This design comes from an exercise in tuning for a short achievable clock period and few clock cycles on the open sky130 flow, not from production work. Only simulation tests tie the RTL to the original design; equivalence was not proved. Some runs may be left out. An edit can pass the tests and still lose a function that they never use.

==> flow/design.v <==
module MUX #(parameter LENGTH = 1) (
  input  [LENGTH-1:0] in_1, 
  input  [LENGTH-1:0] in_2, 
  input               select,
  output [LENGTH-1:0] out
);
  assign out = select == 1'b0 ? in_1 : in_2;
endmodule
module MUX3 #(parameter LENGTH = 1) (
  input  [LENGTH-1:0] in_1,
  input  [LENGTH-1:0] in_2,
  input  [LENGTH-1:0] in_3,
  input  [1:0]        select,
  output [LENGTH-1:0] out
);
  assign out = 
    select == 2'b00 ? in_1 :
    select == 2'b01 ? in_2 :
    in_3;
endmodule
module ALU(
  input             cin,
  input      [3:0]  exec_cmd,
  input      [31:0] val_1,
  input      [31:0] val_2,
  output     [3:0]  status_bits,
  output reg [31:0] alu_res
);
  reg v, cout;
  wire z, n;
  assign n = alu_res[31];
  assign z = (alu_res == 32'b0) ? 1'b1 : 1'b0;
  assign status_bits = {z, cout, n, v};
  always @(*) begin
    alu_res = 32'b0;
    cout = 1'b0;
    v = 1'b0;
    case(exec_cmd)
      4'b0001: begin
        alu_res = val_2;
      end
      4'b1001: begin
        alu_res = ~val_2;
      end
      4'b0010: begin
        { cout, alu_res } = val_1 + val_2;
        v = ((val_1[31] == val_2[31]) & (alu_res[31] == ~val_1[31]));
      end
      4'b0011: begin
        { cout, alu_res } = val_1 + val_2 + cin;
        v = ((val_1[31] == val_2[31]) & (alu_res[31] == ~val_1[31]));
      end
      4'b0100: begin
        { cout, alu_res } = { val_1[31], val_1 } - { val_2[31], val_2 };
        v = ((val_1[31] == ~val_2[31]) & (alu_res[31] == ~val_1[31]));
      end
      4'b0101: begin
        { cout, alu_res } = { val_1[31], val_1 } - { val_2[31], val_2 } - { 32'b0, ~cin };
        v = cout ^ alu_res[31];
      end
      4'b0110: begin
        alu_res = val_1 & val_2;
      end
      4'b0111: begin
        alu_res = val_1 | val_2;
      end
      4'b1000: begin
        alu_res = val_1 ^ val_2;
      end
    endcase
  end
endmodule
module Condition_Check (
  input      [3:0] cond,
  input      [3:0] status,
  output reg       result
);
  wire z, c, n, v;
  assign { z, c, n, v } = status;
  always @(*) begin
    result = 1'b0;
    case (cond)
      4'b0000: begin
        result = z;
      end
      4'b0001: begin
        result = ~z;
      end
      4'b0010: begin
        result = c;
      end
      4'b0011: begin
        result = ~c;
      end
      4'b0100: begin
        result = n;
      end
      4'b0101: begin
        result = ~n;
      end
      4'b0110: begin
        result = v;
      end
      4'b0111: begin
        result = ~v;
      end
      4'b1000: begin
        result = c & ~z;
      end
      4'b1001: begin
        result = ~c & z;
      end
      4'b1010: begin
        result = (n & v) | (~n & ~v);
      end
      4'b1011: begin
        result = (n & ~v) | (~n & v);
      end
      4'b1100: begin
        result = ~z & ((n & v) | (~n & ~v));
      end
      4'b1101: begin
        result = z & ((n & ~v) | (~n & v));
      end
      4'b1110: begin
        result = 1'b1;
      end
      default begin
        result = 1'b0;
      end
    endcase
  end
endmodule
module Control_Unit(
  input            s_in,
  input      [1:0] mode,
  input      [3:0] op_code,
  output reg       MEM_r_en,
  output reg       MEM_w_en,
  output reg       WB_en,
  output reg       s_out,
  output reg       b,
  output reg [3:0] exec_cmd
);
  always @(op_code, mode, s_in) begin
    exec_cmd = 4'b0000;
    MEM_r_en = 1'b0;
    MEM_w_en = 1'b0;
    WB_en = 1'b0;
    b = 1'b0;
    s_out = s_in;
    case (mode)
      2'b00: begin
        case (op_code)
          4'b1101: begin
            WB_en = 1'b1;
            exec_cmd = 4'b0001;
          end
          4'b1111: begin
            WB_en = 1'b1;
            exec_cmd = 4'b1001;
          end
          4'b0100: begin
            WB_en = 1'b1;
            exec_cmd = 4'b0010;
          end
          4'b0101: begin
            WB_en = 1'b1;
            exec_cmd = 4'b0011;
          end
          4'b0010: begin
            WB_en = 1'b1;
            exec_cmd = 4'b0100;
          end
          4'b0110: begin
            WB_en = 1'b1;
            exec_cmd = 4'b0101;
          end
          4'b0000: begin
            WB_en = 1'b1;
            exec_cmd = 4'b0110;
          end
          4'b1100: begin
            WB_en = 1'b1;
            exec_cmd = 4'b0111;
          end
          4'b0001: begin
            WB_en = 1'b1;
            exec_cmd = 4'b1000;
          end
          4'b1010: begin
            exec_cmd = 4'b0100;
          end
          4'b1000: begin
            exec_cmd = 4'b0110;
          end 
        endcase
      end
      2'b01: begin
        case (s_in)
          1'b1: begin
            MEM_r_en = 1'b1;
            exec_cmd = 4'b0010;
            WB_en = 1'b1;
          end
          1'b0: begin
            MEM_w_en = 1'b1;
            exec_cmd = 4'b0010;
          end
        endcase
      end
      2'b10: begin
        b = 1'b1;
      end
    endcase
  end
endmodule
module Val2_Generator(
  input             imm,
  input             MEM_write_or_read_en,
  input      [11:0] shift_operand,
  input      [31:0] rm,
  output reg [31:0] val_2
);
  always @(*) begin
    if (MEM_write_or_read_en) begin
      val_2 = { 20'b0, shift_operand };
    end
    else if (imm) begin
      val_2 = { 24'b0, shift_operand[7:0] };
      val_2 = { val_2, val_2 } >> { shift_operand[11:8], 1'b0 };
    end
    else begin
      if (shift_operand[6:5] == 2'b00)
        val_2 = rm << shift_operand[11:7];
      else if (shift_operand[6:5] == 2'b01)
        val_2 = rm >> shift_operand[11:7];
      else if (shift_operand[6:5] == 2'b10)
        val_2 = rm >>> shift_operand[11:7];
      else if (shift_operand[6:5] == 2'b11) begin
        val_2 = { rm, rm } >> shift_operand[11:7];
      end
      else
        val_2 = rm << shift_operand[11:7];
    end
  end
endmodule
module Register_File (
  input clk, rst, write_back_en,
  input [3:0] src_1, src_2, WB_dest,
  input [31:0] WB_result,
  output [31:0] reg_1, reg_2
);
  reg [31:0] registers[0:14];
  assign reg_1 = registers[src_1];
  assign reg_2 = registers[src_2];
  integer i;
  always @(negedge clk, posedge rst) begin
    if (rst) begin
      for (i = 0; i < 15; i = i + 1)
        registers[i] <= i;
    end
    else if (write_back_en) begin
      registers[WB_dest] = WB_result;
    end
    else begin
      for (i = 0; i < 15; i = i + 1)
        registers[i] <= registers[i];
    end
	end
endmodule
module Status_Register (
  input            clk,
  input            rst,
  input            s,
  input      [3:0] status_bits_in,
  output reg [3:0] status_bits_out
);
	always @(negedge clk, posedge rst) 
	begin
		if (rst) begin
		  status_bits_out <= 4'b0;
		end
		else if (s) begin
      status_bits_out <= status_bits_in;
    end
    else begin
      status_bits_out <= status_bits_out;
    end
	end
endmodule
module Forwarding_Unit (
  input enable,
  input [3:0] src_1, src_2,
  input [3:0] WB_dest, MEM_dest,
  input WB_wb_en, MEM_wb_en,
  output reg [1:0] sel_src_1, sel_src_2
);
  always @(*) begin
    sel_src_1 = 2'b00;
    sel_src_2 = 2'b00;
    if (enable) begin
      if (WB_wb_en == 1'b1) begin
        if (WB_dest == src_1) begin
          sel_src_1 = 2'b10;
        end
        if (WB_dest == src_2) begin
          sel_src_2 = 2'b10; 
        end 
      end
      if (MEM_wb_en == 1'b1) begin
        if (MEM_dest == src_1) begin
          sel_src_1 = 2'b01;
        end
        if (MEM_dest == src_2) begin
          sel_src_2 = 2'b01; 
        end
      end
    end
  end
endmodule
module Hazard_Detection_Unit(
  input forwarding_enable, EXE_WB_en, MEM_WB_en, two_src, EXE_MEM_r_en,
  input [3:0] src_1, src_2, EXE_dest, MEM_dest,
	output reg hazard_detected
);
  always @(*) begin
    hazard_detected = 1'b0;
    if (~forwarding_enable) begin
      if (src_1 == EXE_dest & EXE_WB_en == 1'b1)
        hazard_detected = 1'b1;
      else if (src_1 == MEM_dest & MEM_WB_en == 1'b1)
        hazard_detected = 1'b1;
      else if (src_2 == EXE_dest & EXE_WB_en == 1'b1 & two_src == 1'b1)
        hazard_detected = 1'b1;
      else if (src_2 == MEM_dest & MEM_WB_en == 1'b1 & two_src == 1'b1)
        hazard_detected = 1'b1;
      else
        hazard_detected = 1'b0;
    end
    else if (EXE_MEM_r_en) begin
      if (src_1 == EXE_dest & EXE_WB_en == 1'b1)
        hazard_detected = 1'b1;
      else if (src_2 == EXE_dest & EXE_WB_en == 1'b1 & two_src == 1'b1)
        hazard_detected = 1'b1;
      else
        hazard_detected = 1'b0;
    end
    else
      hazard_detected = 1'b0;
  end
endmodule
module PC (
  input             clk,
  input             rst,
  input             freeze,
  input      [31:0] pc_in,
  output reg [31:0] pc_out
);
  always @(posedge clk, posedge rst) begin
    if (rst) pc_out <= 32'b0;
    else if (freeze) pc_out <= pc_out;
    else pc_out <= pc_in;
  end
endmodule
module IF_Stage (
  input         clk,
  input         rst,
  input         freeze,
  input         branch_taken,
  input  [31:0] branch_addr,
  input  [31:0] instruction_in,
  output [31:0] pc,
  output [31:0] instruction_address,
  output [31:0] instruction
);
  wire[31:0] mux_in, mux_out, pc_increment, pc_in, pc_out;
  MUX #(.LENGTH(32)) mux (
    .in_1(mux_in),
    .in_2(branch_addr),
    .select(branch_taken),
    .out(mux_out)
  );
  PC pc_module(
    .clk(clk),
    .rst(rst),
    .freeze(freeze),
    .pc_in(pc_in),
    .pc_out(pc_out)
  );
  assign instruction_address = pc_out;
  assign instruction = instruction_in;
  assign pc_in = mux_out;
  assign pc_increment = pc_out + 4;
  assign mux_in = pc_increment;
  assign pc = pc_increment;
endmodule
module IF_Stage_Reg (
  input             clk,
  input             rst,
  input             freeze,
  input             flush,
  input      [31:0] pc_in,
  input      [31:0] instruction_in,
  output reg [31:0] pc_out,
  output reg [31:0] instruction_out
);
  always @(posedge clk, posedge rst) begin
    if (rst) begin
      pc_out <= 32'b0;
      instruction_out <= 32'b0;
    end
    else if (flush) begin
      pc_out <= 32'b0;
      instruction_out <= 32'b0;
    end
    else if (freeze) begin
      pc_out <= pc_out;
      instruction_out <= instruction_out;
    end
    else begin
      pc_out <= pc_in;
      instruction_out <= instruction_in;
    end
  end
endmodule 
module ID_Stage (
  input clk, rst, hazard, WB_wb_en,
  input [3:0] WB_dest, status,
  input [31:0] pc_in, instruction, WB_value,
  output two_src, imm_out, MEM_r_en_out, MEM_w_en_out, WB_enable_out, s_out, b_out,
  output [3:0] dest, exec_cmd_out, src_1, src_2,
  output [11:0] shift_operand,
  output [23:0] signed_immed_24,
  output [31:0] pc_out, val_rm, val_rn
);
  wire [3:0] mux_1_out;
  wire MEM_w_en;
  assign src_1 = instruction[19:16];  
  assign src_2 = mux_1_out;
  MUX #(.LENGTH(4)) mux_1 (
    .in_1(instruction[3:0]),  
    .in_2(instruction[15:12]),  
    .select(MEM_w_en),
    .out(mux_1_out)
  );
  Register_File register_file (
    .clk(clk),
    .rst(rst),
    .write_back_en(WB_wb_en),
    .src_1(instruction[19:16]),  
    .src_2(mux_1_out),
    .WB_dest(WB_dest),
    .WB_result(WB_value),
    .reg_1(val_rn),
    .reg_2(val_rm)
  );
  wire MEM_r_en, WB_enable, s, b;
  wire [3:0] exec_cmd;
  Control_Unit control_unit (
		.mode(instruction[27:26]),  
    .op_code(instruction[24:21]),  
		.s_in(instruction[20]),  
		.exec_cmd(exec_cmd),
		.MEM_r_en(MEM_r_en),
    .MEM_w_en(MEM_w_en),
		.WB_en(WB_enable),
    .s_out(s),
		.b(b)
	);
  wire [8:0] control_unit_out;
  assign control_unit_out = {
    exec_cmd,
    MEM_r_en,
    MEM_w_en,
    WB_enable,
    s,
    b
  };
  wire condition_check_out;
  Condition_Check condition_check (
    .cond(instruction[31:28]),  
    .status(status),
    .result(condition_check_out)
  );
  wire [8:0] mux_2_out;
  MUX #(.LENGTH(9)) mux_2 (
    .in_1(control_unit_out),
    .in_2(9'b0),
    .select((~condition_check_out) | hazard),
    .out(mux_2_out)
  );
  assign {
    exec_cmd_out,
    MEM_r_en_out,
    MEM_w_en_out,
    WB_enable_out,
    s_out,
    b_out
  } = mux_2_out;
  assign two_src = ~instruction[25] | MEM_w_en;
  assign pc_out = pc_in;
  assign imm_out = instruction[25];  
  assign dest = instruction[15:12];  
  assign shift_operand = instruction[11:0];  
  assign signed_immed_24 = instruction[23:0];  
endmodule
module ID_Stage_Reg (
  input clk, rst, flush, freeze, imm_in, MEM_r_en_in, MEM_w_en_in, WB_enable_in, s_in, b_in,
  input [3:0] status_in, exec_cmd_in, dest_in, src_1_in, src_2_in,
  input [11:0] shift_operand_in,
  input [23:0] signed_immed_24_in,
  input [31:0] pc_in, val_rm_in, val_rn_in, 
  output reg imm_out, MEM_r_en_out, MEM_w_en_out, WB_enable_out, s_out, b_out,
  output reg [3:0] status_out, exec_cmd_out, dest_out, src_1_out, src_2_out,
  output reg [11:0] shift_operand_out,
  output reg [23:0] signed_immed_24_out,
  output reg [31:0] pc_out, val_rm_out, val_rn_out
);
  always @(posedge clk, posedge rst) begin
    if (rst) begin
      status_out <= 4'b0;
      imm_out <= 1'b0;
      MEM_r_en_out <= 1'b0;
      MEM_w_en_out <= 1'b0;
      WB_enable_out <= 1'b0;
      s_out <= 1'b0;
      b_out <= 1'b0;
      exec_cmd_out <= 4'b0;
      dest_out <= 4'b0;
      src_1_out <= 32'b0;
      src_2_out <= 32'b0;
      shift_operand_out <= 12'b0;
      signed_immed_24_out <= 24'b0;
      pc_out <= 32'b0;
      val_rm_out <= 32'b0;
      val_rn_out <= 32'b0;
    end
    else if (flush & ~freeze) begin
      status_out <= 4'b0;
      imm_out <= 1'b0;
      MEM_r_en_out <= 1'b0;
      MEM_w_en_out <= 1'b0;
      WB_enable_out <= 1'b0;
      s_out <= 1'b0;
      b_out <= 1'b0;
      exec_cmd_out <= 4'b0;
      dest_out <= 4'b0;
      src_1_out <= 32'b0;
      src_2_out <= 32'b0;
      shift_operand_out <= 12'b0;
      signed_immed_24_out <= 24'b0;
      pc_out <= 32'b0;
      val_rm_out <= 32'b0;
      val_rn_out <= 32'b0;
    end
    else if (freeze) begin
      status_out <= status_out;
      imm_out <= imm_out;
      MEM_r_en_out <= MEM_r_en_out;
      MEM_w_en_out <= MEM_w_en_out;
      WB_enable_out <= WB_enable_out;
      s_out <= s_out;
      b_out <= b_out;
      exec_cmd_out <= exec_cmd_out;
      dest_out <= dest_out;
      src_1_out <= src_1_out;
      src_2_out <= src_2_out;
      shift_operand_out <= shift_operand_out;
      signed_immed_24_out <= signed_immed_24_out;
      pc_out <= pc_out;
      val_rm_out <= val_rm_out;
      val_rn_out <= val_rn_out;
    end
    else begin
      status_out <= status_in;
      imm_out <= imm_in;
      MEM_r_en_out <= MEM_r_en_in;
      MEM_w_en_out <= MEM_w_en_in;
      WB_enable_out <= WB_enable_in;
      s_out <= s_in;
      b_out <= b_in;
      exec_cmd_out <= exec_cmd_in;
      dest_out <= dest_in;
      src_1_out <= src_1_in;
      src_2_out <= src_2_in;
      shift_operand_out <= shift_operand_in;
      signed_immed_24_out <= signed_immed_24_in;
      pc_out <= pc_in;
      val_rm_out <= val_rm_in;
      val_rn_out <= val_rn_in;
    end
  end
endmodule 
module EXE_Stage (
  input clk, rst, MEM_r_en_in, MEM_w_en_in, WB_en_in, imm,
  input [1:0] sel_src_1, sel_src_2,
  input [3:0] status, exec_cmd, dest_in,
  input [11:0] shift_operand,
  input [23:0] signed_immed_24,
  input [31:0] val_rm_in, val_rn, pc_in, WB_value, MEM_alu_res,
  output WB_en_out, MEM_r_en_out, MEM_w_en_out, branch_taken,
  output [31:0] branch_address, alu_res,
  output [3:0] status_bits,
  output [31:0] val_rm_out,
  output [3:0] dest_out
);
  wire MEM_write_or_read_en;
  wire [31:0] val_1, val_2, mux_2_out;
  assign MEM_r_en_out = MEM_r_en_in;
  assign MEM_w_en_out = MEM_w_en_in;
  assign WB_en_out = WB_en_in;
  assign dest_out = dest_in;
  assign val_rm_out = mux_2_out;
  assign MEM_write_or_read_en = MEM_r_en_in | MEM_w_en_in;
  MUX3 #(.LENGTH(32)) mux_1 (
    .in_1(val_rn),
    .in_2(MEM_alu_res),
    .in_3(WB_value),
    .select(sel_src_1),
    .out(val_1)
  );
  MUX3 #(.LENGTH(32)) mux_2 (
    .in_1(val_rm_in),
    .in_2(MEM_alu_res),
    .in_3(WB_value),
    .select(sel_src_2),
    .out(mux_2_out)
  );
  Val2_Generator val2_generator(
    .rm(mux_2_out),
    .shift_operand(shift_operand),
    .imm(imm),
    .MEM_write_or_read_en(MEM_write_or_read_en),
    .val_2(val_2)
  );
  ALU alu(
    .val_1(val_1), 
    .val_2(val_2),
    .exec_cmd(exec_cmd),
    .cin(status[2]),
    .alu_res(alu_res),
    .status_bits(status_bits)
  );
  assign branch_address = pc_in + { { 6{ signed_immed_24[23] } }, signed_immed_24, 2'b0 };
endmodule
module EXE_Stage_Reg (
  input             clk,
  input             rst,
  input             freeze,
  input             WB_en_in,
  input             MEM_r_en_in,
  input             MEM_w_en_in,
  input      [3:0]  dest_in,
  input      [31:0] alu_res_in,
  input      [31:0] val_rm_in,
  output reg        WB_en_out,
  output reg        MEM_r_en_out,
  output reg        MEM_w_en_out,
  output reg [3:0]  dest_out,
  output reg [31:0] alu_res_out,
  output reg [31:0] val_rm_out
);
  always @(posedge clk, posedge rst) begin
    if (rst) begin
      WB_en_out <= 1'b0;
      MEM_r_en_out <= 1'b0;
      MEM_w_en_out <= 1'b0;
      alu_res_out <= 32'b0;
      val_rm_out <= 32'b0;
      dest_out <= 4'b0;
    end
    else if (freeze) begin
      WB_en_out <= WB_en_out;
      MEM_r_en_out <= MEM_r_en_out;
      MEM_w_en_out <= MEM_w_en_out;
      alu_res_out <= alu_res_out;
      val_rm_out <= val_rm_out;
      dest_out <= dest_out;
    end
    else begin
      WB_en_out <= WB_en_in;
      MEM_r_en_out <= MEM_r_en_in;
      MEM_w_en_out <= MEM_w_en_in;
      alu_res_out <= alu_res_in;
      val_rm_out <= val_rm_in;
      dest_out <= dest_in;
    end
  end
endmodule
module SRAM_Controller(
  input clk, rst, write_en, read_en,
  input [31:0] address, write_data,
  output ready, SRAM_UB_N, SRAM_LB_N, SRAM_WE_N, SRAM_CE_N, SRAM_OE_N,
  output [16:0] SRAM_ADDR,
  output [31:0] read_data,
  output [31:0] SRAM_DQ_OUT,
  input  [31:0] SRAM_DQ_IN
);
  assign SRAM_UB_N = 1'b0;
  assign SRAM_LB_N = 1'b0;
  assign SRAM_CE_N = 1'b0;
  assign SRAM_OE_N = 1'b0;
  wire [31:0] base_address;
  assign base_address = address - 1024;
  wire [16:0] final_address;
  assign final_address = base_address[17:2];
  reg [1:0] present_state, next_state;
  parameter IDLE_STATE = 2'b00, READ_STATE = 2'b01, WRITE_STATE = 2'b10;
  reg [2:0] sram_counter, sram_next_counter;
  always @(posedge clk, posedge rst) begin
    if (rst) begin
      present_state <= 0;
      sram_counter <= 0;
    end
    else begin
      present_state <= next_state;
      sram_counter <= sram_next_counter;
    end
  end
  always @(*) begin
    next_state <= (present_state == IDLE_STATE && read_en) 
      ? READ_STATE 
      : (present_state == IDLE_STATE && write_en) 
        ? WRITE_STATE 
        : (present_state == READ_STATE && sram_counter != 3'd5) 
          ? READ_STATE 
          : (present_state == WRITE_STATE && sram_counter != 3'd5) 
            ? WRITE_STATE 
            : IDLE_STATE;
    sram_next_counter <= (present_state == READ_STATE && sram_counter != 3'd5) 
      ? sram_counter + 1 
      : (present_state == WRITE_STATE && sram_counter != 3'd5) 
        ? sram_counter + 1 
        : 3'b0;
  end
  assign ready = (present_state == READ_STATE && sram_counter != 3'd5) 
    ? 1'b0 
    : (present_state == WRITE_STATE && sram_counter != 3'd5) 
      ? 1'b0 
      : ((present_state == IDLE_STATE) && (read_en || write_en)) 
        ? 1'b0 
        : 1'b1;
  assign SRAM_DQ_OUT = write_data;
  assign SRAM_WE_N = (present_state == WRITE_STATE && sram_counter != 3'd5) ? 1'b0 : 1'b1;
  assign SRAM_ADDR = final_address;
  assign read_data = SRAM_DQ_IN;
endmodule
module MEM_Stage (
  input clk, rst, WB_en_in, MEM_r_en_in, MEM_w_en,
  input [3:0] dest_in,
  input [31:0] alu_res_in, val_rm,
  output WB_en_out, MEM_r_en_out, SRAM_WE_N, ready,
  output [16:0] SRAM_ADDR, 
  output [3:0] dest_out,
  output [31:0] data_mem_out, alu_res_out,
  output [31:0] SRAM_DQ_OUT,
  input  [31:0] SRAM_DQ_IN
);
  wire [3:0] SRAM_controller;
  assign alu_res_out = alu_res_in;
  assign WB_en_out = WB_en_in;
  assign MEM_r_en_out = MEM_r_en_in;
  assign dest_out = dest_in;
  SRAM_Controller sram_controller (
    .clk(clk), 
    .rst(rst), 
    .write_en(MEM_w_en), 
    .read_en(MEM_r_en_in),
    .address(alu_res_in), 
    .write_data(val_rm),
    .ready(ready), 
    .SRAM_UB_N(SRAM_controller[0]), 
    .SRAM_LB_N(SRAM_controller[1]), 
    .SRAM_WE_N(SRAM_WE_N), 
    .SRAM_CE_N(SRAM_controller[2]), 
    .SRAM_OE_N(SRAM_controller[3]),
    .SRAM_ADDR(SRAM_ADDR),
    .read_data(data_mem_out),
    .SRAM_DQ_OUT(SRAM_DQ_OUT),
    .SRAM_DQ_IN(SRAM_DQ_IN)
);
endmodule
module MEM_Stage_Reg (
  input clk, rst, freeze, WB_en_in, MEM_r_en_in, 
  input [3:0] dest_in,
  input [31:0] alu_res_in, data_mem_in,
  output reg WB_en_out, MEM_r_en_out, 
  output reg [3:0] dest_out,
  output reg [31:0] alu_res_out, data_mem_out
);
  always @(posedge clk, posedge rst) begin
    if (rst) begin
      WB_en_out <= 1'b0;
      MEM_r_en_out <= 1'b0;
      alu_res_out <= 32'b0;
      dest_out <= 4'b0;
      data_mem_out <= 32'b0;
    end
    else if (freeze) begin
      WB_en_out <= WB_en_out;
      MEM_r_en_out <= MEM_r_en_out;
      alu_res_out <= alu_res_out;
      dest_out <= dest_out;
      data_mem_out <= data_mem_out;
    end
    else begin
      WB_en_out <= WB_en_in;
      MEM_r_en_out <= MEM_r_en_in;
      alu_res_out <= alu_res_in;
      dest_out <= dest_in;
      data_mem_out <= data_mem_in;
    end
  end
endmodule
module WB_Stage(
	input         clk,
	input         rst,
	input         MEM_r_en,
	input  [31:0] alu_res,
	input  [31:0] data_mem,
	output [31:0] WB_value
);
  MUX #(.LENGTH(32)) mux (
    .in_1(alu_res),
    .in_2(data_mem),
    .select(MEM_r_en),
    .out(WB_value)
  );
endmodule
module ARM (
  input         clk,
  input         rst,
  output [31:0] IMEM_ADDR,
  input  [31:0] IMEM_DATA,
  output        SRAM_WE_N,
  output [16:0] SRAM_ADDR,
  output [31:0] SRAM_DQ_OUT,
  input  [31:0] SRAM_DQ_IN
);
  wire [3:0] SW = 4'b1000;
  wire branch_taken, s, WB_en, hazard, SRAM_freeze;
  wire [1:0] sel_src_1, sel_src_2;
  wire [3:0] status_bits, WB_dest, src_1, src_2, forwarding_src_1, forwarding_src_2;
  wire [31:0] branch_address, WB_value, MEM_alu_res_in;
  wire [31:0] IF_pc_out, IF_instruction_out;
  IF_Stage if_stage (
    .clk(clk),
    .rst(rst),
    .freeze(hazard | ~SRAM_freeze),
    .branch_taken(branch_taken),
    .branch_addr(branch_address),
    .instruction_in(IMEM_DATA),
    .pc(IF_pc_out),
    .instruction_address(IMEM_ADDR),
    .instruction(IF_instruction_out)
  );
  wire [31:0] ID_pc_in, ID_instruction_in;
  IF_Stage_Reg if_stage_reg (
    .clk(clk),
    .rst(rst),
    .freeze(hazard | ~SRAM_freeze),
    .flush(branch_taken),
    .pc_in(IF_pc_out),
    .instruction_in(IF_instruction_out),
    .pc_out(ID_pc_in),
    .instruction_out(ID_instruction_in)
  );
  wire ID_two_src, ID_imm, ID_MEM_r_en, ID_MEM_w_en, ID_WB_enable, ID_s, ID_b;
  wire [3:0] ID_dest, ID_exec_cmd;
  wire [11:0] ID_shift_operand;
  wire [23:0] ID_signed_immed_24;
  wire [31:0] ID_pc_out, ID_val_rm, ID_val_rn;
  ID_Stage id_stage (
    .clk(clk),
    .rst(rst),
    .hazard(hazard),
    .WB_value(WB_value),
    .WB_wb_en(WB_en),
    .status(status_bits),
    .WB_dest(WB_dest),
    .pc_in(ID_pc_in),
    .instruction(ID_instruction_in),
    .two_src(ID_two_src),
    .imm_out(ID_imm),
    .MEM_r_en_out(ID_MEM_r_en),
    .MEM_w_en_out(ID_MEM_w_en),
    .WB_enable_out(ID_WB_enable),
    .s_out(ID_s),
    .b_out(ID_b),
    .dest(ID_dest),
    .exec_cmd_out(ID_exec_cmd),
    .src_1(src_1),
    .src_2(src_2),
    .shift_operand(ID_shift_operand),
    .signed_immed_24(ID_signed_immed_24),
    .pc_out(ID_pc_out),
    .val_rm(ID_val_rm),
    .val_rn(ID_val_rn)
  );
  wire EXE_MEM_r_en_in, EXE_MEM_w_en_in, EXE_WB_enable_in, EXE_imm;
  wire [3:0] EXE_status, EXE_cmd, EXE_dest_in;
  wire [11:0] EXE_shift_operand;
  wire [23:0] EXE_signed_immed_24;
  wire [31:0] EXE_pc_in, EXE_val_rm_in, EXE_val_rn;
  ID_Stage_Reg id_stage_reg (
    .clk(clk),
    .rst(rst),
    .flush(branch_taken),
    .freeze(~SRAM_freeze),
    .status_in(status_bits),
    .imm_in(ID_imm),
    .MEM_r_en_in(ID_MEM_r_en), 
    .MEM_w_en_in(ID_MEM_w_en), 
    .WB_enable_in(ID_WB_enable), 
    .s_in(ID_s), 
    .b_in(ID_b),
    .exec_cmd_in(ID_exec_cmd), 
    .dest_in(ID_dest),
    .src_1_in(src_1),
    .src_2_in(src_2),
    .shift_operand_in(ID_shift_operand),
    .signed_immed_24_in(ID_signed_immed_24),
    .pc_in(ID_pc_out),
    .val_rm_in(ID_val_rm), 
    .val_rn_in(ID_val_rn),
    .status_out(EXE_status), 
    .imm_out(EXE_imm), 
    .MEM_r_en_out(EXE_MEM_r_en_in), 
    .MEM_w_en_out(EXE_MEM_w_en_in), 
    .WB_enable_out(EXE_WB_enable_in), 
    .s_out(s), 
    .b_out(branch_taken),
    .exec_cmd_out(EXE_cmd),
    .dest_out(EXE_dest_in),
    .src_1_out(forwarding_src_1),
    .src_2_out(forwarding_src_2),
    .shift_operand_out(EXE_shift_operand),
    .signed_immed_24_out(EXE_signed_immed_24),
    .pc_out(EXE_pc_in),
    .val_rm_out(EXE_val_rm_in), 
    .val_rn_out(EXE_val_rn)
  );
  wire EXE_WB_en_out, EXE_MEM_r_en_out, EXE_MEM_w_en_out;
  wire [3:0] EXE_status_bits, EXE_dest_out;
  wire [31:0] EXE_alu_res, EXE_val_rm_out;
  EXE_Stage exe_stage (
    .clk(clk), 
    .rst(rst), 
    .MEM_r_en_in(EXE_MEM_r_en_in), 
    .MEM_w_en_in(EXE_MEM_w_en_in), 
    .WB_en_in(EXE_WB_enable_in), 
    .imm(EXE_imm), 
    .sel_src_1(sel_src_1), 
    .sel_src_2(sel_src_2),
    .status(EXE_status),
    .exec_cmd(EXE_cmd), 
    .dest_in(EXE_dest_in),
    .shift_operand(EXE_shift_operand),
    .signed_immed_24(EXE_signed_immed_24),
    .val_rm_in(EXE_val_rm_in), 
    .val_rn(EXE_val_rn), 
    .pc_in(EXE_pc_in),
    .WB_value(WB_value), 
    .MEM_alu_res(MEM_alu_res_in),
    .WB_en_out(EXE_WB_en_out), 
    .MEM_r_en_out(EXE_MEM_r_en_out), 
    .MEM_w_en_out(EXE_MEM_w_en_out), 
    .branch_taken(branch_taken), 
    .branch_address(branch_address), 
    .alu_res(EXE_alu_res),
    .status_bits(EXE_status_bits),
    .val_rm_out(EXE_val_rm_out),
    .dest_out(EXE_dest_out)
  );
  Status_Register status_register (
    .clk(clk), 
    .rst(rst),
    .s(s),
    .status_bits_in(EXE_status_bits),
    .status_bits_out(status_bits)
  );
  wire MEM_r_en_in, MEM_w_en, MEM_WB_en_in;
  wire [3:0] MEM_dest_in;
  wire [31:0] MEM_val_rm;
  EXE_Stage_Reg exe_stage_reg (
    .clk(clk), 
    .rst(rst), 
    .freeze(~SRAM_freeze),
    .WB_en_in(EXE_WB_en_out), 
    .MEM_r_en_in(EXE_MEM_r_en_out),
    .MEM_w_en_in(EXE_MEM_w_en_out),
    .dest_in(EXE_dest_out),
    .alu_res_in(EXE_alu_res),
    .val_rm_in(EXE_val_rm_out),
    .WB_en_out(MEM_WB_en_in), 
    .MEM_r_en_out(MEM_r_en_in), 
    .MEM_w_en_out(MEM_w_en),
    .dest_out(MEM_dest_in),
    .alu_res_out(MEM_alu_res_in), 
    .val_rm_out(MEM_val_rm)
  );
  wire MEM_WB_en_out, MEM_r_en_out;
  wire [3:0] MEM_dest_out;
  wire [31:0] MEM_alu_res_out, data_mem_out;
  MEM_Stage mem_stage (
    .clk(clk), 
    .rst(rst), 
    .WB_en_in(MEM_WB_en_in), 
    .MEM_r_en_in(MEM_r_en_in), 
    .MEM_w_en(MEM_w_en), 
    .dest_in(MEM_dest_in),
    .alu_res_in(MEM_alu_res_in), 
    .val_rm(MEM_val_rm),
    .ready(SRAM_freeze),
    .SRAM_WE_N(SRAM_WE_N),
    .SRAM_ADDR(SRAM_ADDR),
    .WB_en_out(MEM_WB_en_out), 
    .MEM_r_en_out(MEM_r_en_out), 
    .dest_out(MEM_dest_out),
    .data_mem_out(data_mem_out), 
    .alu_res_out(MEM_alu_res_out),
    .SRAM_DQ_OUT(SRAM_DQ_OUT),
    .SRAM_DQ_IN(SRAM_DQ_IN)
  );
  wire WB_MEM_r_en;
  wire [31:0] WB_alu_res, WB_data_mem;
  MEM_Stage_Reg mem_stage_reg (
    .clk(clk), 
    .rst(rst), 
    .freeze(~SRAM_freeze),
    .WB_en_in(MEM_WB_en_out), 
    .MEM_r_en_in(MEM_r_en_out), 
    .dest_in(MEM_dest_out),
    .alu_res_in(MEM_alu_res_out), 
    .data_mem_in(data_mem_out),
    .WB_en_out(WB_en), 
    .MEM_r_en_out(WB_MEM_r_en), 
    .alu_res_out(WB_alu_res),
    .dest_out(WB_dest),
    .data_mem_out(WB_data_mem)
  );
  WB_Stage wb_stage (
    .clk(clk),
    .rst(rst),
    .MEM_r_en(WB_MEM_r_en),
    .alu_res(WB_alu_res),
    .data_mem(WB_data_mem),
    .WB_value(WB_value)
  );
  Hazard_Detection_Unit hazard_detection_unit (
    .forwarding_enable(SW[3]),
    .EXE_WB_en(EXE_WB_en_out),
    .MEM_WB_en(MEM_WB_en_out),
    .two_src(ID_two_src),
    .EXE_MEM_r_en(EXE_MEM_r_en_in),
    .src_1(src_1),
    .src_2(src_2),
    .EXE_dest(EXE_dest_out),
    .MEM_dest(MEM_dest_out),
    .hazard_detected(hazard)
  );
  Forwarding_Unit forwarding_unit (
    .enable(SW[3]),
    .src_1(forwarding_src_1), 
    .src_2(forwarding_src_2),
    .WB_dest(WB_dest), 
    .MEM_dest(MEM_dest_out),
    .WB_wb_en(WB_en), 
    .MEM_wb_en(MEM_WB_en_out),
    .sel_src_1(sel_src_1), 
    .sel_src_2(sel_src_2)
  );
endmodule
==> flow/run.sh <==
#!/bin/bash
# synth_recipe.tcl (not shown) runs the flow's synth.tcl, then flattens the netlist and writes it again
# the make line also repeats each setting of config.mk as NAME=value (left out here)
make -C /OpenROAD-flow-scripts/flow DESIGN_CONFIG=/design/flow/config.mk WORK_HOME=/design/flow/orfs CLKGATE_MAP_FILE= SYNTH_SCRIPT=/design/flow/synth_recipe.tcl finish
==> flow/config.mk <==
export PLATFORM = sky130hd
export DESIGN_NAME = ARM
export DESIGN_NICKNAME = ARM
export VERILOG_FILES = /design/flow/design.v
export SDC_FILE = /design/flow/constraint.sdc
export NUM_CORES = 4
export LEC_CHECK = 0
export CAP_MARGIN = 40
export CORE_MARGIN = 2
export CORE_UTILIZATION = 40
export SETUP_SLACK_MARGIN = 1.0
export SLEW_MARGIN = 30
==> flow/constraint.sdc <==
create_clock -name core_clock -period 20.0 [get_ports {clk}]
set_input_delay 4.0000 -clock core_clock [delete_from_list [all_inputs] [get_ports {clk}]]
set_output_delay 4.0000 -clock core_clock [all_outputs]
set_load 0.01 [all_outputs]
run_1/clk_routes.png
(1 px per um)
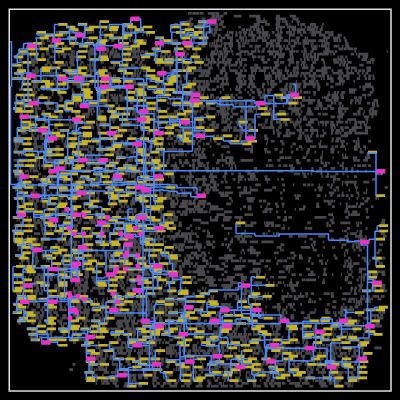
- magenta: clock drivers (count 127)
- yellow: flip-flops (count 861)
- blue: clock wires (length 12700 um)
- routed clock nets: 128
- flops lie: spread over the die

run_1/routing.png
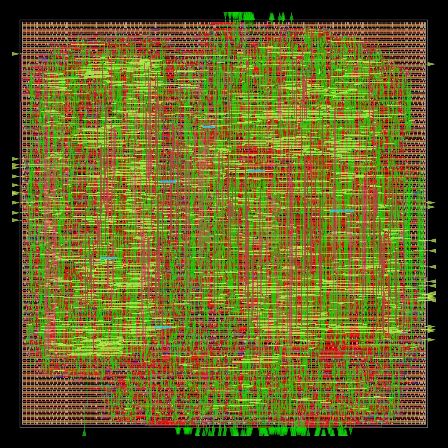
Max Used Layer: met5
met3 wire len: 26990 um

run_1/flops_by_reg.png
(1.5 px per um) Other sequential cells in the stronger gray, the rest of the logic in the fainter gray.
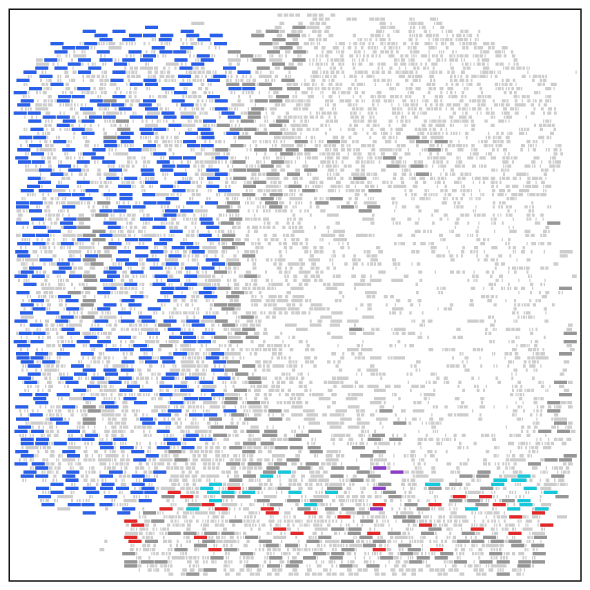
- purple: `id_stage_reg.exec_cmd_out` (sequential cells 4)
- cyan: `id_stage_reg.signed_immed_24_out` (sequential cells 24)
- blue: `id_stage.register_file.registers` (sequential cells 480)
- red: `id_stage_reg.pc_out` (sequential cells 32; where a band across the bottom)

==> flow_summary.yaml, run 1 <==
placement:
  dp_cells: 8507
  gp_congestion: 1.044
  post-dp-hpwl_um: 198300
  dp_slack_ns: 0.9687
  numPortBuffers: 146
detailed_routing:
  route.detailed.drc: 0
  routed_wl_um: 282300
  avgRoutedWirePerCell_um: 32.28
  num_vias: 57420
  wl_met1_um: 114000
  routed-wl-met2_um: 123100
  dr.pass1.iters: 8
  vias_per_cell: 6.566
  drt_iter0_markers: 7736
  antenna_left: 0
floorplan:
  n_tap_cell: 1890
  die_w_um: 380.1
  ios: 148
  initial_core_util_pct: 40.11
  rows: 138
  die-area_sq_mm: 0.1445
  dieHeight_um: 380.1
  core_sq_mm: 0.1411
logic_synthesis:
  avgSynthCellArea_sq_um: 8.469
  ys_top_cells_by_area: "dfrtn_1 20%, dfrtp_1 17%, nand2_1 5.8%"
  synth_ff_type: "dfrtn_1"
  synth_xor_area_share_pct: 2.724
  synth_mux_area_share_pct: 7.000
  synth-simple-area-share_pct: 17.78
  synth_top_family_by_area: "compound AO/OA/AOI/OAI gates"
  ys_warn_count: 15
  synth_most_common_cell: "nand2_1"
  synth_top_area_share_pct: 20.16
  synth_seq_area_share_pct: 38.14
  synth_common_cells: "871 x nand2_1, 708 x nor2_1, 574 x o21ai_0"
  syn_inst: 6682
  synth-compound-area-share_pct: 26.17
  async_flop_share_pct: 100.0
  synth_top_area_cell: "dfrtn_1"
  netlist_area_sq_mm: 0.05659
  synth_cell_types: 110
  synth_adder_area_share_pct: 3.197
cts:
  clk_latency_ns: 0.75
  cts_setup_buffers: 0
  htreeDepth: 3
  cts_root_buffer: "clkbuf_16"
  cts_hold_buf: 0
  cts_buffers: 99
  clk_pin_slew_ns: 0.06
  cts_sinks: 861
  cts_tree: "built"
  clock_path_buffers: 3
setup_path:
  arrival_ns: 9.44
  r2r-start: "mem_stage_reg.MEM_r_en_out"
  worstPathRequired_ns: 10.67
  crit_start: "mem_stage_reg.MEM_r_en_out"
  worst_setup_path_start_kind: "flip-flop"
  r2r_cells: 27
  worst_setup_path_end_kind: "flip-flop"
  reg2reg_to: "status_register.status_bits_out[3]"
  rrSetupSlack_ns: 1.23
  critical_path_class: "flip-flop to flip-flop"
cells_and_area:
  largest-register: "id_stage.register_file.registers"
  nNonClkInverters: 144
  layout.cells.non_filler: 8745
  regArea_sq_mm: 0.02160
  antenna_cells: 1
  clock_buffers: 139
  drive_gt1_share_pct: 13.01
  num-nonclk-buffers: 512
  nFillCells: 13800
  largest_register_ffs: 480
  dominant_cells: "multi-input gates"
  nFlopsAndLatches: 861
  multi_input_area_sq_mm: 0.03278
  seq_share_pct: 32.98
  final_cell_mix: "869 x nand2_1, 675 x nor2_1, 565 x o21ai_0, 532 x a21oi_1, 456 x dfrtn_1"
  bufAreaShareNonClock_pct: 7.035
  area_growth_pct: 15.76
  clock_cell_area_share_pct: 5.493
  final_common_cell: "nand2_1"
timing:
  report.final.setup_viol: 0
  skew_ns: 0.1037
  final.setup.worst_slack_ns: 1.232
  drv_slew: 0
  hold_viol_final: 0
  worst_pin_slew_ns: 1.100
  grt_setup_unrepaired: "false"
  tns_ns: 0
  maxSlewHeadroom_pct: 26.68
  hold_ws_ns: 0.4421
hold_path:
  hp-class: "flip-flop to flip-flop"
  whs_path_depth: 2
  hold_end: "id_stage.register_file.registers[0][14]"
status:
  status: "finished clean"
global_routing:
  grt_max_degree: 208
  grt_use_met3_pct: 7.825
  gr-max-usage-layer: "met2"
  first_global_vias: 54020
  grt_usage_pct: 37.77
  use_met2_pct: 57.27
  antenna_found_initial: 12
  grt_pass1_wl_um: 400500
  grt_use_met1_pct: 50.57
job:
  max-cap-violations: 0
Testbench counts for the RTL of run 1, summed over its fixed seeds: cycles 195,958.
run 1: per-stage QoR:
stage,cell area [sq um],util (%)
2_1_floorplan,56590,-
3_3_place_gp,60950,43.21
3_5_place_dp,61390,43.52
4_1_cts,64990,46.07
5_1_grt,65510,46.44
6_report,65510,46.44
run 1: critical path, cell delays in order, from the launching register on:
cell	delay, ns
dfrtp_4	0.62
buf_4	0.28
mux2i_1	0.63
and3_1	0.31
o311ai_0	0.13
buf_4	0.21
a21boi_0	0.16
mux4_2	0.55
mux2i_1	0.50
mux2i_1	0.22
and2_1	0.21
o31ai_1	0.27
buf_4	0.19
ha_2	0.34
nand2b_1	0.29
nor2_1	0.06
a2111oi_0	0.48
o311ai_0	0.41
nand2b_1	0.26
or4_1	0.60
nor3b_4	0.32
nand3_1	0.13
xor2_1	0.20
a2111oi_2	0.40
nand3_1	0.15
nor4_2	0.37
nand4_1	0.19
o41ai_2	0.21
run_1/clocks.png
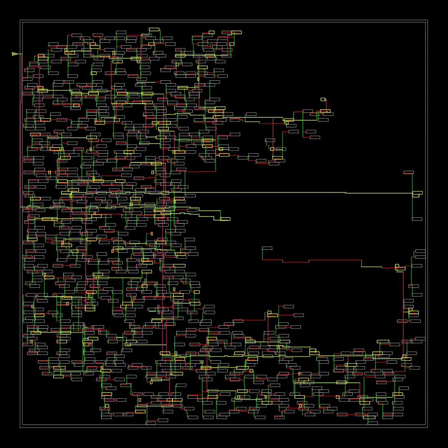

## Run 2: files that changed since run 1, shown whole
==> flow/design.v <==
module ARM (
  input         clk,
  input         rst,
  output [31:0] IMEM_ADDR,
  input  [31:0] IMEM_DATA,
  output        SRAM_WE_N,
  output [16:0] SRAM_ADDR,
  output [31:0] SRAM_DQ_OUT,
  input  [31:0] SRAM_DQ_IN
);
  integer i;
  reg  [9:0]  pc;                        
  reg  [31:0] ir;                        
  reg         d_valid;
  reg  [9:0]  d_pc;
  reg         e_valid;                   
  reg  [3:0]  e_cond;
  reg         e_s;
  reg         e_wb, e_load, e_store;
  reg         e_arith, e_sub, e_adc, e_and, e_orr, e_eor, e_mov, e_mvn;
  reg  [3:0]  e_dest;
  reg  [31:0] e_a, e_b, e_sd;
  reg  [17:0] e_off;
  reg         e_a_ex, e_a_ld, e_b_ex, e_b_ld, e_sd_ex, e_sd_ld;
  reg         e_br_check;                
  reg  [9:0]  e_target;
  reg  [3:0]  flags;                     
  reg         m_we, m_ld;                
  reg  [3:0]  m_dest;
  reg  [31:0] m_res;
  reg         sram_we_n;
  reg  [15:0] sram_addr;
  reg  [31:0] sram_dq;
  reg         w_we;                      
  reg  [3:0]  w_dest;
  reg  [31:0] w_data;
  reg  [31:0] rf [0:14];
  assign IMEM_ADDR   = {20'b0, pc, 2'b00};
  assign SRAM_WE_N   = sram_we_n;
  assign SRAM_ADDR   = {1'b0, sram_addr};
  assign SRAM_DQ_OUT = sram_dq;
  function cond_ok(input [3:0] c, input [3:0] f);
    reg z, cf, n, v;
    begin
      {z, cf, n, v} = f;
      case (c)
        4'b0000: cond_ok = z;
        4'b0001: cond_ok = ~z;
        4'b0010: cond_ok = cf;
        4'b0011: cond_ok = ~cf;
        4'b0100: cond_ok = n;
        4'b0101: cond_ok = ~n;
        4'b0110: cond_ok = v;
        4'b0111: cond_ok = ~v;
        4'b1000: cond_ok = cf & ~z;
        4'b1001: cond_ok = ~cf & z;
        4'b1010: cond_ok = n == v;
        4'b1011: cond_ok = n != v;
        4'b1100: cond_ok = ~z & (n == v);
        4'b1101: cond_ok = z & (n != v);
        4'b1110: cond_ok = 1'b1;
        default: cond_ok = 1'b0;
      endcase
    end
  endfunction
  wire [3:0] d_cond = ir[31:28];
  wire [1:0] d_mode = ir[27:26];
  wire       d_imm  = ir[25];
  wire [3:0] d_op   = ir[24:21];
  wire       d_sbit = ir[20];
  wire [3:0] d_rn   = ir[19:16];
  wire [3:0] d_rd   = ir[15:12];
  wire [3:0] d_rm   = ir[3:0];
  wire [4:0] d_amt  = ir[11:7];
  wire [1:0] d_sh   = ir[6:5];
  wire d_dp    = d_mode == 2'b00;
  wire d_mem   = d_mode == 2'b01;
  wire d_br    = d_mode == 2'b10;
  wire d_load  = d_mem & d_sbit;
  wire d_store = d_mem & ~d_sbit;
  wire op_mov = d_dp & (d_op == 4'b1101);
  wire op_mvn = d_dp & (d_op == 4'b1111);
  wire op_add = d_dp & (d_op == 4'b0100);
  wire op_adc = d_dp & (d_op == 4'b0101);
  wire op_sub = d_dp & (d_op == 4'b0010);
  wire op_sbc = d_dp & (d_op == 4'b0110);
  wire op_and = d_dp & (d_op == 4'b0000);
  wire op_orr = d_dp & (d_op == 4'b1100);
  wire op_eor = d_dp & (d_op == 4'b0001);
  wire op_cmp = d_dp & (d_op == 4'b1010);
  wire op_tst = d_dp & (d_op == 4'b1000);
  wire d_wb     = op_mov | op_mvn | op_add | op_adc | op_sub | op_sbc |
                  op_and | op_orr | op_eor | d_load;
  wire d_arith  = op_add | op_adc | op_sub | op_sbc | op_cmp | d_mem;
  wire d_subop  = op_sub | op_sbc | op_cmp;
  wire d_adcop  = op_adc | op_sbc;
  wire d_andop  = op_and | op_tst;
  wire d_use_b  = op_mov | op_mvn | d_arith | op_and | op_tst | op_orr | op_eor;
  wire d_use_a  = d_use_b & ~op_mov & ~op_mvn;
  wire d_use_rm = d_use_b & ~d_mem & ~d_imm;      
  wire d_shifted = d_use_rm & (d_amt != 5'd0);
  wire [3:0] d_r2 = d_store ? d_rd : d_rm;
  function [31:0] dread(input [3:0] r);
    begin
      if (m_we & ~m_ld & (m_dest == r))
        dread = m_res;
      else if (w_we & (w_dest == r))
        dread = w_data;
      else if (r == 4'd15)
        dread = 32'b0;
      else
        dread = rf[r];
    end
  endfunction
  wire [31:0] d_va = dread(d_rn);
  wire [31:0] d_v2 = dread(d_r2);
  wire [31:0] d_rot_src = {24'b0, ir[7:0]};
  wire [63:0] d_rot_dbl = {d_rot_src, d_rot_src} >> {ir[11:8], 1'b0};
  wire [63:0] d_ror_dbl = {d_v2, d_v2} >> d_amt;
  reg  [31:0] d_shv;
  always @(*) begin
    case (d_sh)
      2'b00: d_shv = d_v2 << d_amt;
      2'b01: d_shv = d_v2 >> d_amt;
      2'b10: d_shv = d_v2 >> d_amt;
      default: d_shv = d_ror_dbl[31:0];
    endcase
  end
  wire [31:0] d_b = d_mem ? {20'b0, ir[11:0]} : d_imm ? d_rot_dbl[31:0] : d_shv;
  wire e_w_any = e_valid & e_wb;
  wire a_hit_e  = d_use_a  & e_w_any & (e_dest == d_rn);
  wire b_hit_e  = d_use_rm & e_w_any & (e_dest == d_rm);
  wire sd_hit_e = d_store  & e_w_any & (e_dest == d_rd);
  wire a_hit_ml  = d_use_a  & m_we & m_ld & (m_dest == d_rn);
  wire b_hit_ml  = d_use_rm & m_we & m_ld & (m_dest == d_rm);
  wire sd_hit_ml = d_store  & m_we & m_ld & (m_dest == d_rd);
  wire d_stall = d_valid & (
      (e_load & (a_hit_e | b_hit_e | sd_hit_e)) |
      (d_shifted & (b_hit_e | b_hit_ml)));
  wire [9:0] d_target = d_pc + 10'd1 + ir[9:0];
  wire d_flags_known = ~(e_valid & e_s);
  wire d_cond_now = cond_ok(d_cond, flags);
  wire d_br_sure  = (d_cond == 4'b1110) | (d_cond == 4'b1111) | d_flags_known;
  wire d_taken    = d_valid & d_br & d_br_sure & d_cond_now;
  wire e_sel_a_ex  = e_a_ex  & m_we & ~m_ld;
  wire e_sel_b_ex  = e_b_ex  & m_we & ~m_ld;
  wire e_sel_sd_ex = e_sd_ex & m_we & ~m_ld;
  wire [31:0] a  = e_sel_a_ex  ? m_res : e_a_ld  ? w_data : e_a;
  wire [31:0] b  = e_sel_b_ex  ? m_res : e_b_ld  ? w_data : e_b;
  wire [31:0] sd = e_sel_sd_ex ? m_res : e_sd_ld ? w_data : e_sd;
  wire e_pass = cond_ok(e_cond, flags);
  wire e_exec = e_valid & e_pass;
  wire [32:0] x   = e_sub ? {a[31], a} : {1'b0, a};
  wire [32:0] y   = e_sub ? ~{b[31], b} : {1'b0, b};
  wire        cin = e_adc ? flags[2] : e_sub;
  wire [32:0] sum = x + y + {32'b0, cin};
  wire [31:0] res =
      ({32{e_arith}} & sum[31:0]) |
      ({32{e_and}}   & (a & b)) |
      ({32{e_orr}}   & (a | b)) |
      ({32{e_eor}}   & (a ^ b)) |
      ({32{e_mov}}   & b) |
      ({32{e_mvn}}   & ~b);
  wire f_z = res == 32'b0;
  wire f_n = res[31];
  wire f_c = e_arith & sum[32];
  wire f_v = e_arith & (e_sub ? (sum[32] ^ sum[31])
                              : ((a[31] == b[31]) & (sum[31] != a[31])));
  wire [17:0] e_addr = a[17:0] + e_off;
  wire e_redirect = e_valid & e_br_check & e_pass;
  always @(posedge clk or posedge rst) begin
    if (rst) begin
      pc <= 10'd0;
      ir <= 32'b0;
      d_valid <= 1'b0;
      d_pc <= 10'd0;
      e_valid <= 1'b0;
      e_cond <= 4'b0;
      e_s <= 1'b0;
      e_wb <= 1'b0; e_load <= 1'b0; e_store <= 1'b0;
      e_arith <= 1'b0; e_sub <= 1'b0; e_adc <= 1'b0; e_and <= 1'b0;
      e_orr <= 1'b0; e_eor <= 1'b0; e_mov <= 1'b0; e_mvn <= 1'b0;
      e_dest <= 4'b0;
      e_a <= 32'b0; e_b <= 32'b0; e_sd <= 32'b0;
      e_off <= 18'b0;
      e_a_ex <= 1'b0; e_a_ld <= 1'b0; e_b_ex <= 1'b0; e_b_ld <= 1'b0;
      e_sd_ex <= 1'b0; e_sd_ld <= 1'b0;
      e_br_check <= 1'b0;
      e_target <= 10'd0;
      flags <= 4'b0;
      m_we <= 1'b0; m_ld <= 1'b0; m_dest <= 4'b0; m_res <= 32'b0;
      sram_we_n <= 1'b1; sram_addr <= 16'b0; sram_dq <= 32'b0;
      w_we <= 1'b0; w_dest <= 4'b0; w_data <= 32'b0;
      for (i = 0; i < 15; i = i + 1)
        rf[i] <= i;
    end else begin
      if (e_redirect) begin
        pc <= e_target;
        d_valid <= 1'b0;
      end else if (d_stall) begin
      end else if (d_taken) begin
        pc <= d_target;
        d_valid <= 1'b0;
      end else begin
        pc <= pc + 10'd1;
        ir <= IMEM_DATA;
        d_pc <= pc;
        d_valid <= 1'b1;
      end
      e_valid <= d_valid & ~d_stall & ~e_redirect;
      e_cond <= d_cond;
      e_s <= d_sbit;
      e_wb <= d_wb;
      e_load <= d_load;
      e_store <= d_store;
      e_arith <= d_arith;
      e_sub <= d_subop;
      e_adc <= d_adcop;
      e_and <= d_andop;
      e_orr <= op_orr;
      e_eor <= op_eor;
      e_mov <= op_mov;
      e_mvn <= op_mvn;
      e_dest <= d_rd;
      e_a <= d_va;
      e_b <= d_b;
      e_sd <= d_v2;
      e_off <= {6'b0, ir[11:0]} - 18'd1024;
      e_a_ex <= a_hit_e;
      e_a_ld <= a_hit_ml;
      e_b_ex <= b_hit_e & ~d_shifted;
      e_b_ld <= b_hit_ml & ~d_shifted;
      e_sd_ex <= sd_hit_e;
      e_sd_ld <= sd_hit_ml;
      e_br_check <= d_br & ~d_br_sure;
      e_target <= d_target;
      if (e_exec & e_s)
        flags <= {f_z, f_c, f_n, f_v};
      m_we <= e_exec & e_wb;
      m_ld <= e_load;
      m_dest <= e_dest;
      m_res <= res;
      sram_we_n <= ~(e_exec & e_store);
      sram_addr <= e_addr[17:2];
      sram_dq <= sd;
      w_we <= m_we & m_ld;
      w_dest <= m_dest;
      w_data <= SRAM_DQ_IN;
      for (i = 0; i < 15; i = i + 1) begin
        if (m_we & ~m_ld & (m_dest == i))
          rf[i] <= m_res;
        else if (w_we & (w_dest == i))
          rf[i] <= w_data;
      end
    end
  end
endmodule
run_2/clocks.png
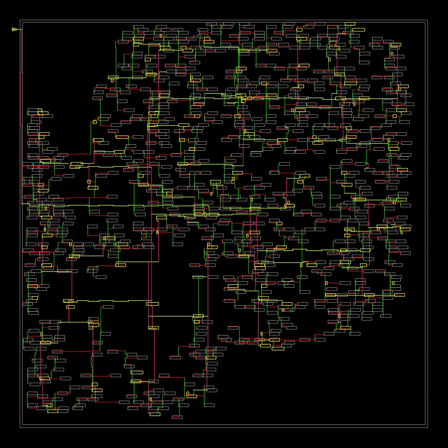
CTS Sinks: 808
CLK BUF: 144
TritonCTS Buffers: 96
num sequential: 808

run_2/wires.png
(1 px per um) Two of the layers only.
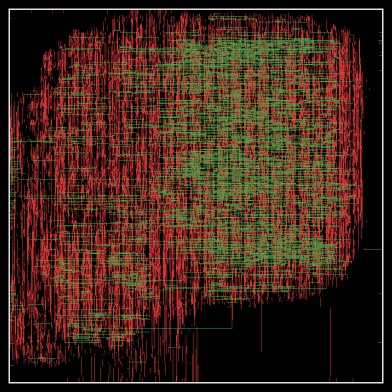
- green: metal 3 (wire length 38.1 mm)
- red: metal 2 (wire length 107 mm)

==> run 2 against run 1 <==
Net effect:
- still clean
- core utilization down 0.88 points
- final cell count down 11%
- clock skew down 0.034 ns
- via count down 7.6%
- critical endpoint is now e_b[28]
==> flow_summary.yaml, run 2 <==
placement:
  dp_cells: 7605
  place_area_sq_mm: 0.05788
  numPortBuffers: 124
  post-dp-hpwl_um: 174400
  dp_slack_ns: 12.91
  gp_congestion: 1.015
global_routing:
  gr-max-usage-layer: "met2"
  use_met2_pct: 52.38
  first_global_vias: 49840
  grt_max_degree: 142
  grt_pass1_wl_um: 375200
  antenna_found_initial: 18
cells_and_area:
  design_area_sq_mm: 0.06148
  largest_register_ffs: 480
  final_cell_mix: "758 x mux2i_1, 758 x dfrtp_1, 590 x nand2_1, 517 x nor2_1, 415 x a21oi_1"
  area_growth_pct: 13.47
  drive_gt1_share_pct: 11.85
  nFillCells: 12810
  largest-register: "rf"
  layout.cells.non_filler: 7811
detailed_routing:
  avgRoutedWirePerCell_um: 34.21
  wl_met3_um: 38090
  drt_iter0_markers: 9637
  vias_per_cell: 6.791
  routed-wl-met2_um: 107200
  antenna_left: 0
  wl_met1_um: 99110
  dr.max_layer_used: "met5"
setup_path:
  cp_num_cells: 16
  cp_slowest_cell: "o211ai_1"
  critical_path.top_delay_family: "compound AO/OA/AOI/OAI gates"
  rrSetupSlack_ns: 13.02
  arrival_ns: 7.65
  r2r-start: "ir[26]"
  worst_setup_path_end_kind: "flip-flop"
  crit_start: "ir[26]"
  worst_setup_path_start_kind: "flip-flop"
timing:
  maxSlewHeadroom_pct: 33.32
  grt_setup_unrepaired: "false"
  skew_ns: 0.07004
  hold_ws_ns: 0.4214
  worst_pin_slew_ns: 1.000
  final.setup.worst_slack_ns: 13.02
  drv_slew: 0
  hold_viol_final: 0
  tns_ns: 0
logic_synthesis:
  synth_top_area_share_pct: 35.98
  ys_warn_count: 2
  async_flop_share_pct: 100.0
  synth-compound-area-share_pct: 20.46
  synth_cell_types: 105
  synth_ff_type: "dfrtp_1"
  avgSynthCellArea_sq_um: 8.946
  synth_most_common_cell: "dfrtp_1"
  netlist_area_sq_mm: 0.05418
  syn_inst: 6057
  synth_mux_area_share_pct: 17.58
  ys_top_cells_by_area: "dfrtp_1 36%, mux2i_1 14%, nand2_1 4.2%"
  synth-simple-area-share_pct: 13.83
  synth_xor_area_share_pct: 1.933
  synth_seq_area_share_pct: 37.38
  synth_top_family_by_area: "compound AO/OA/AOI/OAI gates"
cts:
  clock_path_buffers: 3
  cts_setup_buffers: 0
  cts_root_buffer: "clkbuf_16"
  clk_pin_slew_ns: 0.06
  htreeDepth: 3
  clk_latency_ns: 0.77
hold_path:
  whs_path_depth: 0
floorplan:
  die-area_sq_mm: 0.1384
  ios: 148
  core_sq_mm: 0.1350
  die_w_um: 372.1
  initial_core_util_pct: 40.15
status:
  status: "finished clean"
job:
  max-cap-violations: 0
Testbench counts for the RTL of run 2, summed over its fixed seeds: cycles 85,393.
[run 2: how the worst min path moves through the flow]
stage / startpoint / to
finish: ir[20] / e_s
global route: e_target[1] / pc[1]
CTS: ir[20] / e_s
detailed placement: ir[20] / e_s
global placement: ir[20] / e_s
floorplan: e_load / m_ld
[run 2: logic make-up after synthesis]
kind of cell,after synthesis
flip-flops,808
other,1
XOR/XNOR,117
adder cells (fa/ha/maj),127
AO/OA/AOI/OAI,1691
multiplexers,892
AND/OR/NAND/NOR,1643
buffers and inverters,778
[run 2: area by class of cell]
type / instances / area (sq um) / share of cell area (%)
multi-input combinational: 4493 / 31230 / 50.79
sequential: 808 / 20280 / 32.99
timing repair buffer: 387 / 3785 / 6.156
clock buffer: 144 / 2884 / 4.691
tap: 1781 / 2228 / 3.624
inverter: 157 / 593.1 / 0.9646
clock inverter: 37 / 473.0 / 0.7692
antenna: 4 / 10.01 / 0.01628
run_2/power_grid.png
(1 px per um) Pins as bars on the die edge. Tap cells in gray.
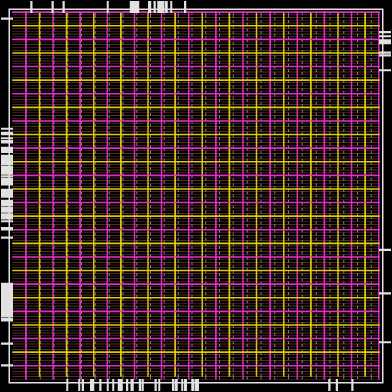

--- run 3 (changed files replaced; the others as in run 2) ---
removed: flow/run.sh
==> flow/design.v <==
module ARM (
  input         clk,
  input         rst,
  output [31:0] IMEM_ADDR,
  input  [31:0] IMEM_DATA,
  output        SRAM_WE_N,
  output [16:0] SRAM_ADDR,
  output [31:0] SRAM_DQ_OUT,
  input  [31:0] SRAM_DQ_IN
);
  integer i;
  reg  [9:0]  pc;                        
  reg  [9:0]  pc_o;                      
  reg         sram_we_n;
  reg  [31:0] ir;                        
  reg         d_valid;
  reg         d_pre;                     
  reg         d_pred;                    
  reg  [9:0]  d_pc;
  reg         e_valid;                   
  reg  [3:0]  e_cond;
  reg         e_s;
  reg         e_wb, e_load, e_store;
  reg         e_arith, e_sub, e_adc, e_and, e_orr, e_eor, e_mov, e_mvn;
  reg  [3:0]  e_dest;
  reg  [31:0] e_a, e_b, e_sd;
  reg  [17:0] e_off;
  reg         e_a_ex, e_a_ld, e_b_ex, e_b_ld, e_sd_ex, e_sd_ld;
  reg         e_br_check;                
  reg         e_pred;                    
  reg  [9:0]  e_target;
  reg  [9:0]  e_next;                    
  reg  [3:0]  flags;                     
  reg         m_we, m_ld;                
  reg  [3:0]  m_dest;
  reg  [31:0] m_res;
  reg  [15:0] sram_addr;
  reg  [31:0] sram_dq;
  reg         w_we;                      
  reg  [3:0]  w_dest;
  reg  [31:0] w_data;
  reg  [31:0] rf [0:14];
  assign IMEM_ADDR   = {20'b0, pc_o, 2'b00};
  assign SRAM_WE_N   = sram_we_n;
  assign SRAM_ADDR   = {1'b0, sram_addr};
  assign SRAM_DQ_OUT = sram_dq;
  function cond_ok(input [3:0] c, input [3:0] f);
    reg z, cf, n, v;
    begin
      {z, cf, n, v} = f;
      case (c)
        4'b0000: cond_ok = z;
        4'b0001: cond_ok = ~z;
        4'b0010: cond_ok = cf;
        4'b0011: cond_ok = ~cf;
        4'b0100: cond_ok = n;
        4'b0101: cond_ok = ~n;
        4'b0110: cond_ok = v;
        4'b0111: cond_ok = ~v;
        4'b1000: cond_ok = cf & ~z;
        4'b1001: cond_ok = ~cf & z;
        4'b1010: cond_ok = n == v;
        4'b1011: cond_ok = n != v;
        4'b1100: cond_ok = ~z & (n == v);
        4'b1101: cond_ok = z & (n != v);
        4'b1110: cond_ok = 1'b1;
        default: cond_ok = 1'b0;
      endcase
    end
  endfunction
  wire e_pass = cond_ok(e_cond, flags);
  wire [3:0] d_cond = ir[31:28];
  wire [1:0] d_mode = ir[27:26];
  wire       d_imm  = ir[25];
  wire [3:0] d_op   = ir[24:21];
  wire       d_sbit = ir[20];
  wire [3:0] d_rn   = ir[19:16];
  wire [3:0] d_rd   = ir[15:12];
  wire [3:0] d_rm   = ir[3:0];
  wire [4:0] d_amt  = ir[11:7];
  wire [1:0] d_sh   = ir[6:5];
  wire d_dp    = d_mode == 2'b00;
  wire d_mem   = d_mode == 2'b01;
  wire d_br    = d_mode == 2'b10;
  wire d_load  = d_mem & d_sbit;
  wire d_store = d_mem & ~d_sbit;
  wire op_mov = d_dp & (d_op == 4'b1101);
  wire op_mvn = d_dp & (d_op == 4'b1111);
  wire op_add = d_dp & (d_op == 4'b0100);
  wire op_adc = d_dp & (d_op == 4'b0101);
  wire op_sub = d_dp & (d_op == 4'b0010);
  wire op_sbc = d_dp & (d_op == 4'b0110);
  wire op_and = d_dp & (d_op == 4'b0000);
  wire op_orr = d_dp & (d_op == 4'b1100);
  wire op_eor = d_dp & (d_op == 4'b0001);
  wire op_cmp = d_dp & (d_op == 4'b1010);
  wire op_tst = d_dp & (d_op == 4'b1000);
  wire d_wb     = op_mov | op_mvn | op_add | op_adc | op_sub | op_sbc |
                  op_and | op_orr | op_eor | d_load;
  wire d_arith  = op_add | op_adc | op_sub | op_sbc | op_cmp | d_mem;
  wire d_subop  = op_sub | op_sbc | op_cmp;
  wire d_adcop  = op_adc | op_sbc;
  wire d_andop  = op_and | op_tst;
  wire d_use_b  = op_mov | op_mvn | d_arith | op_and | op_tst | op_orr | op_eor;
  wire d_use_a  = d_use_b & ~op_mov & ~op_mvn;
  wire d_use_rm = d_use_b & ~d_mem & ~d_imm;      
  wire d_shifted = d_use_rm & (d_amt != 5'd0);
  function [31:0] dread(input [3:0] r);
    begin
      if (m_we & ~m_ld & (m_dest == r))
        dread = m_res;
      else if (w_we & (w_dest == r))
        dread = w_data;
      else if (r == 4'd15)
        dread = 32'b0;
      else
        dread = rf[r];
    end
  endfunction
  wire [31:0] d_va = dread(d_rn);
  wire [31:0] d_v2 = dread(d_rm);
  wire [31:0] d_vd = dread(d_rd);
  wire [31:0] d_rot_src = {24'b0, ir[7:0]};
  wire [63:0] d_rot_dbl = {d_rot_src, d_rot_src} >> {ir[11:8], 1'b0};
  wire [63:0] d_ror_dbl = {d_v2, d_v2} >> d_amt;
  reg  [31:0] d_shv;
  always @(*) begin
    case (d_sh)
      2'b00: d_shv = d_v2 << d_amt;
      2'b01: d_shv = d_v2 >> d_amt;
      2'b10: d_shv = d_v2 >> d_amt;
      default: d_shv = d_ror_dbl[31:0];
    endcase
  end
  wire [31:0] d_b = d_mem ? {20'b0, ir[11:0]} : d_imm ? d_rot_dbl[31:0] : d_shv;
  wire e_w_any = e_valid & e_wb;
  wire a_hit_e  = d_use_a  & e_w_any & (e_dest == d_rn);
  wire b_hit_e  = d_use_rm & e_w_any & (e_dest == d_rm);
  wire sd_hit_e = d_store  & e_w_any & (e_dest == d_rd);
  wire a_hit_ml  = d_use_a  & m_we & m_ld & (m_dest == d_rn);
  wire b_hit_ml  = d_use_rm & m_we & m_ld & (m_dest == d_rm);
  wire sd_hit_ml = d_store  & m_we & m_ld & (m_dest == d_rd);
  wire d_stall = d_valid & (
      (e_load & (a_hit_e | b_hit_e | sd_hit_e)) |
      (d_shifted & (b_hit_e | b_hit_ml)));
  wire [9:0] d_target = d_pc + 10'd1 + ir[9:0];
  wire d_flags_known = ~(e_valid & e_s);
  wire e_sets_flags  = e_valid & e_s & e_pass;
  wire d_cond_now = cond_ok(d_cond, {e_sets_flags ? f_z : flags[3], flags[2:0]});
  wire d_br_sure  = (d_cond == 4'b1110) | (d_cond == 4'b1111) | d_flags_known |
                    (d_cond[3:1] == 3'b000);
  wire [9:0] d_next = d_pc + 10'd1;
  wire d_fix      = d_valid & d_br & ~d_pre & d_br_sure & (d_cond_now != d_pred);
  wire d_taken    = d_fix;
  wire [9:0] d_fix_pc = d_cond_now ? d_target : d_next;
  wire f_flags_known = ~(d_valid & ir[20]) & ~(e_valid & e_s & e_pass);
  reg  [15:0] f_tk, f_nt;                
  integer c;
  always @(*) begin
    for (c = 0; c < 16; c = c + 1) begin
      if (f_flags_known | (c >= 14)) begin
        f_tk[c] = cond_ok(c, flags);
        f_nt[c] = cond_ok(c, flags);
      end else begin
        f_tk[c] = 1'b1;
        f_nt[c] = 1'b0;
      end
    end
  end
  wire [3:0] f_cond = IMEM_DATA[31:28];
  wire f_br = IMEM_DATA[27:26] == 2'b10;
  wire f_sure  = (f_cond == 4'b1110) | (f_cond == 4'b1111) | f_flags_known;
  wire f_taken = f_br & (IMEM_DATA[23] ? f_tk[f_cond] : f_nt[f_cond]);
  wire [10:0] f_sum   = {pc, 1'b1} + {IMEM_DATA[9:0], 1'b1};    
  wire [9:0]  f_target = f_sum[10:1];
  wire [31:0] a  = e_a_ex  ? m_res : e_a_ld  ? w_data : e_a;
  wire [31:0] b  = e_b_ex  ? m_res : e_b_ld  ? w_data : e_b;
  wire [31:0] sd = e_sd_ex ? m_res : e_sd_ld ? w_data : e_sd;
  wire e_exec = e_valid & e_pass;
  wire [32:0] x   = e_sub ? {a[31], a} : {1'b0, a};
  wire [32:0] y   = e_sub ? ~{b[31], b} : {1'b0, b};
  wire        cin = e_adc ? flags[2] : e_sub;
  wire [32:0] sum = x + y + {32'b0, cin};
  wire [31:0] lres =
      ({32{e_and}}   & (a & b)) |
      ({32{e_orr}}   & (a | b)) |
      ({32{e_eor}}   & (a ^ b)) |
      ({32{e_mov}}   & b) |
      ({32{e_mvn}}   & ~b);
  wire [31:0] res = e_arith ? sum[31:0] : lres;
  wire [31:0] zc  = {x[30:0] | y[30:0], cin};
  wire        z_a = &(~(x[31:0] ^ y[31:0] ^ zc));
  wire f_z = e_arith ? z_a : ~|lres;
  wire f_n = res[31];
  wire f_c = e_arith & sum[32];
  wire f_v = e_arith & (e_sub ? (sum[32] ^ sum[31])
                              : ((a[31] == b[31]) & (sum[31] != a[31])));
  wire [17:0] e_addr = a[17:0] + e_off;
  wire e_redirect = e_valid & e_br_check & (e_pass != e_pred);
  wire [9:0] e_fix_pc = e_pass ? e_target : e_next;
  wire       pc_slow = e_redirect | d_stall | d_taken;
  wire [9:0] pc_other = e_redirect ? e_fix_pc : d_stall ? pc : d_taken ? d_fix_pc : pc + 10'd1;
  wire [9:0] pc_next = (~pc_slow & f_taken) ? f_target : pc_other;
  reg rst_q;
  always @(posedge clk)
    rst_q <= rst;
  always @(posedge clk or posedge rst) begin
    if (rst) begin
      pc <= 10'd0;
      d_valid <= 1'b0;
      e_valid <= 1'b0;
      flags <= 4'b0;
      m_we <= 1'b0;
      w_we <= 1'b0;
    end else begin
      pc <= pc_next;
      if (e_redirect | d_taken)
        d_valid <= 1'b0;
      else if (~d_stall)
        d_valid <= 1'b1;
      e_valid <= d_valid & ~d_stall & ~e_redirect;
      if (e_exec & e_s)
        flags <= {f_z, f_c, f_n, f_v};
      m_we <= e_exec & e_wb;
      w_we <= m_we & m_ld;
    end
  end
  always @(posedge clk) begin
    pc_o <= rst ? 10'd0 : pc_next;
    sram_we_n <= rst | ~(e_exec & e_store);
    if (~e_redirect & ~d_stall & ~d_taken) begin
      ir <= IMEM_DATA;
      d_pc <= pc;
      d_pre <= f_br & f_sure;
      d_pred <= f_taken;
    end
    e_cond <= d_cond;
    e_s <= d_sbit;
    e_wb <= d_wb;
    e_load <= d_load;
    e_store <= d_store;
    e_arith <= d_arith;
    e_sub <= d_subop;
    e_adc <= d_adcop;
    e_and <= d_andop;
    e_orr <= op_orr;
    e_eor <= op_eor;
    e_mov <= op_mov;
    e_mvn <= op_mvn;
    e_dest <= d_rd;
    e_a <= d_va;
    e_b <= d_b;
    e_sd <= d_vd;
    e_off <= {6'b0, ir[11:0]} - 18'd1024;
    e_a_ex <= a_hit_e & e_pass & ~e_load;
    e_a_ld <= a_hit_ml & ~(a_hit_e & e_pass);
    e_b_ex <= b_hit_e & e_pass & ~e_load & ~d_shifted;
    e_b_ld <= b_hit_ml & ~(b_hit_e & e_pass) & ~d_shifted;
    e_sd_ex <= sd_hit_e & e_pass & ~e_load;
    e_sd_ld <= sd_hit_ml & ~(sd_hit_e & e_pass);
    e_br_check <= d_br & ~d_pre & ~d_br_sure;
    e_target <= d_target;
    e_next <= d_next;
    e_pred <= d_pred;
    m_ld <= e_load;
    m_dest <= e_dest;
    m_res <= res;
    sram_addr <= e_addr[17:2];
    sram_dq <= sd;
    w_dest <= m_dest;
    w_data <= SRAM_DQ_IN;
    for (i = 0; i < 15; i = i + 1) begin
      if (rst_q)
        rf[i] <= i;
      else if (m_we & ~m_ld & (m_dest == i))
        rf[i] <= m_res;
      else if (w_we & (w_dest == i))
        rf[i] <= w_data;
    end
  end
endmodule
==> flow/flow/run.sh <==
#!/bin/bash
# The standard layout (standard.sh, the standard flow's own ORFS run), with these changes:
#  - repair_timing is asked for 15.3 ns of setup slack, so the resizer works
#    on every path longer than 4.7 ns (the SDC and clock period are unchanged);
#  - the resizer may swap a cell for one of another footprint;
#  - the port buffers are buf_4 cells.
# make's output goes to make_finish.log; ORFS writes each step's log under orfs/logs.
set -euo pipefail
bash standard.sh SETUP_SLACK_MARGIN=15.3 MATCH_CELL_FOOTPRINT=0 \
  "BUFFER_PORTS_ARGS=-buffer_cell sky130_fd_sc_hd__buf_4" finish > make_finish.log 2>&1
==> flow/standard.sh <==
#!/bin/bash
# synth_recipe.tcl (not shown) runs the flow's synth.tcl, then flattens the netlist and writes it again
# the make line also repeats each setting of config.mk as NAME=value (left out here)
make -C /OpenROAD-flow-scripts/flow DESIGN_CONFIG=/design/flow/config.mk WORK_HOME=/design/flow/orfs CLKGATE_MAP_FILE= SYNTH_SCRIPT=/design/flow/synth_recipe.tcl "${@:-finish}"
==> flow/config.mk <==
export PLATFORM = sky130hd
export DESIGN_NAME = ARM
export DESIGN_NICKNAME = ARM
export VERILOG_FILES = /design/flow/design.v
export SDC_FILE = /design/flow/constraint.sdc
export NUM_CORES = 4
export LEC_CHECK = 0
export CAP_MARGIN = 40
export CORE_MARGIN = 2
export CORE_UTILIZATION = 40
export SLEW_MARGIN = 30
run_3/power_grid.png
(1 px per um) Pins as bars on the die edge. Tap cells in gray.
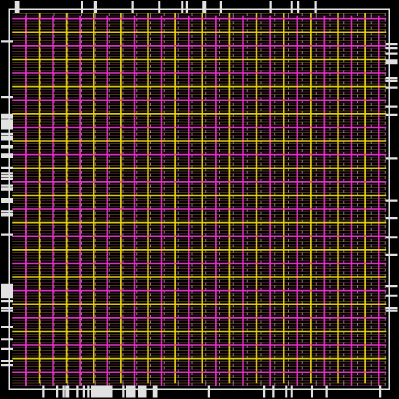
- yellow: VDD
- magenta: VSS
- met1 rails: 138
- met4 straps: 27

run_3/clocks.png
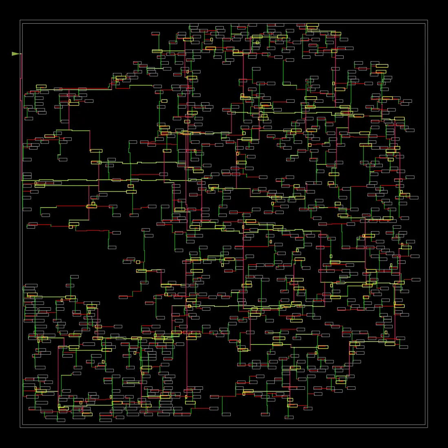
skew final: 0.04739 ns
num sequential: 832
worst skew pair latency: 0.79 ns

==> run 3 against run 2 <==
Net effect:
- sequential share of layout area is 6.6 points lower
- design area is 6.8% higher
- critical path type is now input pin to flip-flop
- first-iteration DRC count is 25% higher
- largest cell class unchanged
- routed wire length is 17% higher
- final cell count is 8.7% higher
==> flow_summary.yaml, run 3 <==
cts:
  cts_tree: "built"
  cts_buffers: 98
  clk_pin_slew_ns: 0.06
  clock_path_buffers: 3
  cts_root_buffer: "clkbuf_16"
  cts_resized: 305
  htreeDepth: 3
  cts_sinks: 832
  cts_setup_buffers: 46
  cts_hold_buf: 0
detailed_routing:
  vias_per_cell: 7.179
  wl_met1_um: 110800
  drt_iter0_markers: 12030
  route.detailed.drc: 0
  wl_met3_um: 45400
  routed-wl-met2_um: 125200
  avgRoutedWirePerCell_um: 36.99
  dr.max_layer_used: "met5"
  routed_wl_um: 313900
  antenna_left: 0
  num_vias: 60930
  dr.pass1.iters: 15
timing:
  hold_ws_ns: 0.4245
  maxSlewHeadroom_pct: 30.79
  grt_setup_unrepaired: "true"
  fin_crit_sh_pct: 26.49
  drv_slew: 0
  hold_viol_final: 0
  fmax_ghz: 0.1888
  tns_ns: 0
  worst_pin_slew_ns: 1.038
  period_needed_ns: 5.298
  report.final.setup_viol: 0
  final.setup.worst_slack_ns: 14.70
cells_and_area:
  final_common_cell: "nor2_1"
  drive_gt1_share_pct: 17.21
  fin_util_pct: 47.11
  area_growth_pct: 16.99
  multi_input_area_sq_mm: 0.03702
  regArea_sq_mm: 0.01730
  nFillCells: 13260
  design_area_sq_mm: 0.06565
  nNetsFinal: 6756
  largest-register: "rf"
  final_cell_mix: "697 x nor2_1, 687 x dfxtp_1, 680 x mux2i_1, 493 x a211oi_1, 414 x a22oi_1"
  layout.cells.non_filler: 8487
  largest_register_ffs: 480
floorplan:
  die_w_um: 378.6
  ios: 148
  dieHeight_um: 378.6
  initial_core_util_pct: 40.27
  rows: 137
  core_sq_mm: 0.1394
  die-area_sq_mm: 0.1433
global_routing:
  use_met2_pct: 59.48
  antenna_found_initial: 29
  grt.overflow.total: 0
  gr-max-usage-layer: "met2"
  grt_use_met3_pct: 17.42
  grt_use_met1_pct: 49.69
  first_global_vias: 56470
  grt_pass1_wl_um: 430200
  grt_max_degree: 82
  grt_usage_pct: 41.72
placement:
  dp_cells: 8189
  gp_congestion: 1.015
  post-dp-hpwl_um: 194100
  dp_slack_ns: 13.58
  place_area_sq_mm: 0.05933
  numPortBuffers: 124
logic_synthesis:
  synth_ff_type: "dfxtp_1"
  synth_cell_types: 100
  netlist_area_sq_mm: 0.05612
  ys_ff_latch: 832
  synth_top_area_cell: "dfxtp_1"
  ys_top_cells_by_area: "dfxtp_1 27%, mux2i_1 13%, a211oi_1 6.7%"
  synth_seq_area_share_pct: 30.63
  synth_top_area_share_pct: 27.47
  synth-edff-count: 44
  async_flop_share_pct: 2.163
  synth_most_common_cell: "dfxtp_1"
  ys_warn_count: 2
  avgSynthCellArea_sq_um: 8.421
  syn_inst: 6664
  synth_common_cells: "770 x dfxtp_1, 730 x nor2_1, 720 x mux2i_1"
setup_path:
  rrSetupSlack_ns: 15.08
  reg2reg_to: "pc_o[4]"
  crit_fanout: 6
  r2r_cells: 20
  r2r-start: "e_b_ld"
  cp_cell_sequence: "buf_12, mux4_2, xor2_2, o311ai_2, a21oi_2, buf_6, a21o_1, a32oi_1, a32o_1, and2_1"
  worst_path_largest_cell_delay_ns: 0.52
  worst_setup_path_end_kind: "flip-flop"
  worstPathRequired_ns: 20.69
  arrival_ns: 5.99
  worst_setup_path_start_kind: "input pin"
  cp_slowest_cell: "mux4_2"
  critical_path_class: "input pin to flip-flop"
  crit_end: "pc_o[2]"
  crit_start: "IMEM_DATA[29]"
job:
  max-cap-violations: 0
hold_path:
  hp-start: "e_store"
  hold_end: "sram_we_n"
  hp-class: "flip-flop to flip-flop"
  whs_path_depth: 1
status:
  status: "finished clean"
Testbench counts for the RTL of run 3, summed over its fixed seeds: cycles 79,398.
[run 3: cell types whose count changed after synthesis, sizes merged, moves of 60 or more]
cell	delta
nand2	-261
a22oi	+145
clkbuf	+60
dfxtp	+770
o21ai	-201
a211oi	+479
a21oi	-152
buf	+62
nor2	+190
dfrtp	-761
[run 3: worst max-delay path: cells and delay by family]
family / cells / cell delay (ns)
AOI/OAI and AO/OA: 5 / 0.92
xor gates and xnor gates: 1 / 0.17
buffers and inverters: 2 / 0.24
muxes: 1 / 0.52
and+or+nand+nor: 1 / 0.13
[run 3: cell families (layout without fill, tap and decap cells)]
kind of cell,count (synthesis),count (layout),synth area share [%]
flops,832,832,30.63
buf+inv,893,801,6.611
mux,837,837,15.75
compound gates,2067,2067,26.62
other cells,1,34,0.006683
simple gates,1690,1696,13.81
fa+ha+maj,169,169,3.822
xor+xnor,175,175,2.756
[run 3: area by class of cell]
cell class | count | area share (%)
Timing Repair Buffer | 472 | 7.599
Clock inverter | 44 | 0.8576
Inverter | 150 | 0.8824
Multi-Input combinational cell | 4967 | 56.39
Tap cell | 1876 | 3.575
Antenna cell | 11 | 0.04193
Clock buffer | 135 | 4.303
Sequential cell | 832 | 26.35
run_3/flops_by_reg.png
(1.5 px per um) Other sequential cells in the stronger gray, the rest of the logic in the fainter gray.
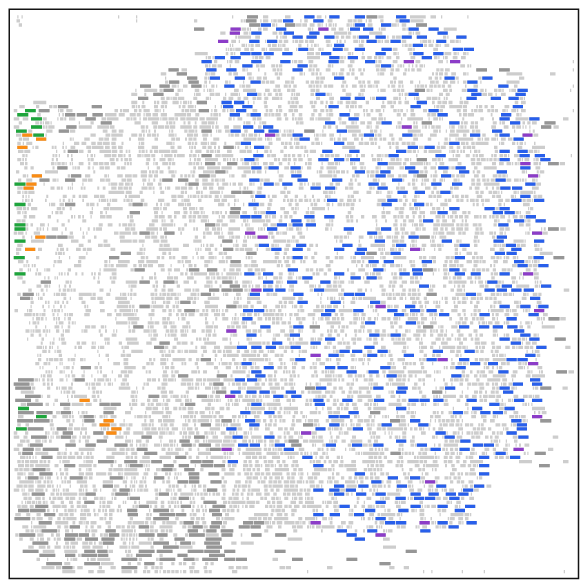

==> run 3 -> run 4 <==
--- a/flow/design.v
+++ b/flow/design.v
@@ -1,3 +1,33 @@
+module IF_Stage (
+  input         rst,
+  input  [31:0] instr,                   
+  input  [9:0]  pc,
+  input  [9:0]  pc_other,                
+  input         pc_slow,                 
+  input  [15:0] tk,                      
+  input  [15:0] nt,                      
+  input  [15:0] known,                   
+  output [9:0]  pc_next,
+  output [9:0]  pc_o_next,               
+  output        pre,                     
+  output        pred                     
+);
+  wire [3:0]  c      = instr[31:28];
+  wire [15:0] dec    = 16'b1 << c;
+  wire        hit_tk = |(dec & tk);
+  wire        hit_nt = |(dec & nt);
+  wire        br     = instr[27:26] == 2'b10;
+  wire        taken  = br & (instr[23] ? hit_tk : hit_nt);
+  wire [10:0] sum    = {pc, 1'b1} + {instr[9:0], 1'b1};    
+  wire [9:0]  other   = pc_slow ? pc_other : pc + 10'd1;
+  wire        sel     = taken & ~pc_slow;
+  wire        sel_o   = sel & ~rst;
+  wire [9:0]  other_o = rst ? 10'd0 : other;
+  assign pc_next   = sel ? sum[10:1] : other;
+  assign pc_o_next = sel_o ? sum[10:1] : other_o;
+  assign pre       = br & |(dec & known);
+  assign pred      = taken;
+endmodule
 module ARM (
   input         clk,
   input         rst,
@@ -40,6 +70,7 @@
   reg  [3:0]  w_dest;
   reg  [31:0] w_data;
   reg  [31:0] rf [0:14];
+  reg  [14:0] rf_eq1;                    
   assign IMEM_ADDR   = {20'b0, pc_o, 2'b00};
   assign SRAM_WE_N   = sram_we_n;
   assign SRAM_ADDR   = {1'b0, sram_addr};
@@ -153,26 +184,42 @@
   wire d_fix      = d_valid & d_br & ~d_pre & d_br_sure & (d_cond_now != d_pred);
   wire d_taken    = d_fix;
   wire [9:0] d_fix_pc = d_cond_now ? d_target : d_next;
-  wire f_flags_known = ~(d_valid & ir[20]) & ~(e_valid & e_s & e_pass);
+  wire d_ops_ready = ~a_hit_e & ~a_hit_ml;
+  wire d_sub1 = (op_sub | op_cmp) & d_imm & (ir[11:0] == 12'd1);
+  wire m_eq1 = m_res == 32'd1;
+  wire w_eq1 = w_data == 32'd1;
+  wire d_rn_eq1 =
+      (m_we & ~m_ld & (m_dest == d_rn)) ? m_eq1 :
+      (w_we & (w_dest == d_rn)) ? w_eq1 :
+      (d_rn == 4'd15) ? 1'b0 : rf_eq1[d_rn];
+  wire e_sf   = e_valid & e_s & e_pass;
+  wire d_sets = d_valid & d_sbit;
+  wire d_exec_known = ~e_sf | (d_cond[3:1] == 3'b111);
+  wire d_exec = d_valid & ((d_cond == 4'b1110) | (~e_sf & cond_ok(d_cond, flags)));
+  wire f_all_known = ~e_sf & ~(d_sets & d_exec);
+  wire f_z_known   = f_all_known |
+                     (d_sets & d_exec & d_exec_known & d_ops_ready & d_sub1);
+  wire f_zv        = (d_sets & d_exec) ? d_rn_eq1 : flags[3];
   reg  [15:0] f_tk, f_nt;                
+  reg  [15:0] f_known;
   integer c;
   always @(*) begin
     for (c = 0; c < 16; c = c + 1) begin
-      if (f_flags_known | (c >= 14)) begin
+      if (f_all_known | (c >= 14)) begin
         f_tk[c] = cond_ok(c, flags);
         f_nt[c] = cond_ok(c, flags);
+        f_known[c] = 1'b1;
+      end else if (f_z_known & (c < 2)) begin
+        f_tk[c] = (c == 0) ? f_zv : ~f_zv;
+        f_nt[c] = (c == 0) ? f_zv : ~f_zv;
+        f_known[c] = 1'b1;
       end else begin
         f_tk[c] = 1'b1;
         f_nt[c] = 1'b0;
+        f_known[c] = 1'b0;
       end
     end
   end
-  wire [3:0] f_cond = IMEM_DATA[31:28];
-  wire f_br = IMEM_DATA[27:26] == 2'b10;
-  wire f_sure  = (f_cond == 4'b1110) | (f_cond == 4'b1111) | f_flags_known;
-  wire f_taken = f_br & (IMEM_DATA[23] ? f_tk[f_cond] : f_nt[f_cond]);
-  wire [10:0] f_sum   = {pc, 1'b1} + {IMEM_DATA[9:0], 1'b1};    
-  wire [9:0]  f_target = f_sum[10:1];
   wire [31:0] a  = e_a_ex  ? m_res : e_a_ld  ? w_data : e_a;
   wire [31:0] b  = e_b_ex  ? m_res : e_b_ld  ? w_data : e_b;
   wire [31:0] sd = e_sd_ex ? m_res : e_sd_ld ? w_data : e_sd;
@@ -199,8 +246,23 @@
   wire e_redirect = e_valid & e_br_check & (e_pass != e_pred);
   wire [9:0] e_fix_pc = e_pass ? e_target : e_next;
   wire       pc_slow = e_redirect | d_stall | d_taken;
-  wire [9:0] pc_other = e_redirect ? e_fix_pc : d_stall ? pc : d_taken ? d_fix_pc : pc + 10'd1;
-  wire [9:0] pc_next = (~pc_slow & f_taken) ? f_target : pc_other;
+  wire [9:0] pc_other = e_redirect ? e_fix_pc : d_stall ? pc : d_fix_pc;
+  wire [9:0] pc_next, pc_o_next;
+  wire       f_pre, f_pred;
+  IF_Stage if_stage (
+    .rst(rst),
+    .instr(IMEM_DATA),
+    .pc(pc),
+    .pc_other(pc_other),
+    .pc_slow(pc_slow),
+    .tk(f_tk),
+    .nt(f_nt),
+    .known(f_known),
+    .pc_next(pc_next),
+    .pc_o_next(pc_o_next),
+    .pre(f_pre),
+    .pred(f_pred)
+  );
   reg rst_q;
   always @(posedge clk)
     rst_q <= rst;
@@ -226,13 +288,13 @@
     end
   end
   always @(posedge clk) begin
-    pc_o <= rst ? 10'd0 : pc_next;
+    pc_o <= pc_o_next;
     sram_we_n <= rst | ~(e_exec & e_store);
     if (~e_redirect & ~d_stall & ~d_taken) begin
       ir <= IMEM_DATA;
       d_pc <= pc;
-      d_pre <= f_br & f_sure;
-      d_pred <= f_taken;
+      d_pre <= f_pre;
+      d_pred <= f_pred;
     end
     e_cond <= d_cond;
     e_s <= d_sbit;
@@ -270,12 +332,16 @@
     w_dest <= m_dest;
     w_data <= SRAM_DQ_IN;
     for (i = 0; i < 15; i = i + 1) begin
-      if (rst_q)
+      if (rst_q) begin
         rf[i] <= i;
-      else if (m_we & ~m_ld & (m_dest == i))
+        rf_eq1[i] <= i == 1;
+      end else if (m_we & ~m_ld & (m_dest == i)) begin
         rf[i] <= m_res;
-      else if (w_we & (w_dest == i))
+        rf_eq1[i] <= m_eq1;
+      end else if (w_we & (w_dest == i)) begin
         rf[i] <= w_data;
+        rf_eq1[i] <= w_eq1;
+      end
     end
   end
 endmodule
--- a/flow/config.mk
+++ b/flow/config.mk
@@ -9,3 +9,4 @@
 export CORE_MARGIN = 2
 export CORE_UTILIZATION = 40
 export SLEW_MARGIN = 30
+export SYNTH_HIERARCHICAL = 1
run_4/flops_by_reg.png
(1.5 px per um) Other sequential cells in the stronger gray, the rest of the logic in the fainter gray.
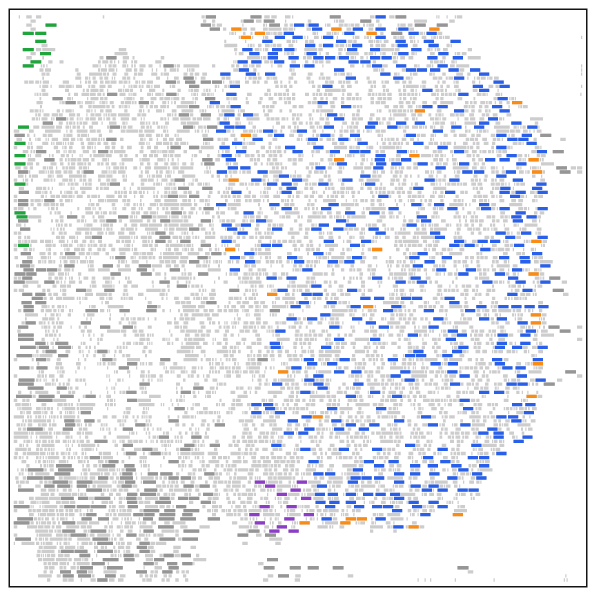
- orange: `e_sd` (sequential cells 32)
- blue: `rf` (sequential cells 480)
- purple: `rf_eq1` (sequential cells 15; where bottom middle)
- green: `sram_addr` (sequential cells 16; where top left)
- not colored: 304

==> run 4 against run 3 <==
Net effect:
- via count up 6.6%
- area after synthesis increased by 3.0%
- register-to-register slack worse by 0.25 ns
- worst setup slack got worse by 0.19 ns
- critical endpoint is now pc_o[8]
- highest routed layer unchanged
==> flow_summary.yaml, run 4 <==
status:
  status: "finished clean"
global_routing:
  grt_max_degree: 76
  grt_pass1_wl_um: 452600
  first_global_vias: 59450
  antenna_found_initial: 27
  grt_usage_pct: 42.15
  gr-max-usage-layer: "met2"
  grt_use_met1_pct: 50.15
  grt.overflow.total: 0
  grt_use_met3_pct: 19.48
  use_met2_pct: 57.52
cells_and_area:
  dominant_cells: "multi-input gates"
  clock_buffers: 140
  nFlopsAndLatches: 847
  multiInputCombCellCount: 5226
  clock_cell_area_share_pct: 5.381
  regArea_sq_mm: 0.01758
  multi_input_area_sq_mm: 0.03824
  seq_share_pct: 25.73
  drive_gt1_share_pct: 17.28
  nNonClkInverters: 163
  final_cell_mix: "781 x nor2_1, 773 x mux2i_1, 716 x dfxtp_1, 471 x a211oi_1, 392 x nand2_1"
  area_growth_pct: 18.26
  antenna_cells: 19
  nFillCells: 13660
  largest_register_ffs: 480
  bufAreaShareNonClock_pct: 8.446
  design_area_sq_mm: 0.06834
  multi_input_area_share_pct: 55.96
  nNetsFinal: 7144
  largest-register: "rf"
  num-nonclk-buffers: 566
  final_common_cell: "nor2_1"
detailed_routing:
  vias_per_cell: 7.280
  routed-wl-met2_um: 125100
  route.detailed.drc: 0
  wl_met1_um: 115500
  dr.max_layer_used: "met5"
  dr.pass1.iters: 15
  avgRoutedWirePerCell_um: 36.44
  drt_iter0_markers: 13740
  antenna_left: 0
hold_path:
  hold_end: "m_dest[2]"
  hp-start: "e_dest[2]"
  hp-class: "flip-flop to flip-flop"
  whs_path_depth: 0
timing:
  hold_viol_final: 0
  grt_setup_unrepaired: "true"
  maxSlewHeadroom_pct: 28.25
  drv_slew: 0
  skew_ns: 0.06185
  final.setup.worst_slack_ns: 14.51
  period_needed_ns: 5.487
  worst_pin_slew_ns: 1.076
  fin_crit_sh_pct: 27.44
  fmax_ghz: 0.1822
  report.final.setup_viol: 0
  tns_ns: 0
setup_path:
  worst_setup_path_start_kind: "input pin"
  critical_path_class: "input pin to flip-flop"
  reg2reg_to: "pc_o[8]"
  worst_setup_path_end_kind: "flip-flop"
  critical_path.top_delay_family: "compound AO/OA/AOI/OAI gates"
  cp_slowest_cell: "or3_4"
  r2r-start: "e_b_ld"
  worstPathRequired_ns: 20.68
  arrival_ns: 6.17
  crit_start: "IMEM_DATA[0]"
  cp_cell_sequence: "buf_8, clkinv_8, ha_4, inv_2, fa_2, a21oi_2, o211ai_1, or3_4, a31oi_4, xnor2_2, mux2i_1, o21ai_1, nor2b_2"
  rrSetupSlack_ns: 14.83
  critPathBufInv: 3
  worst_path_largest_cell_delay_ns: 0.40
  cp_num_cells: 13
  crit_fanout: 2
  crit_end: "pc_o[8]"
  r2r_cells: 20
cts:
  cts_resized: 355
  cts_root_buffer: "clkbuf_16"
  cts_hold_buf: 0
  clk_pin_slew_ns: 0.06
  htreeDepth: 3
  cts_setup_buffers: 89
  clk_latency_ns: 0.78
  cts_tree: "built"
  cts_sinks: 847
  cts_buffers: 104
  clock_path_buffers: 3
floorplan:
  initial_core_util_pct: 40.27
  n_tap_cell: 1903
  dieHeight_um: 384.1
  core_sq_mm: 0.1435
  die-area_sq_mm: 0.1475
  ios: 148
  die_w_um: 384.1
  rows: 139
placement:
  numPortBuffers: 124
  place_area_sq_mm: 0.06107
  post-dp-hpwl_um: 196200
  gp_congestion: 1.064
  dp_slack_ns: 13.90
logic_synthesis:
  syn_inst: 6969
  synth_seq_area_share_pct: 30.26
  synth-edff-count: 44
  avgSynthCellArea_sq_um: 8.291
  synth_cell_types: 110
  async_flop_share_pct: 2.125
  synth_top_area_share_pct: 27.20
  synth_ff_type: "dfxtp_1"
  synth_common_cells: "810 x nor2_1, 802 x mux2i_1, 785 x dfxtp_1"
  synth_top_area_cell: "dfxtp_1"
  ys_warn_count: 8
  ys_ff_latch: 847
  netlist_area_sq_mm: 0.05778
  synth_most_common_cell: "nor2_1"
  ys_top_cells_by_area: "dfxtp_1 27%, mux2i_1 14%, a211oi_1 6.2%"
job:
  max-cap-violations: 0
Testbench counts for the RTL of run 4, summed over its fixed seeds: cycles 77,320.
run_4/routing.png
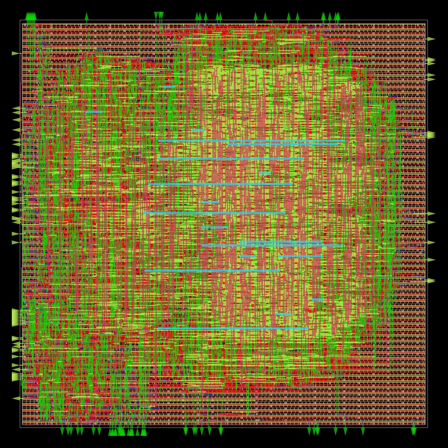
DRT Wirelength: 325100 um
met3 wire len: 48930 um
via count: 64940

run 4: cell count changes in the layout (fill, tap and decap cells not counted), sizes merged, moves of 26 or more:
cell / change
nor2: +83
mux2i: +83
buf: +72
clkbuf: +26
and2: -37
nand2: +68
a21oi: +37
mux2: -29
nand3: +27
run 4: through the flow:
stage / hold slack, ns / instances / utilization (%)
global route: 0.4374 / 8901 / 47.59
detailed placement: 0.4186 / 8525 / 42.57
global placement: 0.4001 / 8488 / 42.10
finish: 0.4225 / 8920 / 47.63
floorplan: 0.3258 / 6996 / -
CTS: 0.4256 / 8838 / 46.94
run 4: cells by family after synthesis:
group                      share of synthesized area (%)
AOI/OAI and AO/OA                                  25.85
xor gates and xnor gates                           2.622
adders and majority gates                          3.733
buffers and inverters                              6.643
DFF                                                30.26
muxes                                              16.11
other                                            0.01300
and+or+nand+nor                                    14.77
run_4/clocks.png
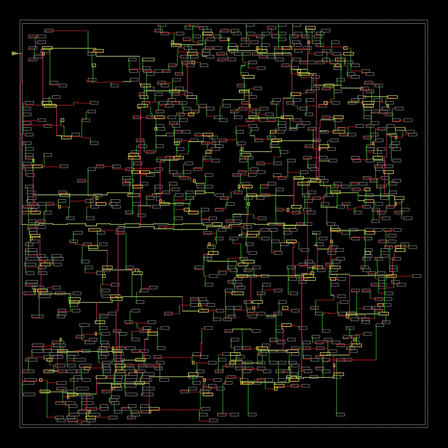

==> run 4 -> run 5 <==
--- a/flow/design.v
+++ b/flow/design.v
@@ -1,5 +1,4 @@
 module IF_Stage (
-  input         rst,
   input  [31:0] instr,                   
   input  [9:0]  pc,
   input  [9:0]  pc_other,                
@@ -8,7 +7,6 @@
   input  [15:0] nt,                      
   input  [15:0] known,                   
   output [9:0]  pc_next,
-  output [9:0]  pc_o_next,               
   output        pre,                     
   output        pred                     
 );
@@ -21,10 +19,7 @@
   wire [10:0] sum    = {pc, 1'b1} + {instr[9:0], 1'b1};    
   wire [9:0]  other   = pc_slow ? pc_other : pc + 10'd1;
   wire        sel     = taken & ~pc_slow;
-  wire        sel_o   = sel & ~rst;
-  wire [9:0]  other_o = rst ? 10'd0 : other;
   assign pc_next   = sel ? sum[10:1] : other;
-  assign pc_o_next = sel_o ? sum[10:1] : other_o;
   assign pre       = br & |(dec & known);
   assign pred      = taken;
 endmodule
@@ -247,10 +242,9 @@
   wire [9:0] e_fix_pc = e_pass ? e_target : e_next;
   wire       pc_slow = e_redirect | d_stall | d_taken;
   wire [9:0] pc_other = e_redirect ? e_fix_pc : d_stall ? pc : d_fix_pc;
-  wire [9:0] pc_next, pc_o_next;
+  wire [9:0] pc_next;
   wire       f_pre, f_pred;
   IF_Stage if_stage (
-    .rst(rst),
     .instr(IMEM_DATA),
     .pc(pc),
     .pc_other(pc_other),
@@ -259,7 +253,6 @@
     .nt(f_nt),
     .known(f_known),
     .pc_next(pc_next),
-    .pc_o_next(pc_o_next),
     .pre(f_pre),
     .pred(f_pred)
   );
@@ -269,6 +262,7 @@
   always @(posedge clk or posedge rst) begin
     if (rst) begin
       pc <= 10'd0;
+      pc_o <= 10'd0;
       d_valid <= 1'b0;
       e_valid <= 1'b0;
       flags <= 4'b0;
@@ -276,6 +270,7 @@
       w_we <= 1'b0;
     end else begin
       pc <= pc_next;
+      pc_o <= pc_next;
       if (e_redirect | d_taken)
         d_valid <= 1'b0;
       else if (~d_stall)
@@ -288,7 +283,6 @@
     end
   end
   always @(posedge clk) begin
-    pc_o <= pc_o_next;
     sram_we_n <= rst | ~(e_exec & e_store);
     if (~e_redirect & ~d_stall & ~d_taken) begin
       ir <= IMEM_DATA;
--- a/flow/config.mk
+++ b/flow/config.mk
@@ -7,6 +7,6 @@
 export LEC_CHECK = 0
 export CAP_MARGIN = 40
 export CORE_MARGIN = 2
-export CORE_UTILIZATION = 40
+export CORE_UTILIZATION = 50
 export SLEW_MARGIN = 30
 export SYNTH_HIERARCHICAL = 1
run_5/clocks.png
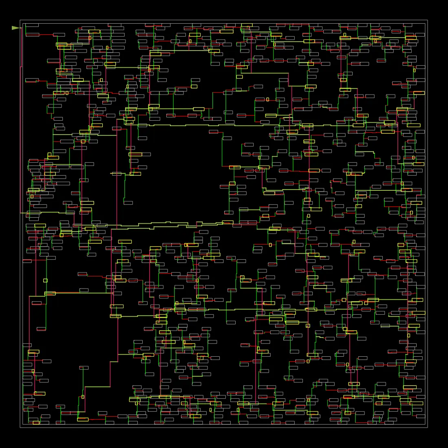
num sequential: 837
worst skew pair latency: 0.78 ns
CTS Sinks: 837
CLK BUF: 131

run_5/flops_by_reg.png
(1.5 px per um) Other sequential cells in the stronger gray, the rest of the logic in the fainter gray.
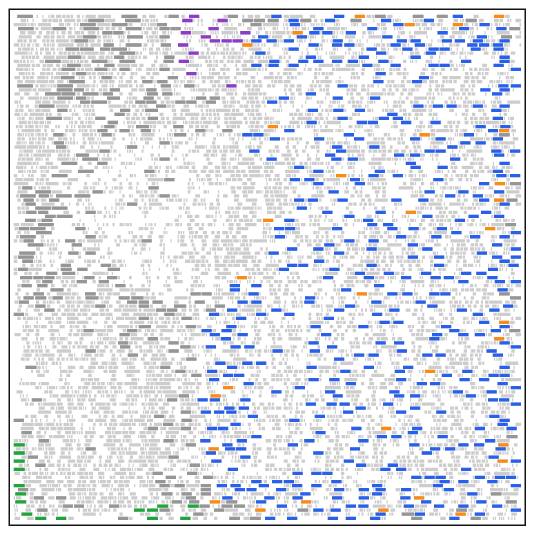
- green: `sram_addr` (sequential cells 16)
- blue: `rf` (sequential cells 480)
- orange: `e_sd` (sequential cells 32)
- purple: `rf_eq1` (sequential cells 15)

==> run 5 against run 4 <==
Net effect:
- critical path depth is 12 lower
- final cell count hardly changed
- via count is 5.4% higher
- register-to-register slack better by 0.20 ns
- count of clock-buffer cells in the layout is 9 lower
- die area is 20% lower
- design area is 1.1% lower
- core utilization is 12 points higher
- sequential share of layout area hardly changed
- area after synthesis is 0.60% lower
- critical path type is now flip-flop to output port
- largest cell class unchanged
- highest routed layer unchanged
==> flow_summary.yaml, run 5 <==
setup_path:
  worst_setup_path_end_kind: "output port"
  rrSetupSlack_ns: 15.03
  reg2reg_to: "ir[5]"
  arrival_ns: 1.30
  critPathBufInv: 1
  critical_path_class: "flip-flop to output port"
  r2r-start: "e_b_ld"
  r2r_cells: 20
  cp_slowest_cell: "dfrtp_2"
  crit_end: "IMEM_ADDR[5]"
cells_and_area:
  clock_cell_area_share_pct: 5.308
  seq_share_pct: 25.74
  design_area_sq_mm: 0.06758
  layout.cells.non_filler: 8914
  largest_register_ffs: 480
  num-nonclk-buffers: 561
  final_common_cell: "nor2_1"
  drive_gt1_share_pct: 17.50
  antenna_cells: 26
  dominant_cells: "multi-input gates"
  nFillCells: 10270
  fin_util_pct: 59.19
  largest-register: "rf"
  nNonClkInverters: 182
  final_cell_mix: "954 x nor2_1, 781 x nand2_1, 711 x dfxtp_1, 438 x a21oi_1, 388 x a22oi_1"
  area_growth_pct: 17.67
  multiInputCombCellCount: 5612
logic_synthesis:
  syn_inst: 7394
  synth_seq_area_share_pct: 30.10
  avgSynthCellArea_sq_um: 7.768
  synth_common_cells: "986 x nor2_1, 810 x nand2_1, 775 x dfxtp_1"
  synth-compound-area-share_pct: 28.24
  synth_mux_area_share_pct: 8.903
  synth_cell_types: 122
  netlist_area_sq_mm: 0.05744
  synth_top_area_cell: "dfxtp_1"
  synth_most_common_cell: "nor2_1"
  async_flop_share_pct: 2.151
  synth_ff_type: "dfxtp_1"
  synth-simple-area-share_pct: 19.19
  ys_warn_count: 8
  ys_ff_latch: 837
global_routing:
  gr-max-usage-layer: "met2"
  grt_use_met3_pct: 29.02
  antenna_found_initial: 33
  use_met2_pct: 73.17
  grt.overflow.total: 0
  grt_usage_pct: 55.21
  first_global_vias: 60380
  grt_max_degree: 211
timing:
  hold_viol_final: 0
  grt_setup_unrepaired: "true"
  hold_ws_ns: 0.3881
  drv_slew: 0
  maxSlewHeadroom_pct: 27.96
  fin_crit_sh_pct: 26.49
  skew_ns: 0.05976
  final.setup.worst_slack_ns: 14.70
  tns_ns: 0
  fmax_ghz: 0.1887
  worst_pin_slew_ns: 1.076
hold_path:
  whs_path_depth: 0
  hp-class: "flip-flop to flip-flop"
cts:
  htreeDepth: 3
  cts_tree: "built"
  cts_hold_buf: 0
  clock_path_buffers: 3
  clk_pin_slew_ns: 0.06
  cts_buffers: 99
placement:
  dp_cells: 8525
  numPortBuffers: 124
floorplan:
  rows: 124
  ios: 148
  core_sq_mm: 0.1142
  n_tap_cell: 1512
  die-area_sq_mm: 0.1176
detailed_routing:
  routed_wl_um: 341700
  antenna_left: 0
  avgRoutedWirePerCell_um: 38.33
status:
  status: "finished clean"
Testbench counts for the RTL of run 5, summed over its fixed seeds: cycles 77,320.
## run 5: cell types whose count changed in the layout (fill, tap and decap cells not counted), moves of 20 or more
| cell | before | now |
|---|---|---|
| mux2i_1 | 773 | 312 |
| a21oi_1 | 280 | 438 |
| a311oi_1 | 8 | 201 |
| inv_1 | 136 | 156 |
| mux2_2 | 46 | 76 |
| nor2_1 | 781 | 954 |
| a211oi_1 | 471 | 288 |
| nand2_1 | 392 | 781 |
## run 5: repair_timing
action                     4_1_cts  5_1_grt
setup endpoints to repair      171      149
resized for setup              281      173
buffers inserted                70       71
gates cloned                    10        7
pin swaps                       51       50
## run 5: per-module statistics from Yosys, one instance, submodules excluded
| module | area (sq um) | flip-flops and latches | times used | cells |
|---|---|---|---|---|
| ARM | 55980 | 837 | 1 | 7194 |
| IF_Stage | 1456 | 0 | 1 | 200 |
## run 5: metal layers
metal | up-vias | wire (um)
li1 | 27070 | -
met1 | 31790 | 117200
met2 | 6999 | 127000
met3 | 2523 | 56870
met4 | 42 | 39550
met5 | - | 1040
run_5/wires.png
(1.5 px per um) Two of the layers only.
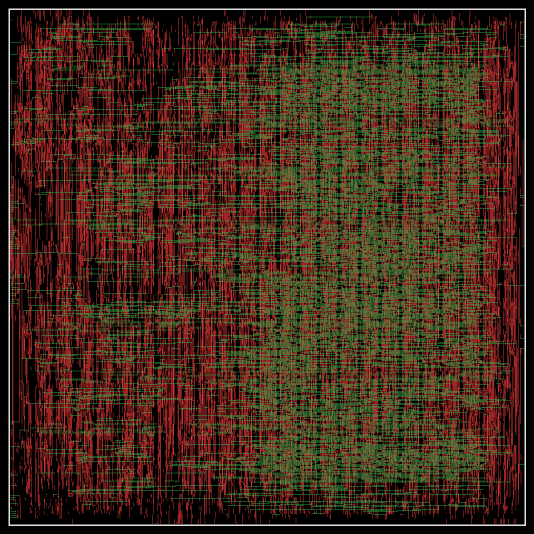

==> run 5 -> run 6 <==
--- a/flow/design.v
+++ b/flow/design.v
@@ -1,3 +1,10 @@
+module PC (
+  input        rst,
+  input  [9:0] pc_next,
+  output [9:0] pc_o_next
+);
+  assign pc_o_next = pc_next & ~{10{rst}};
+endmodule
 module IF_Stage (
   input  [31:0] instr,                   
   input  [9:0]  pc,
@@ -256,13 +263,18 @@
     .pre(f_pre),
     .pred(f_pred)
   );
+  wire [9:0] pc_o_next;
+  PC pc_out (
+    .rst(rst),
+    .pc_next(pc_next),
+    .pc_o_next(pc_o_next)
+  );
   reg rst_q;
   always @(posedge clk)
     rst_q <= rst;
   always @(posedge clk or posedge rst) begin
     if (rst) begin
       pc <= 10'd0;
-      pc_o <= 10'd0;
       d_valid <= 1'b0;
       e_valid <= 1'b0;
       flags <= 4'b0;
@@ -270,7 +282,6 @@
       w_we <= 1'b0;
     end else begin
       pc <= pc_next;
-      pc_o <= pc_next;
       if (e_redirect | d_taken)
         d_valid <= 1'b0;
       else if (~d_stall)
@@ -283,6 +294,7 @@
     end
   end
   always @(posedge clk) begin
+    pc_o <= pc_o_next;
     sram_we_n <= rst | ~(e_exec & e_store);
     if (~e_redirect & ~d_stall & ~d_taken) begin
       ir <= IMEM_DATA;
--- a/flow/config.mk
+++ b/flow/config.mk
@@ -7,6 +7,6 @@
 export LEC_CHECK = 0
 export CAP_MARGIN = 40
 export CORE_MARGIN = 2
-export CORE_UTILIZATION = 50
+export CORE_UTILIZATION = 55
 export SLEW_MARGIN = 30
 export SYNTH_HIERARCHICAL = 1
run_6/wires.png
(1.5 px per um) Two of the layers only.
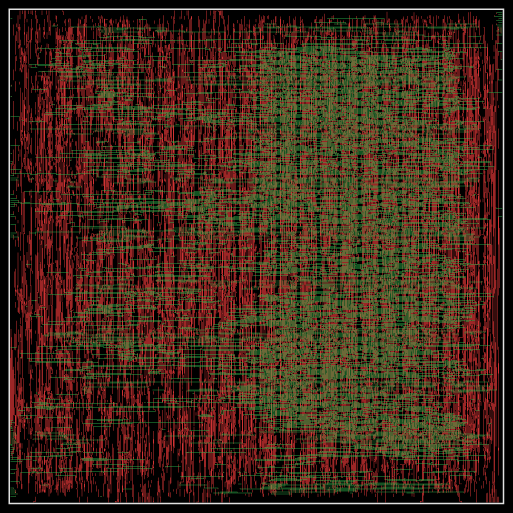
- red: metal 2 (wire length 117 mm)
- green: metal 3 (wire length 52.8 mm)

run_6/clk_routes.png
(1 px per um)
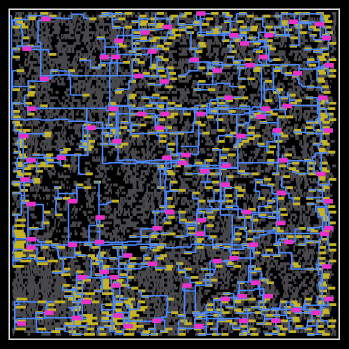
- yellow: flip-flops (count 847)
- magenta: clock drivers (count 98)
- blue: clock wires (length 12500 um)
- routed clock nets: 99
- flops lie: spread over the die

==> run 6 against run 5 <==
Net effect:
- critical path depth is 17 higher
- worst setup slack worse by 0.044 ns
- design area is 0.71% lower
- register-to-register slack worse by 0.37 ns
- sequential share of layout area is 0.47 points higher
- first-iteration DRC count is 4.0% lower
- critical path type is now flip-flop to flip-flop
==> flow_summary.yaml, run 6 <==
cells_and_area:
  num-nonclk-buffers: 507
  drive_gt1_share_pct: 16.58
  largest_register_ffs: 480
  bufAreaShareNonClock_pct: 7.966
  fin_util_pct: 64.02
  antenna_cells: 16
  clock_cell_area_share_pct: 5.075
  nNonClkInverters: 164
  largest-register: "rf"
  final_common_cell: "nor2_1"
  area_growth_pct: 15.85
  nFillCells: 8853
  clock_buffers: 135
  dominant_cells: "multi-input gates"
  multiInputCombCellCount: 5237
  final_cell_mix: "775 x nor2_1, 758 x mux2i_1, 712 x dfxtp_1, 471 x a211oi_1, 388 x a22oi_1"
  nNetsFinal: 7091
  nFlopsAndLatches: 847
  seq_share_pct: 26.21
  layout.cells.non_filler: 8342
  multi_input_area_share_pct: 57.12
setup_path:
  arrival_ns: 5.94
  r2r_cells: 18
  r2r-start: "w_data[14]"
  cp_slowest_cell: "dfxtp_2"
  reg2reg_to: "pc_o[9]"
  critical_path_class: "flip-flop to flip-flop"
  crit_end: "pc_o[9]"
  rrSetupSlack_ns: 14.66
  worst_setup_path_end_kind: "flip-flop"
  crit_start: "w_data[14]"
  cp_cell_sequence: "mux2i_1, o21a_1, xnor2_1, ha_1, xnor2_1, nor4_1, nand4_1, nor4_4, a21oi_4, mux2_4, o41ai_4, o211ai_1, buf_6, xor2_4, a41o_4, or3b_4, o221a_1, nor2b_1"
global_routing:
  first_global_vias: 59350
  grt_max_degree: 97
  grt_usage_pct: 55.59
  grt.overflow.total: 0
  antenna_found_initial: 18
hold_path:
  hp-class: "flip-flop to flip-flop"
  whs_path_depth: 0
floorplan:
  die-area_sq_mm: 0.1079
  n_tap_cell: 1391
  ios: 148
  die_w_um: 328.5
  rows: 119
  core_sq_mm: 0.1048
timing:
  drv_slew: 0
  hold_viol_final: 0
  maxSlewHeadroom_pct: 26.32
  tns_ns: 0
  skew_ns: 0.06689
  fmax_ghz: 0.1872
  hold_ws_ns: 0.4130
  fin_crit_sh_pct: 26.71
  worst_pin_slew_ns: 1.105
  grt_setup_unrepaired: "true"
logic_synthesis:
  synth_top_family_by_area: "compound AO/OA/AOI/OAI gates"
  ys_ff_latch: 847
  synth_mux_area_share_pct: 15.81
  synth-compound-area-share_pct: 26.04
  synth_top_area_cell: "dfxtp_1"
  synth_cell_types: 118
  synth-simple-area-share_pct: 14.97
  ys_warn_count: 8
  synth_common_cells: "811 x nor2_1, 787 x mux2i_1, 785 x dfxtp_1"
  synth_most_common_cell: "nor2_1"
  netlist_area_sq_mm: 0.05792
  synth_seq_area_share_pct: 30.19
  avgSynthCellArea_sq_um: 8.292
  async_flop_share_pct: 2.125
  synth_xor_area_share_pct: 2.616
  synth_ff_type: "dfxtp_1"
  syn_inst: 6985
placement:
  dp_cells: 8026
  numPortBuffers: 124
cts:
  cts_setup_buffers: 65
  cts_buffers: 98
  clk_latency_ns: 0.77
  cts_hold_buf: 0
  cts_root_buffer: "clkbuf_16"
  clock_path_buffers: 3
  clk_pin_slew_ns: 0.06
  cts_tree: "built"
  htreeDepth: 3
  cts_sinks: 847
  cts_resized: 286
detailed_routing:
  avgRoutedWirePerCell_um: 37.68
  drt_iter0_markers: 15140
  antenna_left: 0
  routed_wl_um: 314400
  vias_per_cell: 7.814
status:
  status: "finished clean"
Testbench counts for the RTL of run 6, summed over its fixed seeds: cycles 77,320.
==> run 6: through the flow <==
stage          instance area [sq um]  setup WS [ns]
6_report                       67100          14.66
3_3_place_gp                   59910          13.78
3_5_place_dp                   60740          13.81
2_1_floorplan                  58390          14.22
5_1_grt                        67070          14.52
4_1_cts                        66010          14.73
==> run 6: Yosys stat by module (local to each module, per instance) <==
| module | copies in the design | flip-flops and latches | area (sq um) |
|---|---|---|---|
| IF_Stage | 1 | 0 | 1456 |
| ARM | 1 | 847 | 56400 |
| PC | 1 | 0 | 62.56 |
==> run 6: worst max-delay path: cells and delay by family (launching register included) <==
kind / cells / cell delay [ns]
AOI/OAI and AO/OA: 6 / 1.49
and+or+nand+nor: 5 / 1.29
DFF: 1 / 0.77
xor gates and xnor gates: 3 / 0.52
muxes: 2 / 0.50
adders and majority gates: 1 / 0.42
buffers and inverters: 1 / 0.17
==> run 6: per-layer routing <==
layer  track usage [%]  share of wire, %  vias to the layer above
li1                  -                 -                    25820
met1             65.41                34                    30330
met2             73.25                37                     6474
met3             29.69                17                     2534
met4             45.91                11                       28
met5             3.327              0.23                        -

==> notes/layouts.md <==
Pictures saved along the way, in no particular order.

Routing view.
Plate I
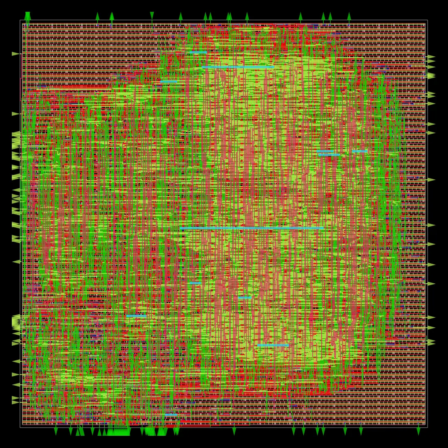
Plate II
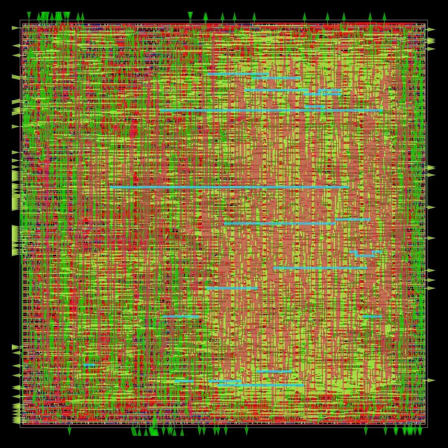
Plate III
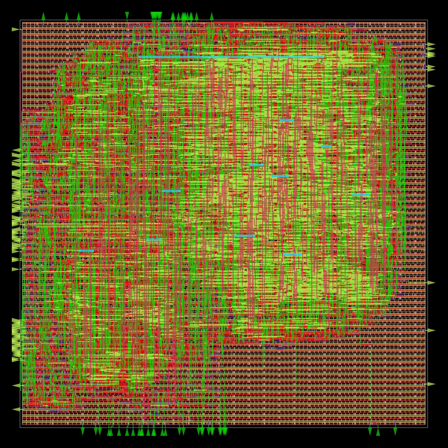
Plate III -> run 2
Plate II -> run 5
Plate I -> run 3
- highest track usage: Plate II
- least wire: Plate III


==> screenshots <==
Power grid.
picture 1
(1.5 px per um) Pins as bars on the die edge. Tap cells in gray.
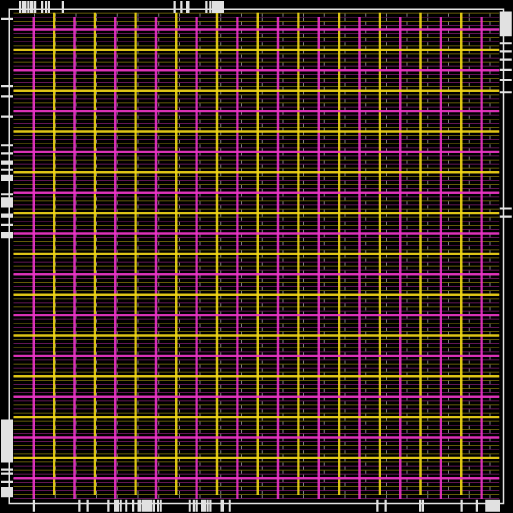
picture 2
(1.5 px per um) Pins as bars on the die edge. Tap cells in gray.
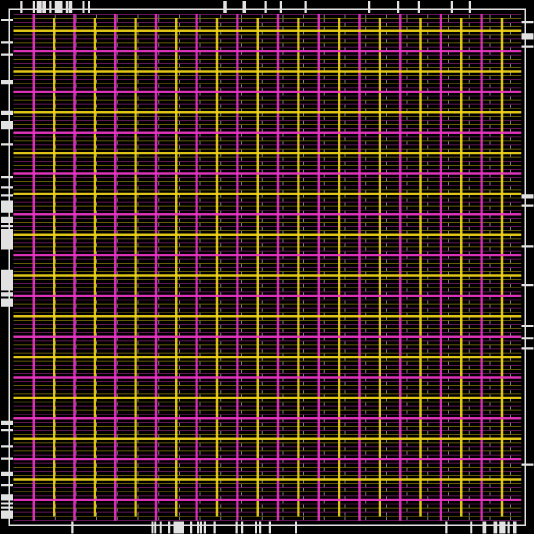
picture 3
(1 px per um) Pins as bars on the die edge. Tap cells in gray.
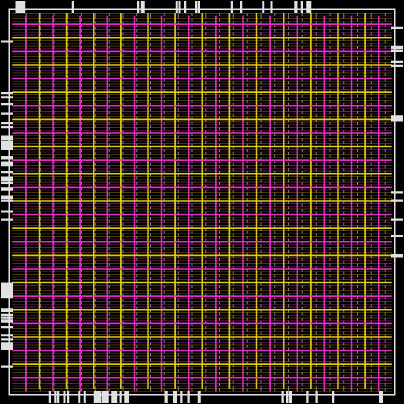
picture 4
(1 px per um) Pins as bars on the die edge. Tap cells in gray.
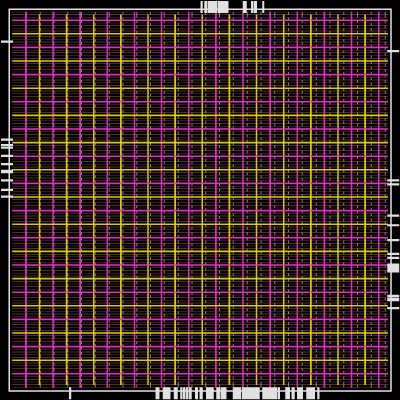
Picture 1 comes from run 6.
Picture 2 comes from run 5.
Picture 3 comes from run 4.
Picture 4 comes from run 1.

Key to picture 3:
- magenta: VSS
- yellow: VDD
- tap cells: 1903
- met5 straps: 27
- met1 rails: 140

## re-timing with driven ports
How much do the figures lean on ideal ports? The routed layouts below were timed once more, with nothing changed but the port constraints.
Step 1: set_driving_cell puts a clkbuf_16 on clk and a buf_2 on each other input, an assumption about the parent block.
Step 2 times the ports against the registers' clock, not the clock port: input delays grow and output delays shrink by t, the midpoint of the rising clock arrivals with the driver on.
a / b / c = ideal ports / drivers / drivers and shift; a / b = the first two.
run | t, ns | setup slack, ns | worst setup path at the end | worst data-port slew with drivers (ns)
run 2 | 0.809 | 13.017 / 13.017 / 13.017 | register to register | 0.08
run 3 | 0.850 | 14.702 / 14.675 / 13.875 | input to register | 0.08
run 4 | 0.837 | 14.513 / 14.552 / 13.715 | input to register | 0.17
run 5 | 0.829 | 14.701 / 14.619 / 13.979 | input to register | 0.30
run 6 | 0.818 | 14.657 / 14.657 / 13.934 | input to register | 0.18
After both steps every run listed still meets setup and hold. For run 3, which loses most, drivers alone change the setup slack by -0.027 ns; drivers and shift together by -0.827 ns.
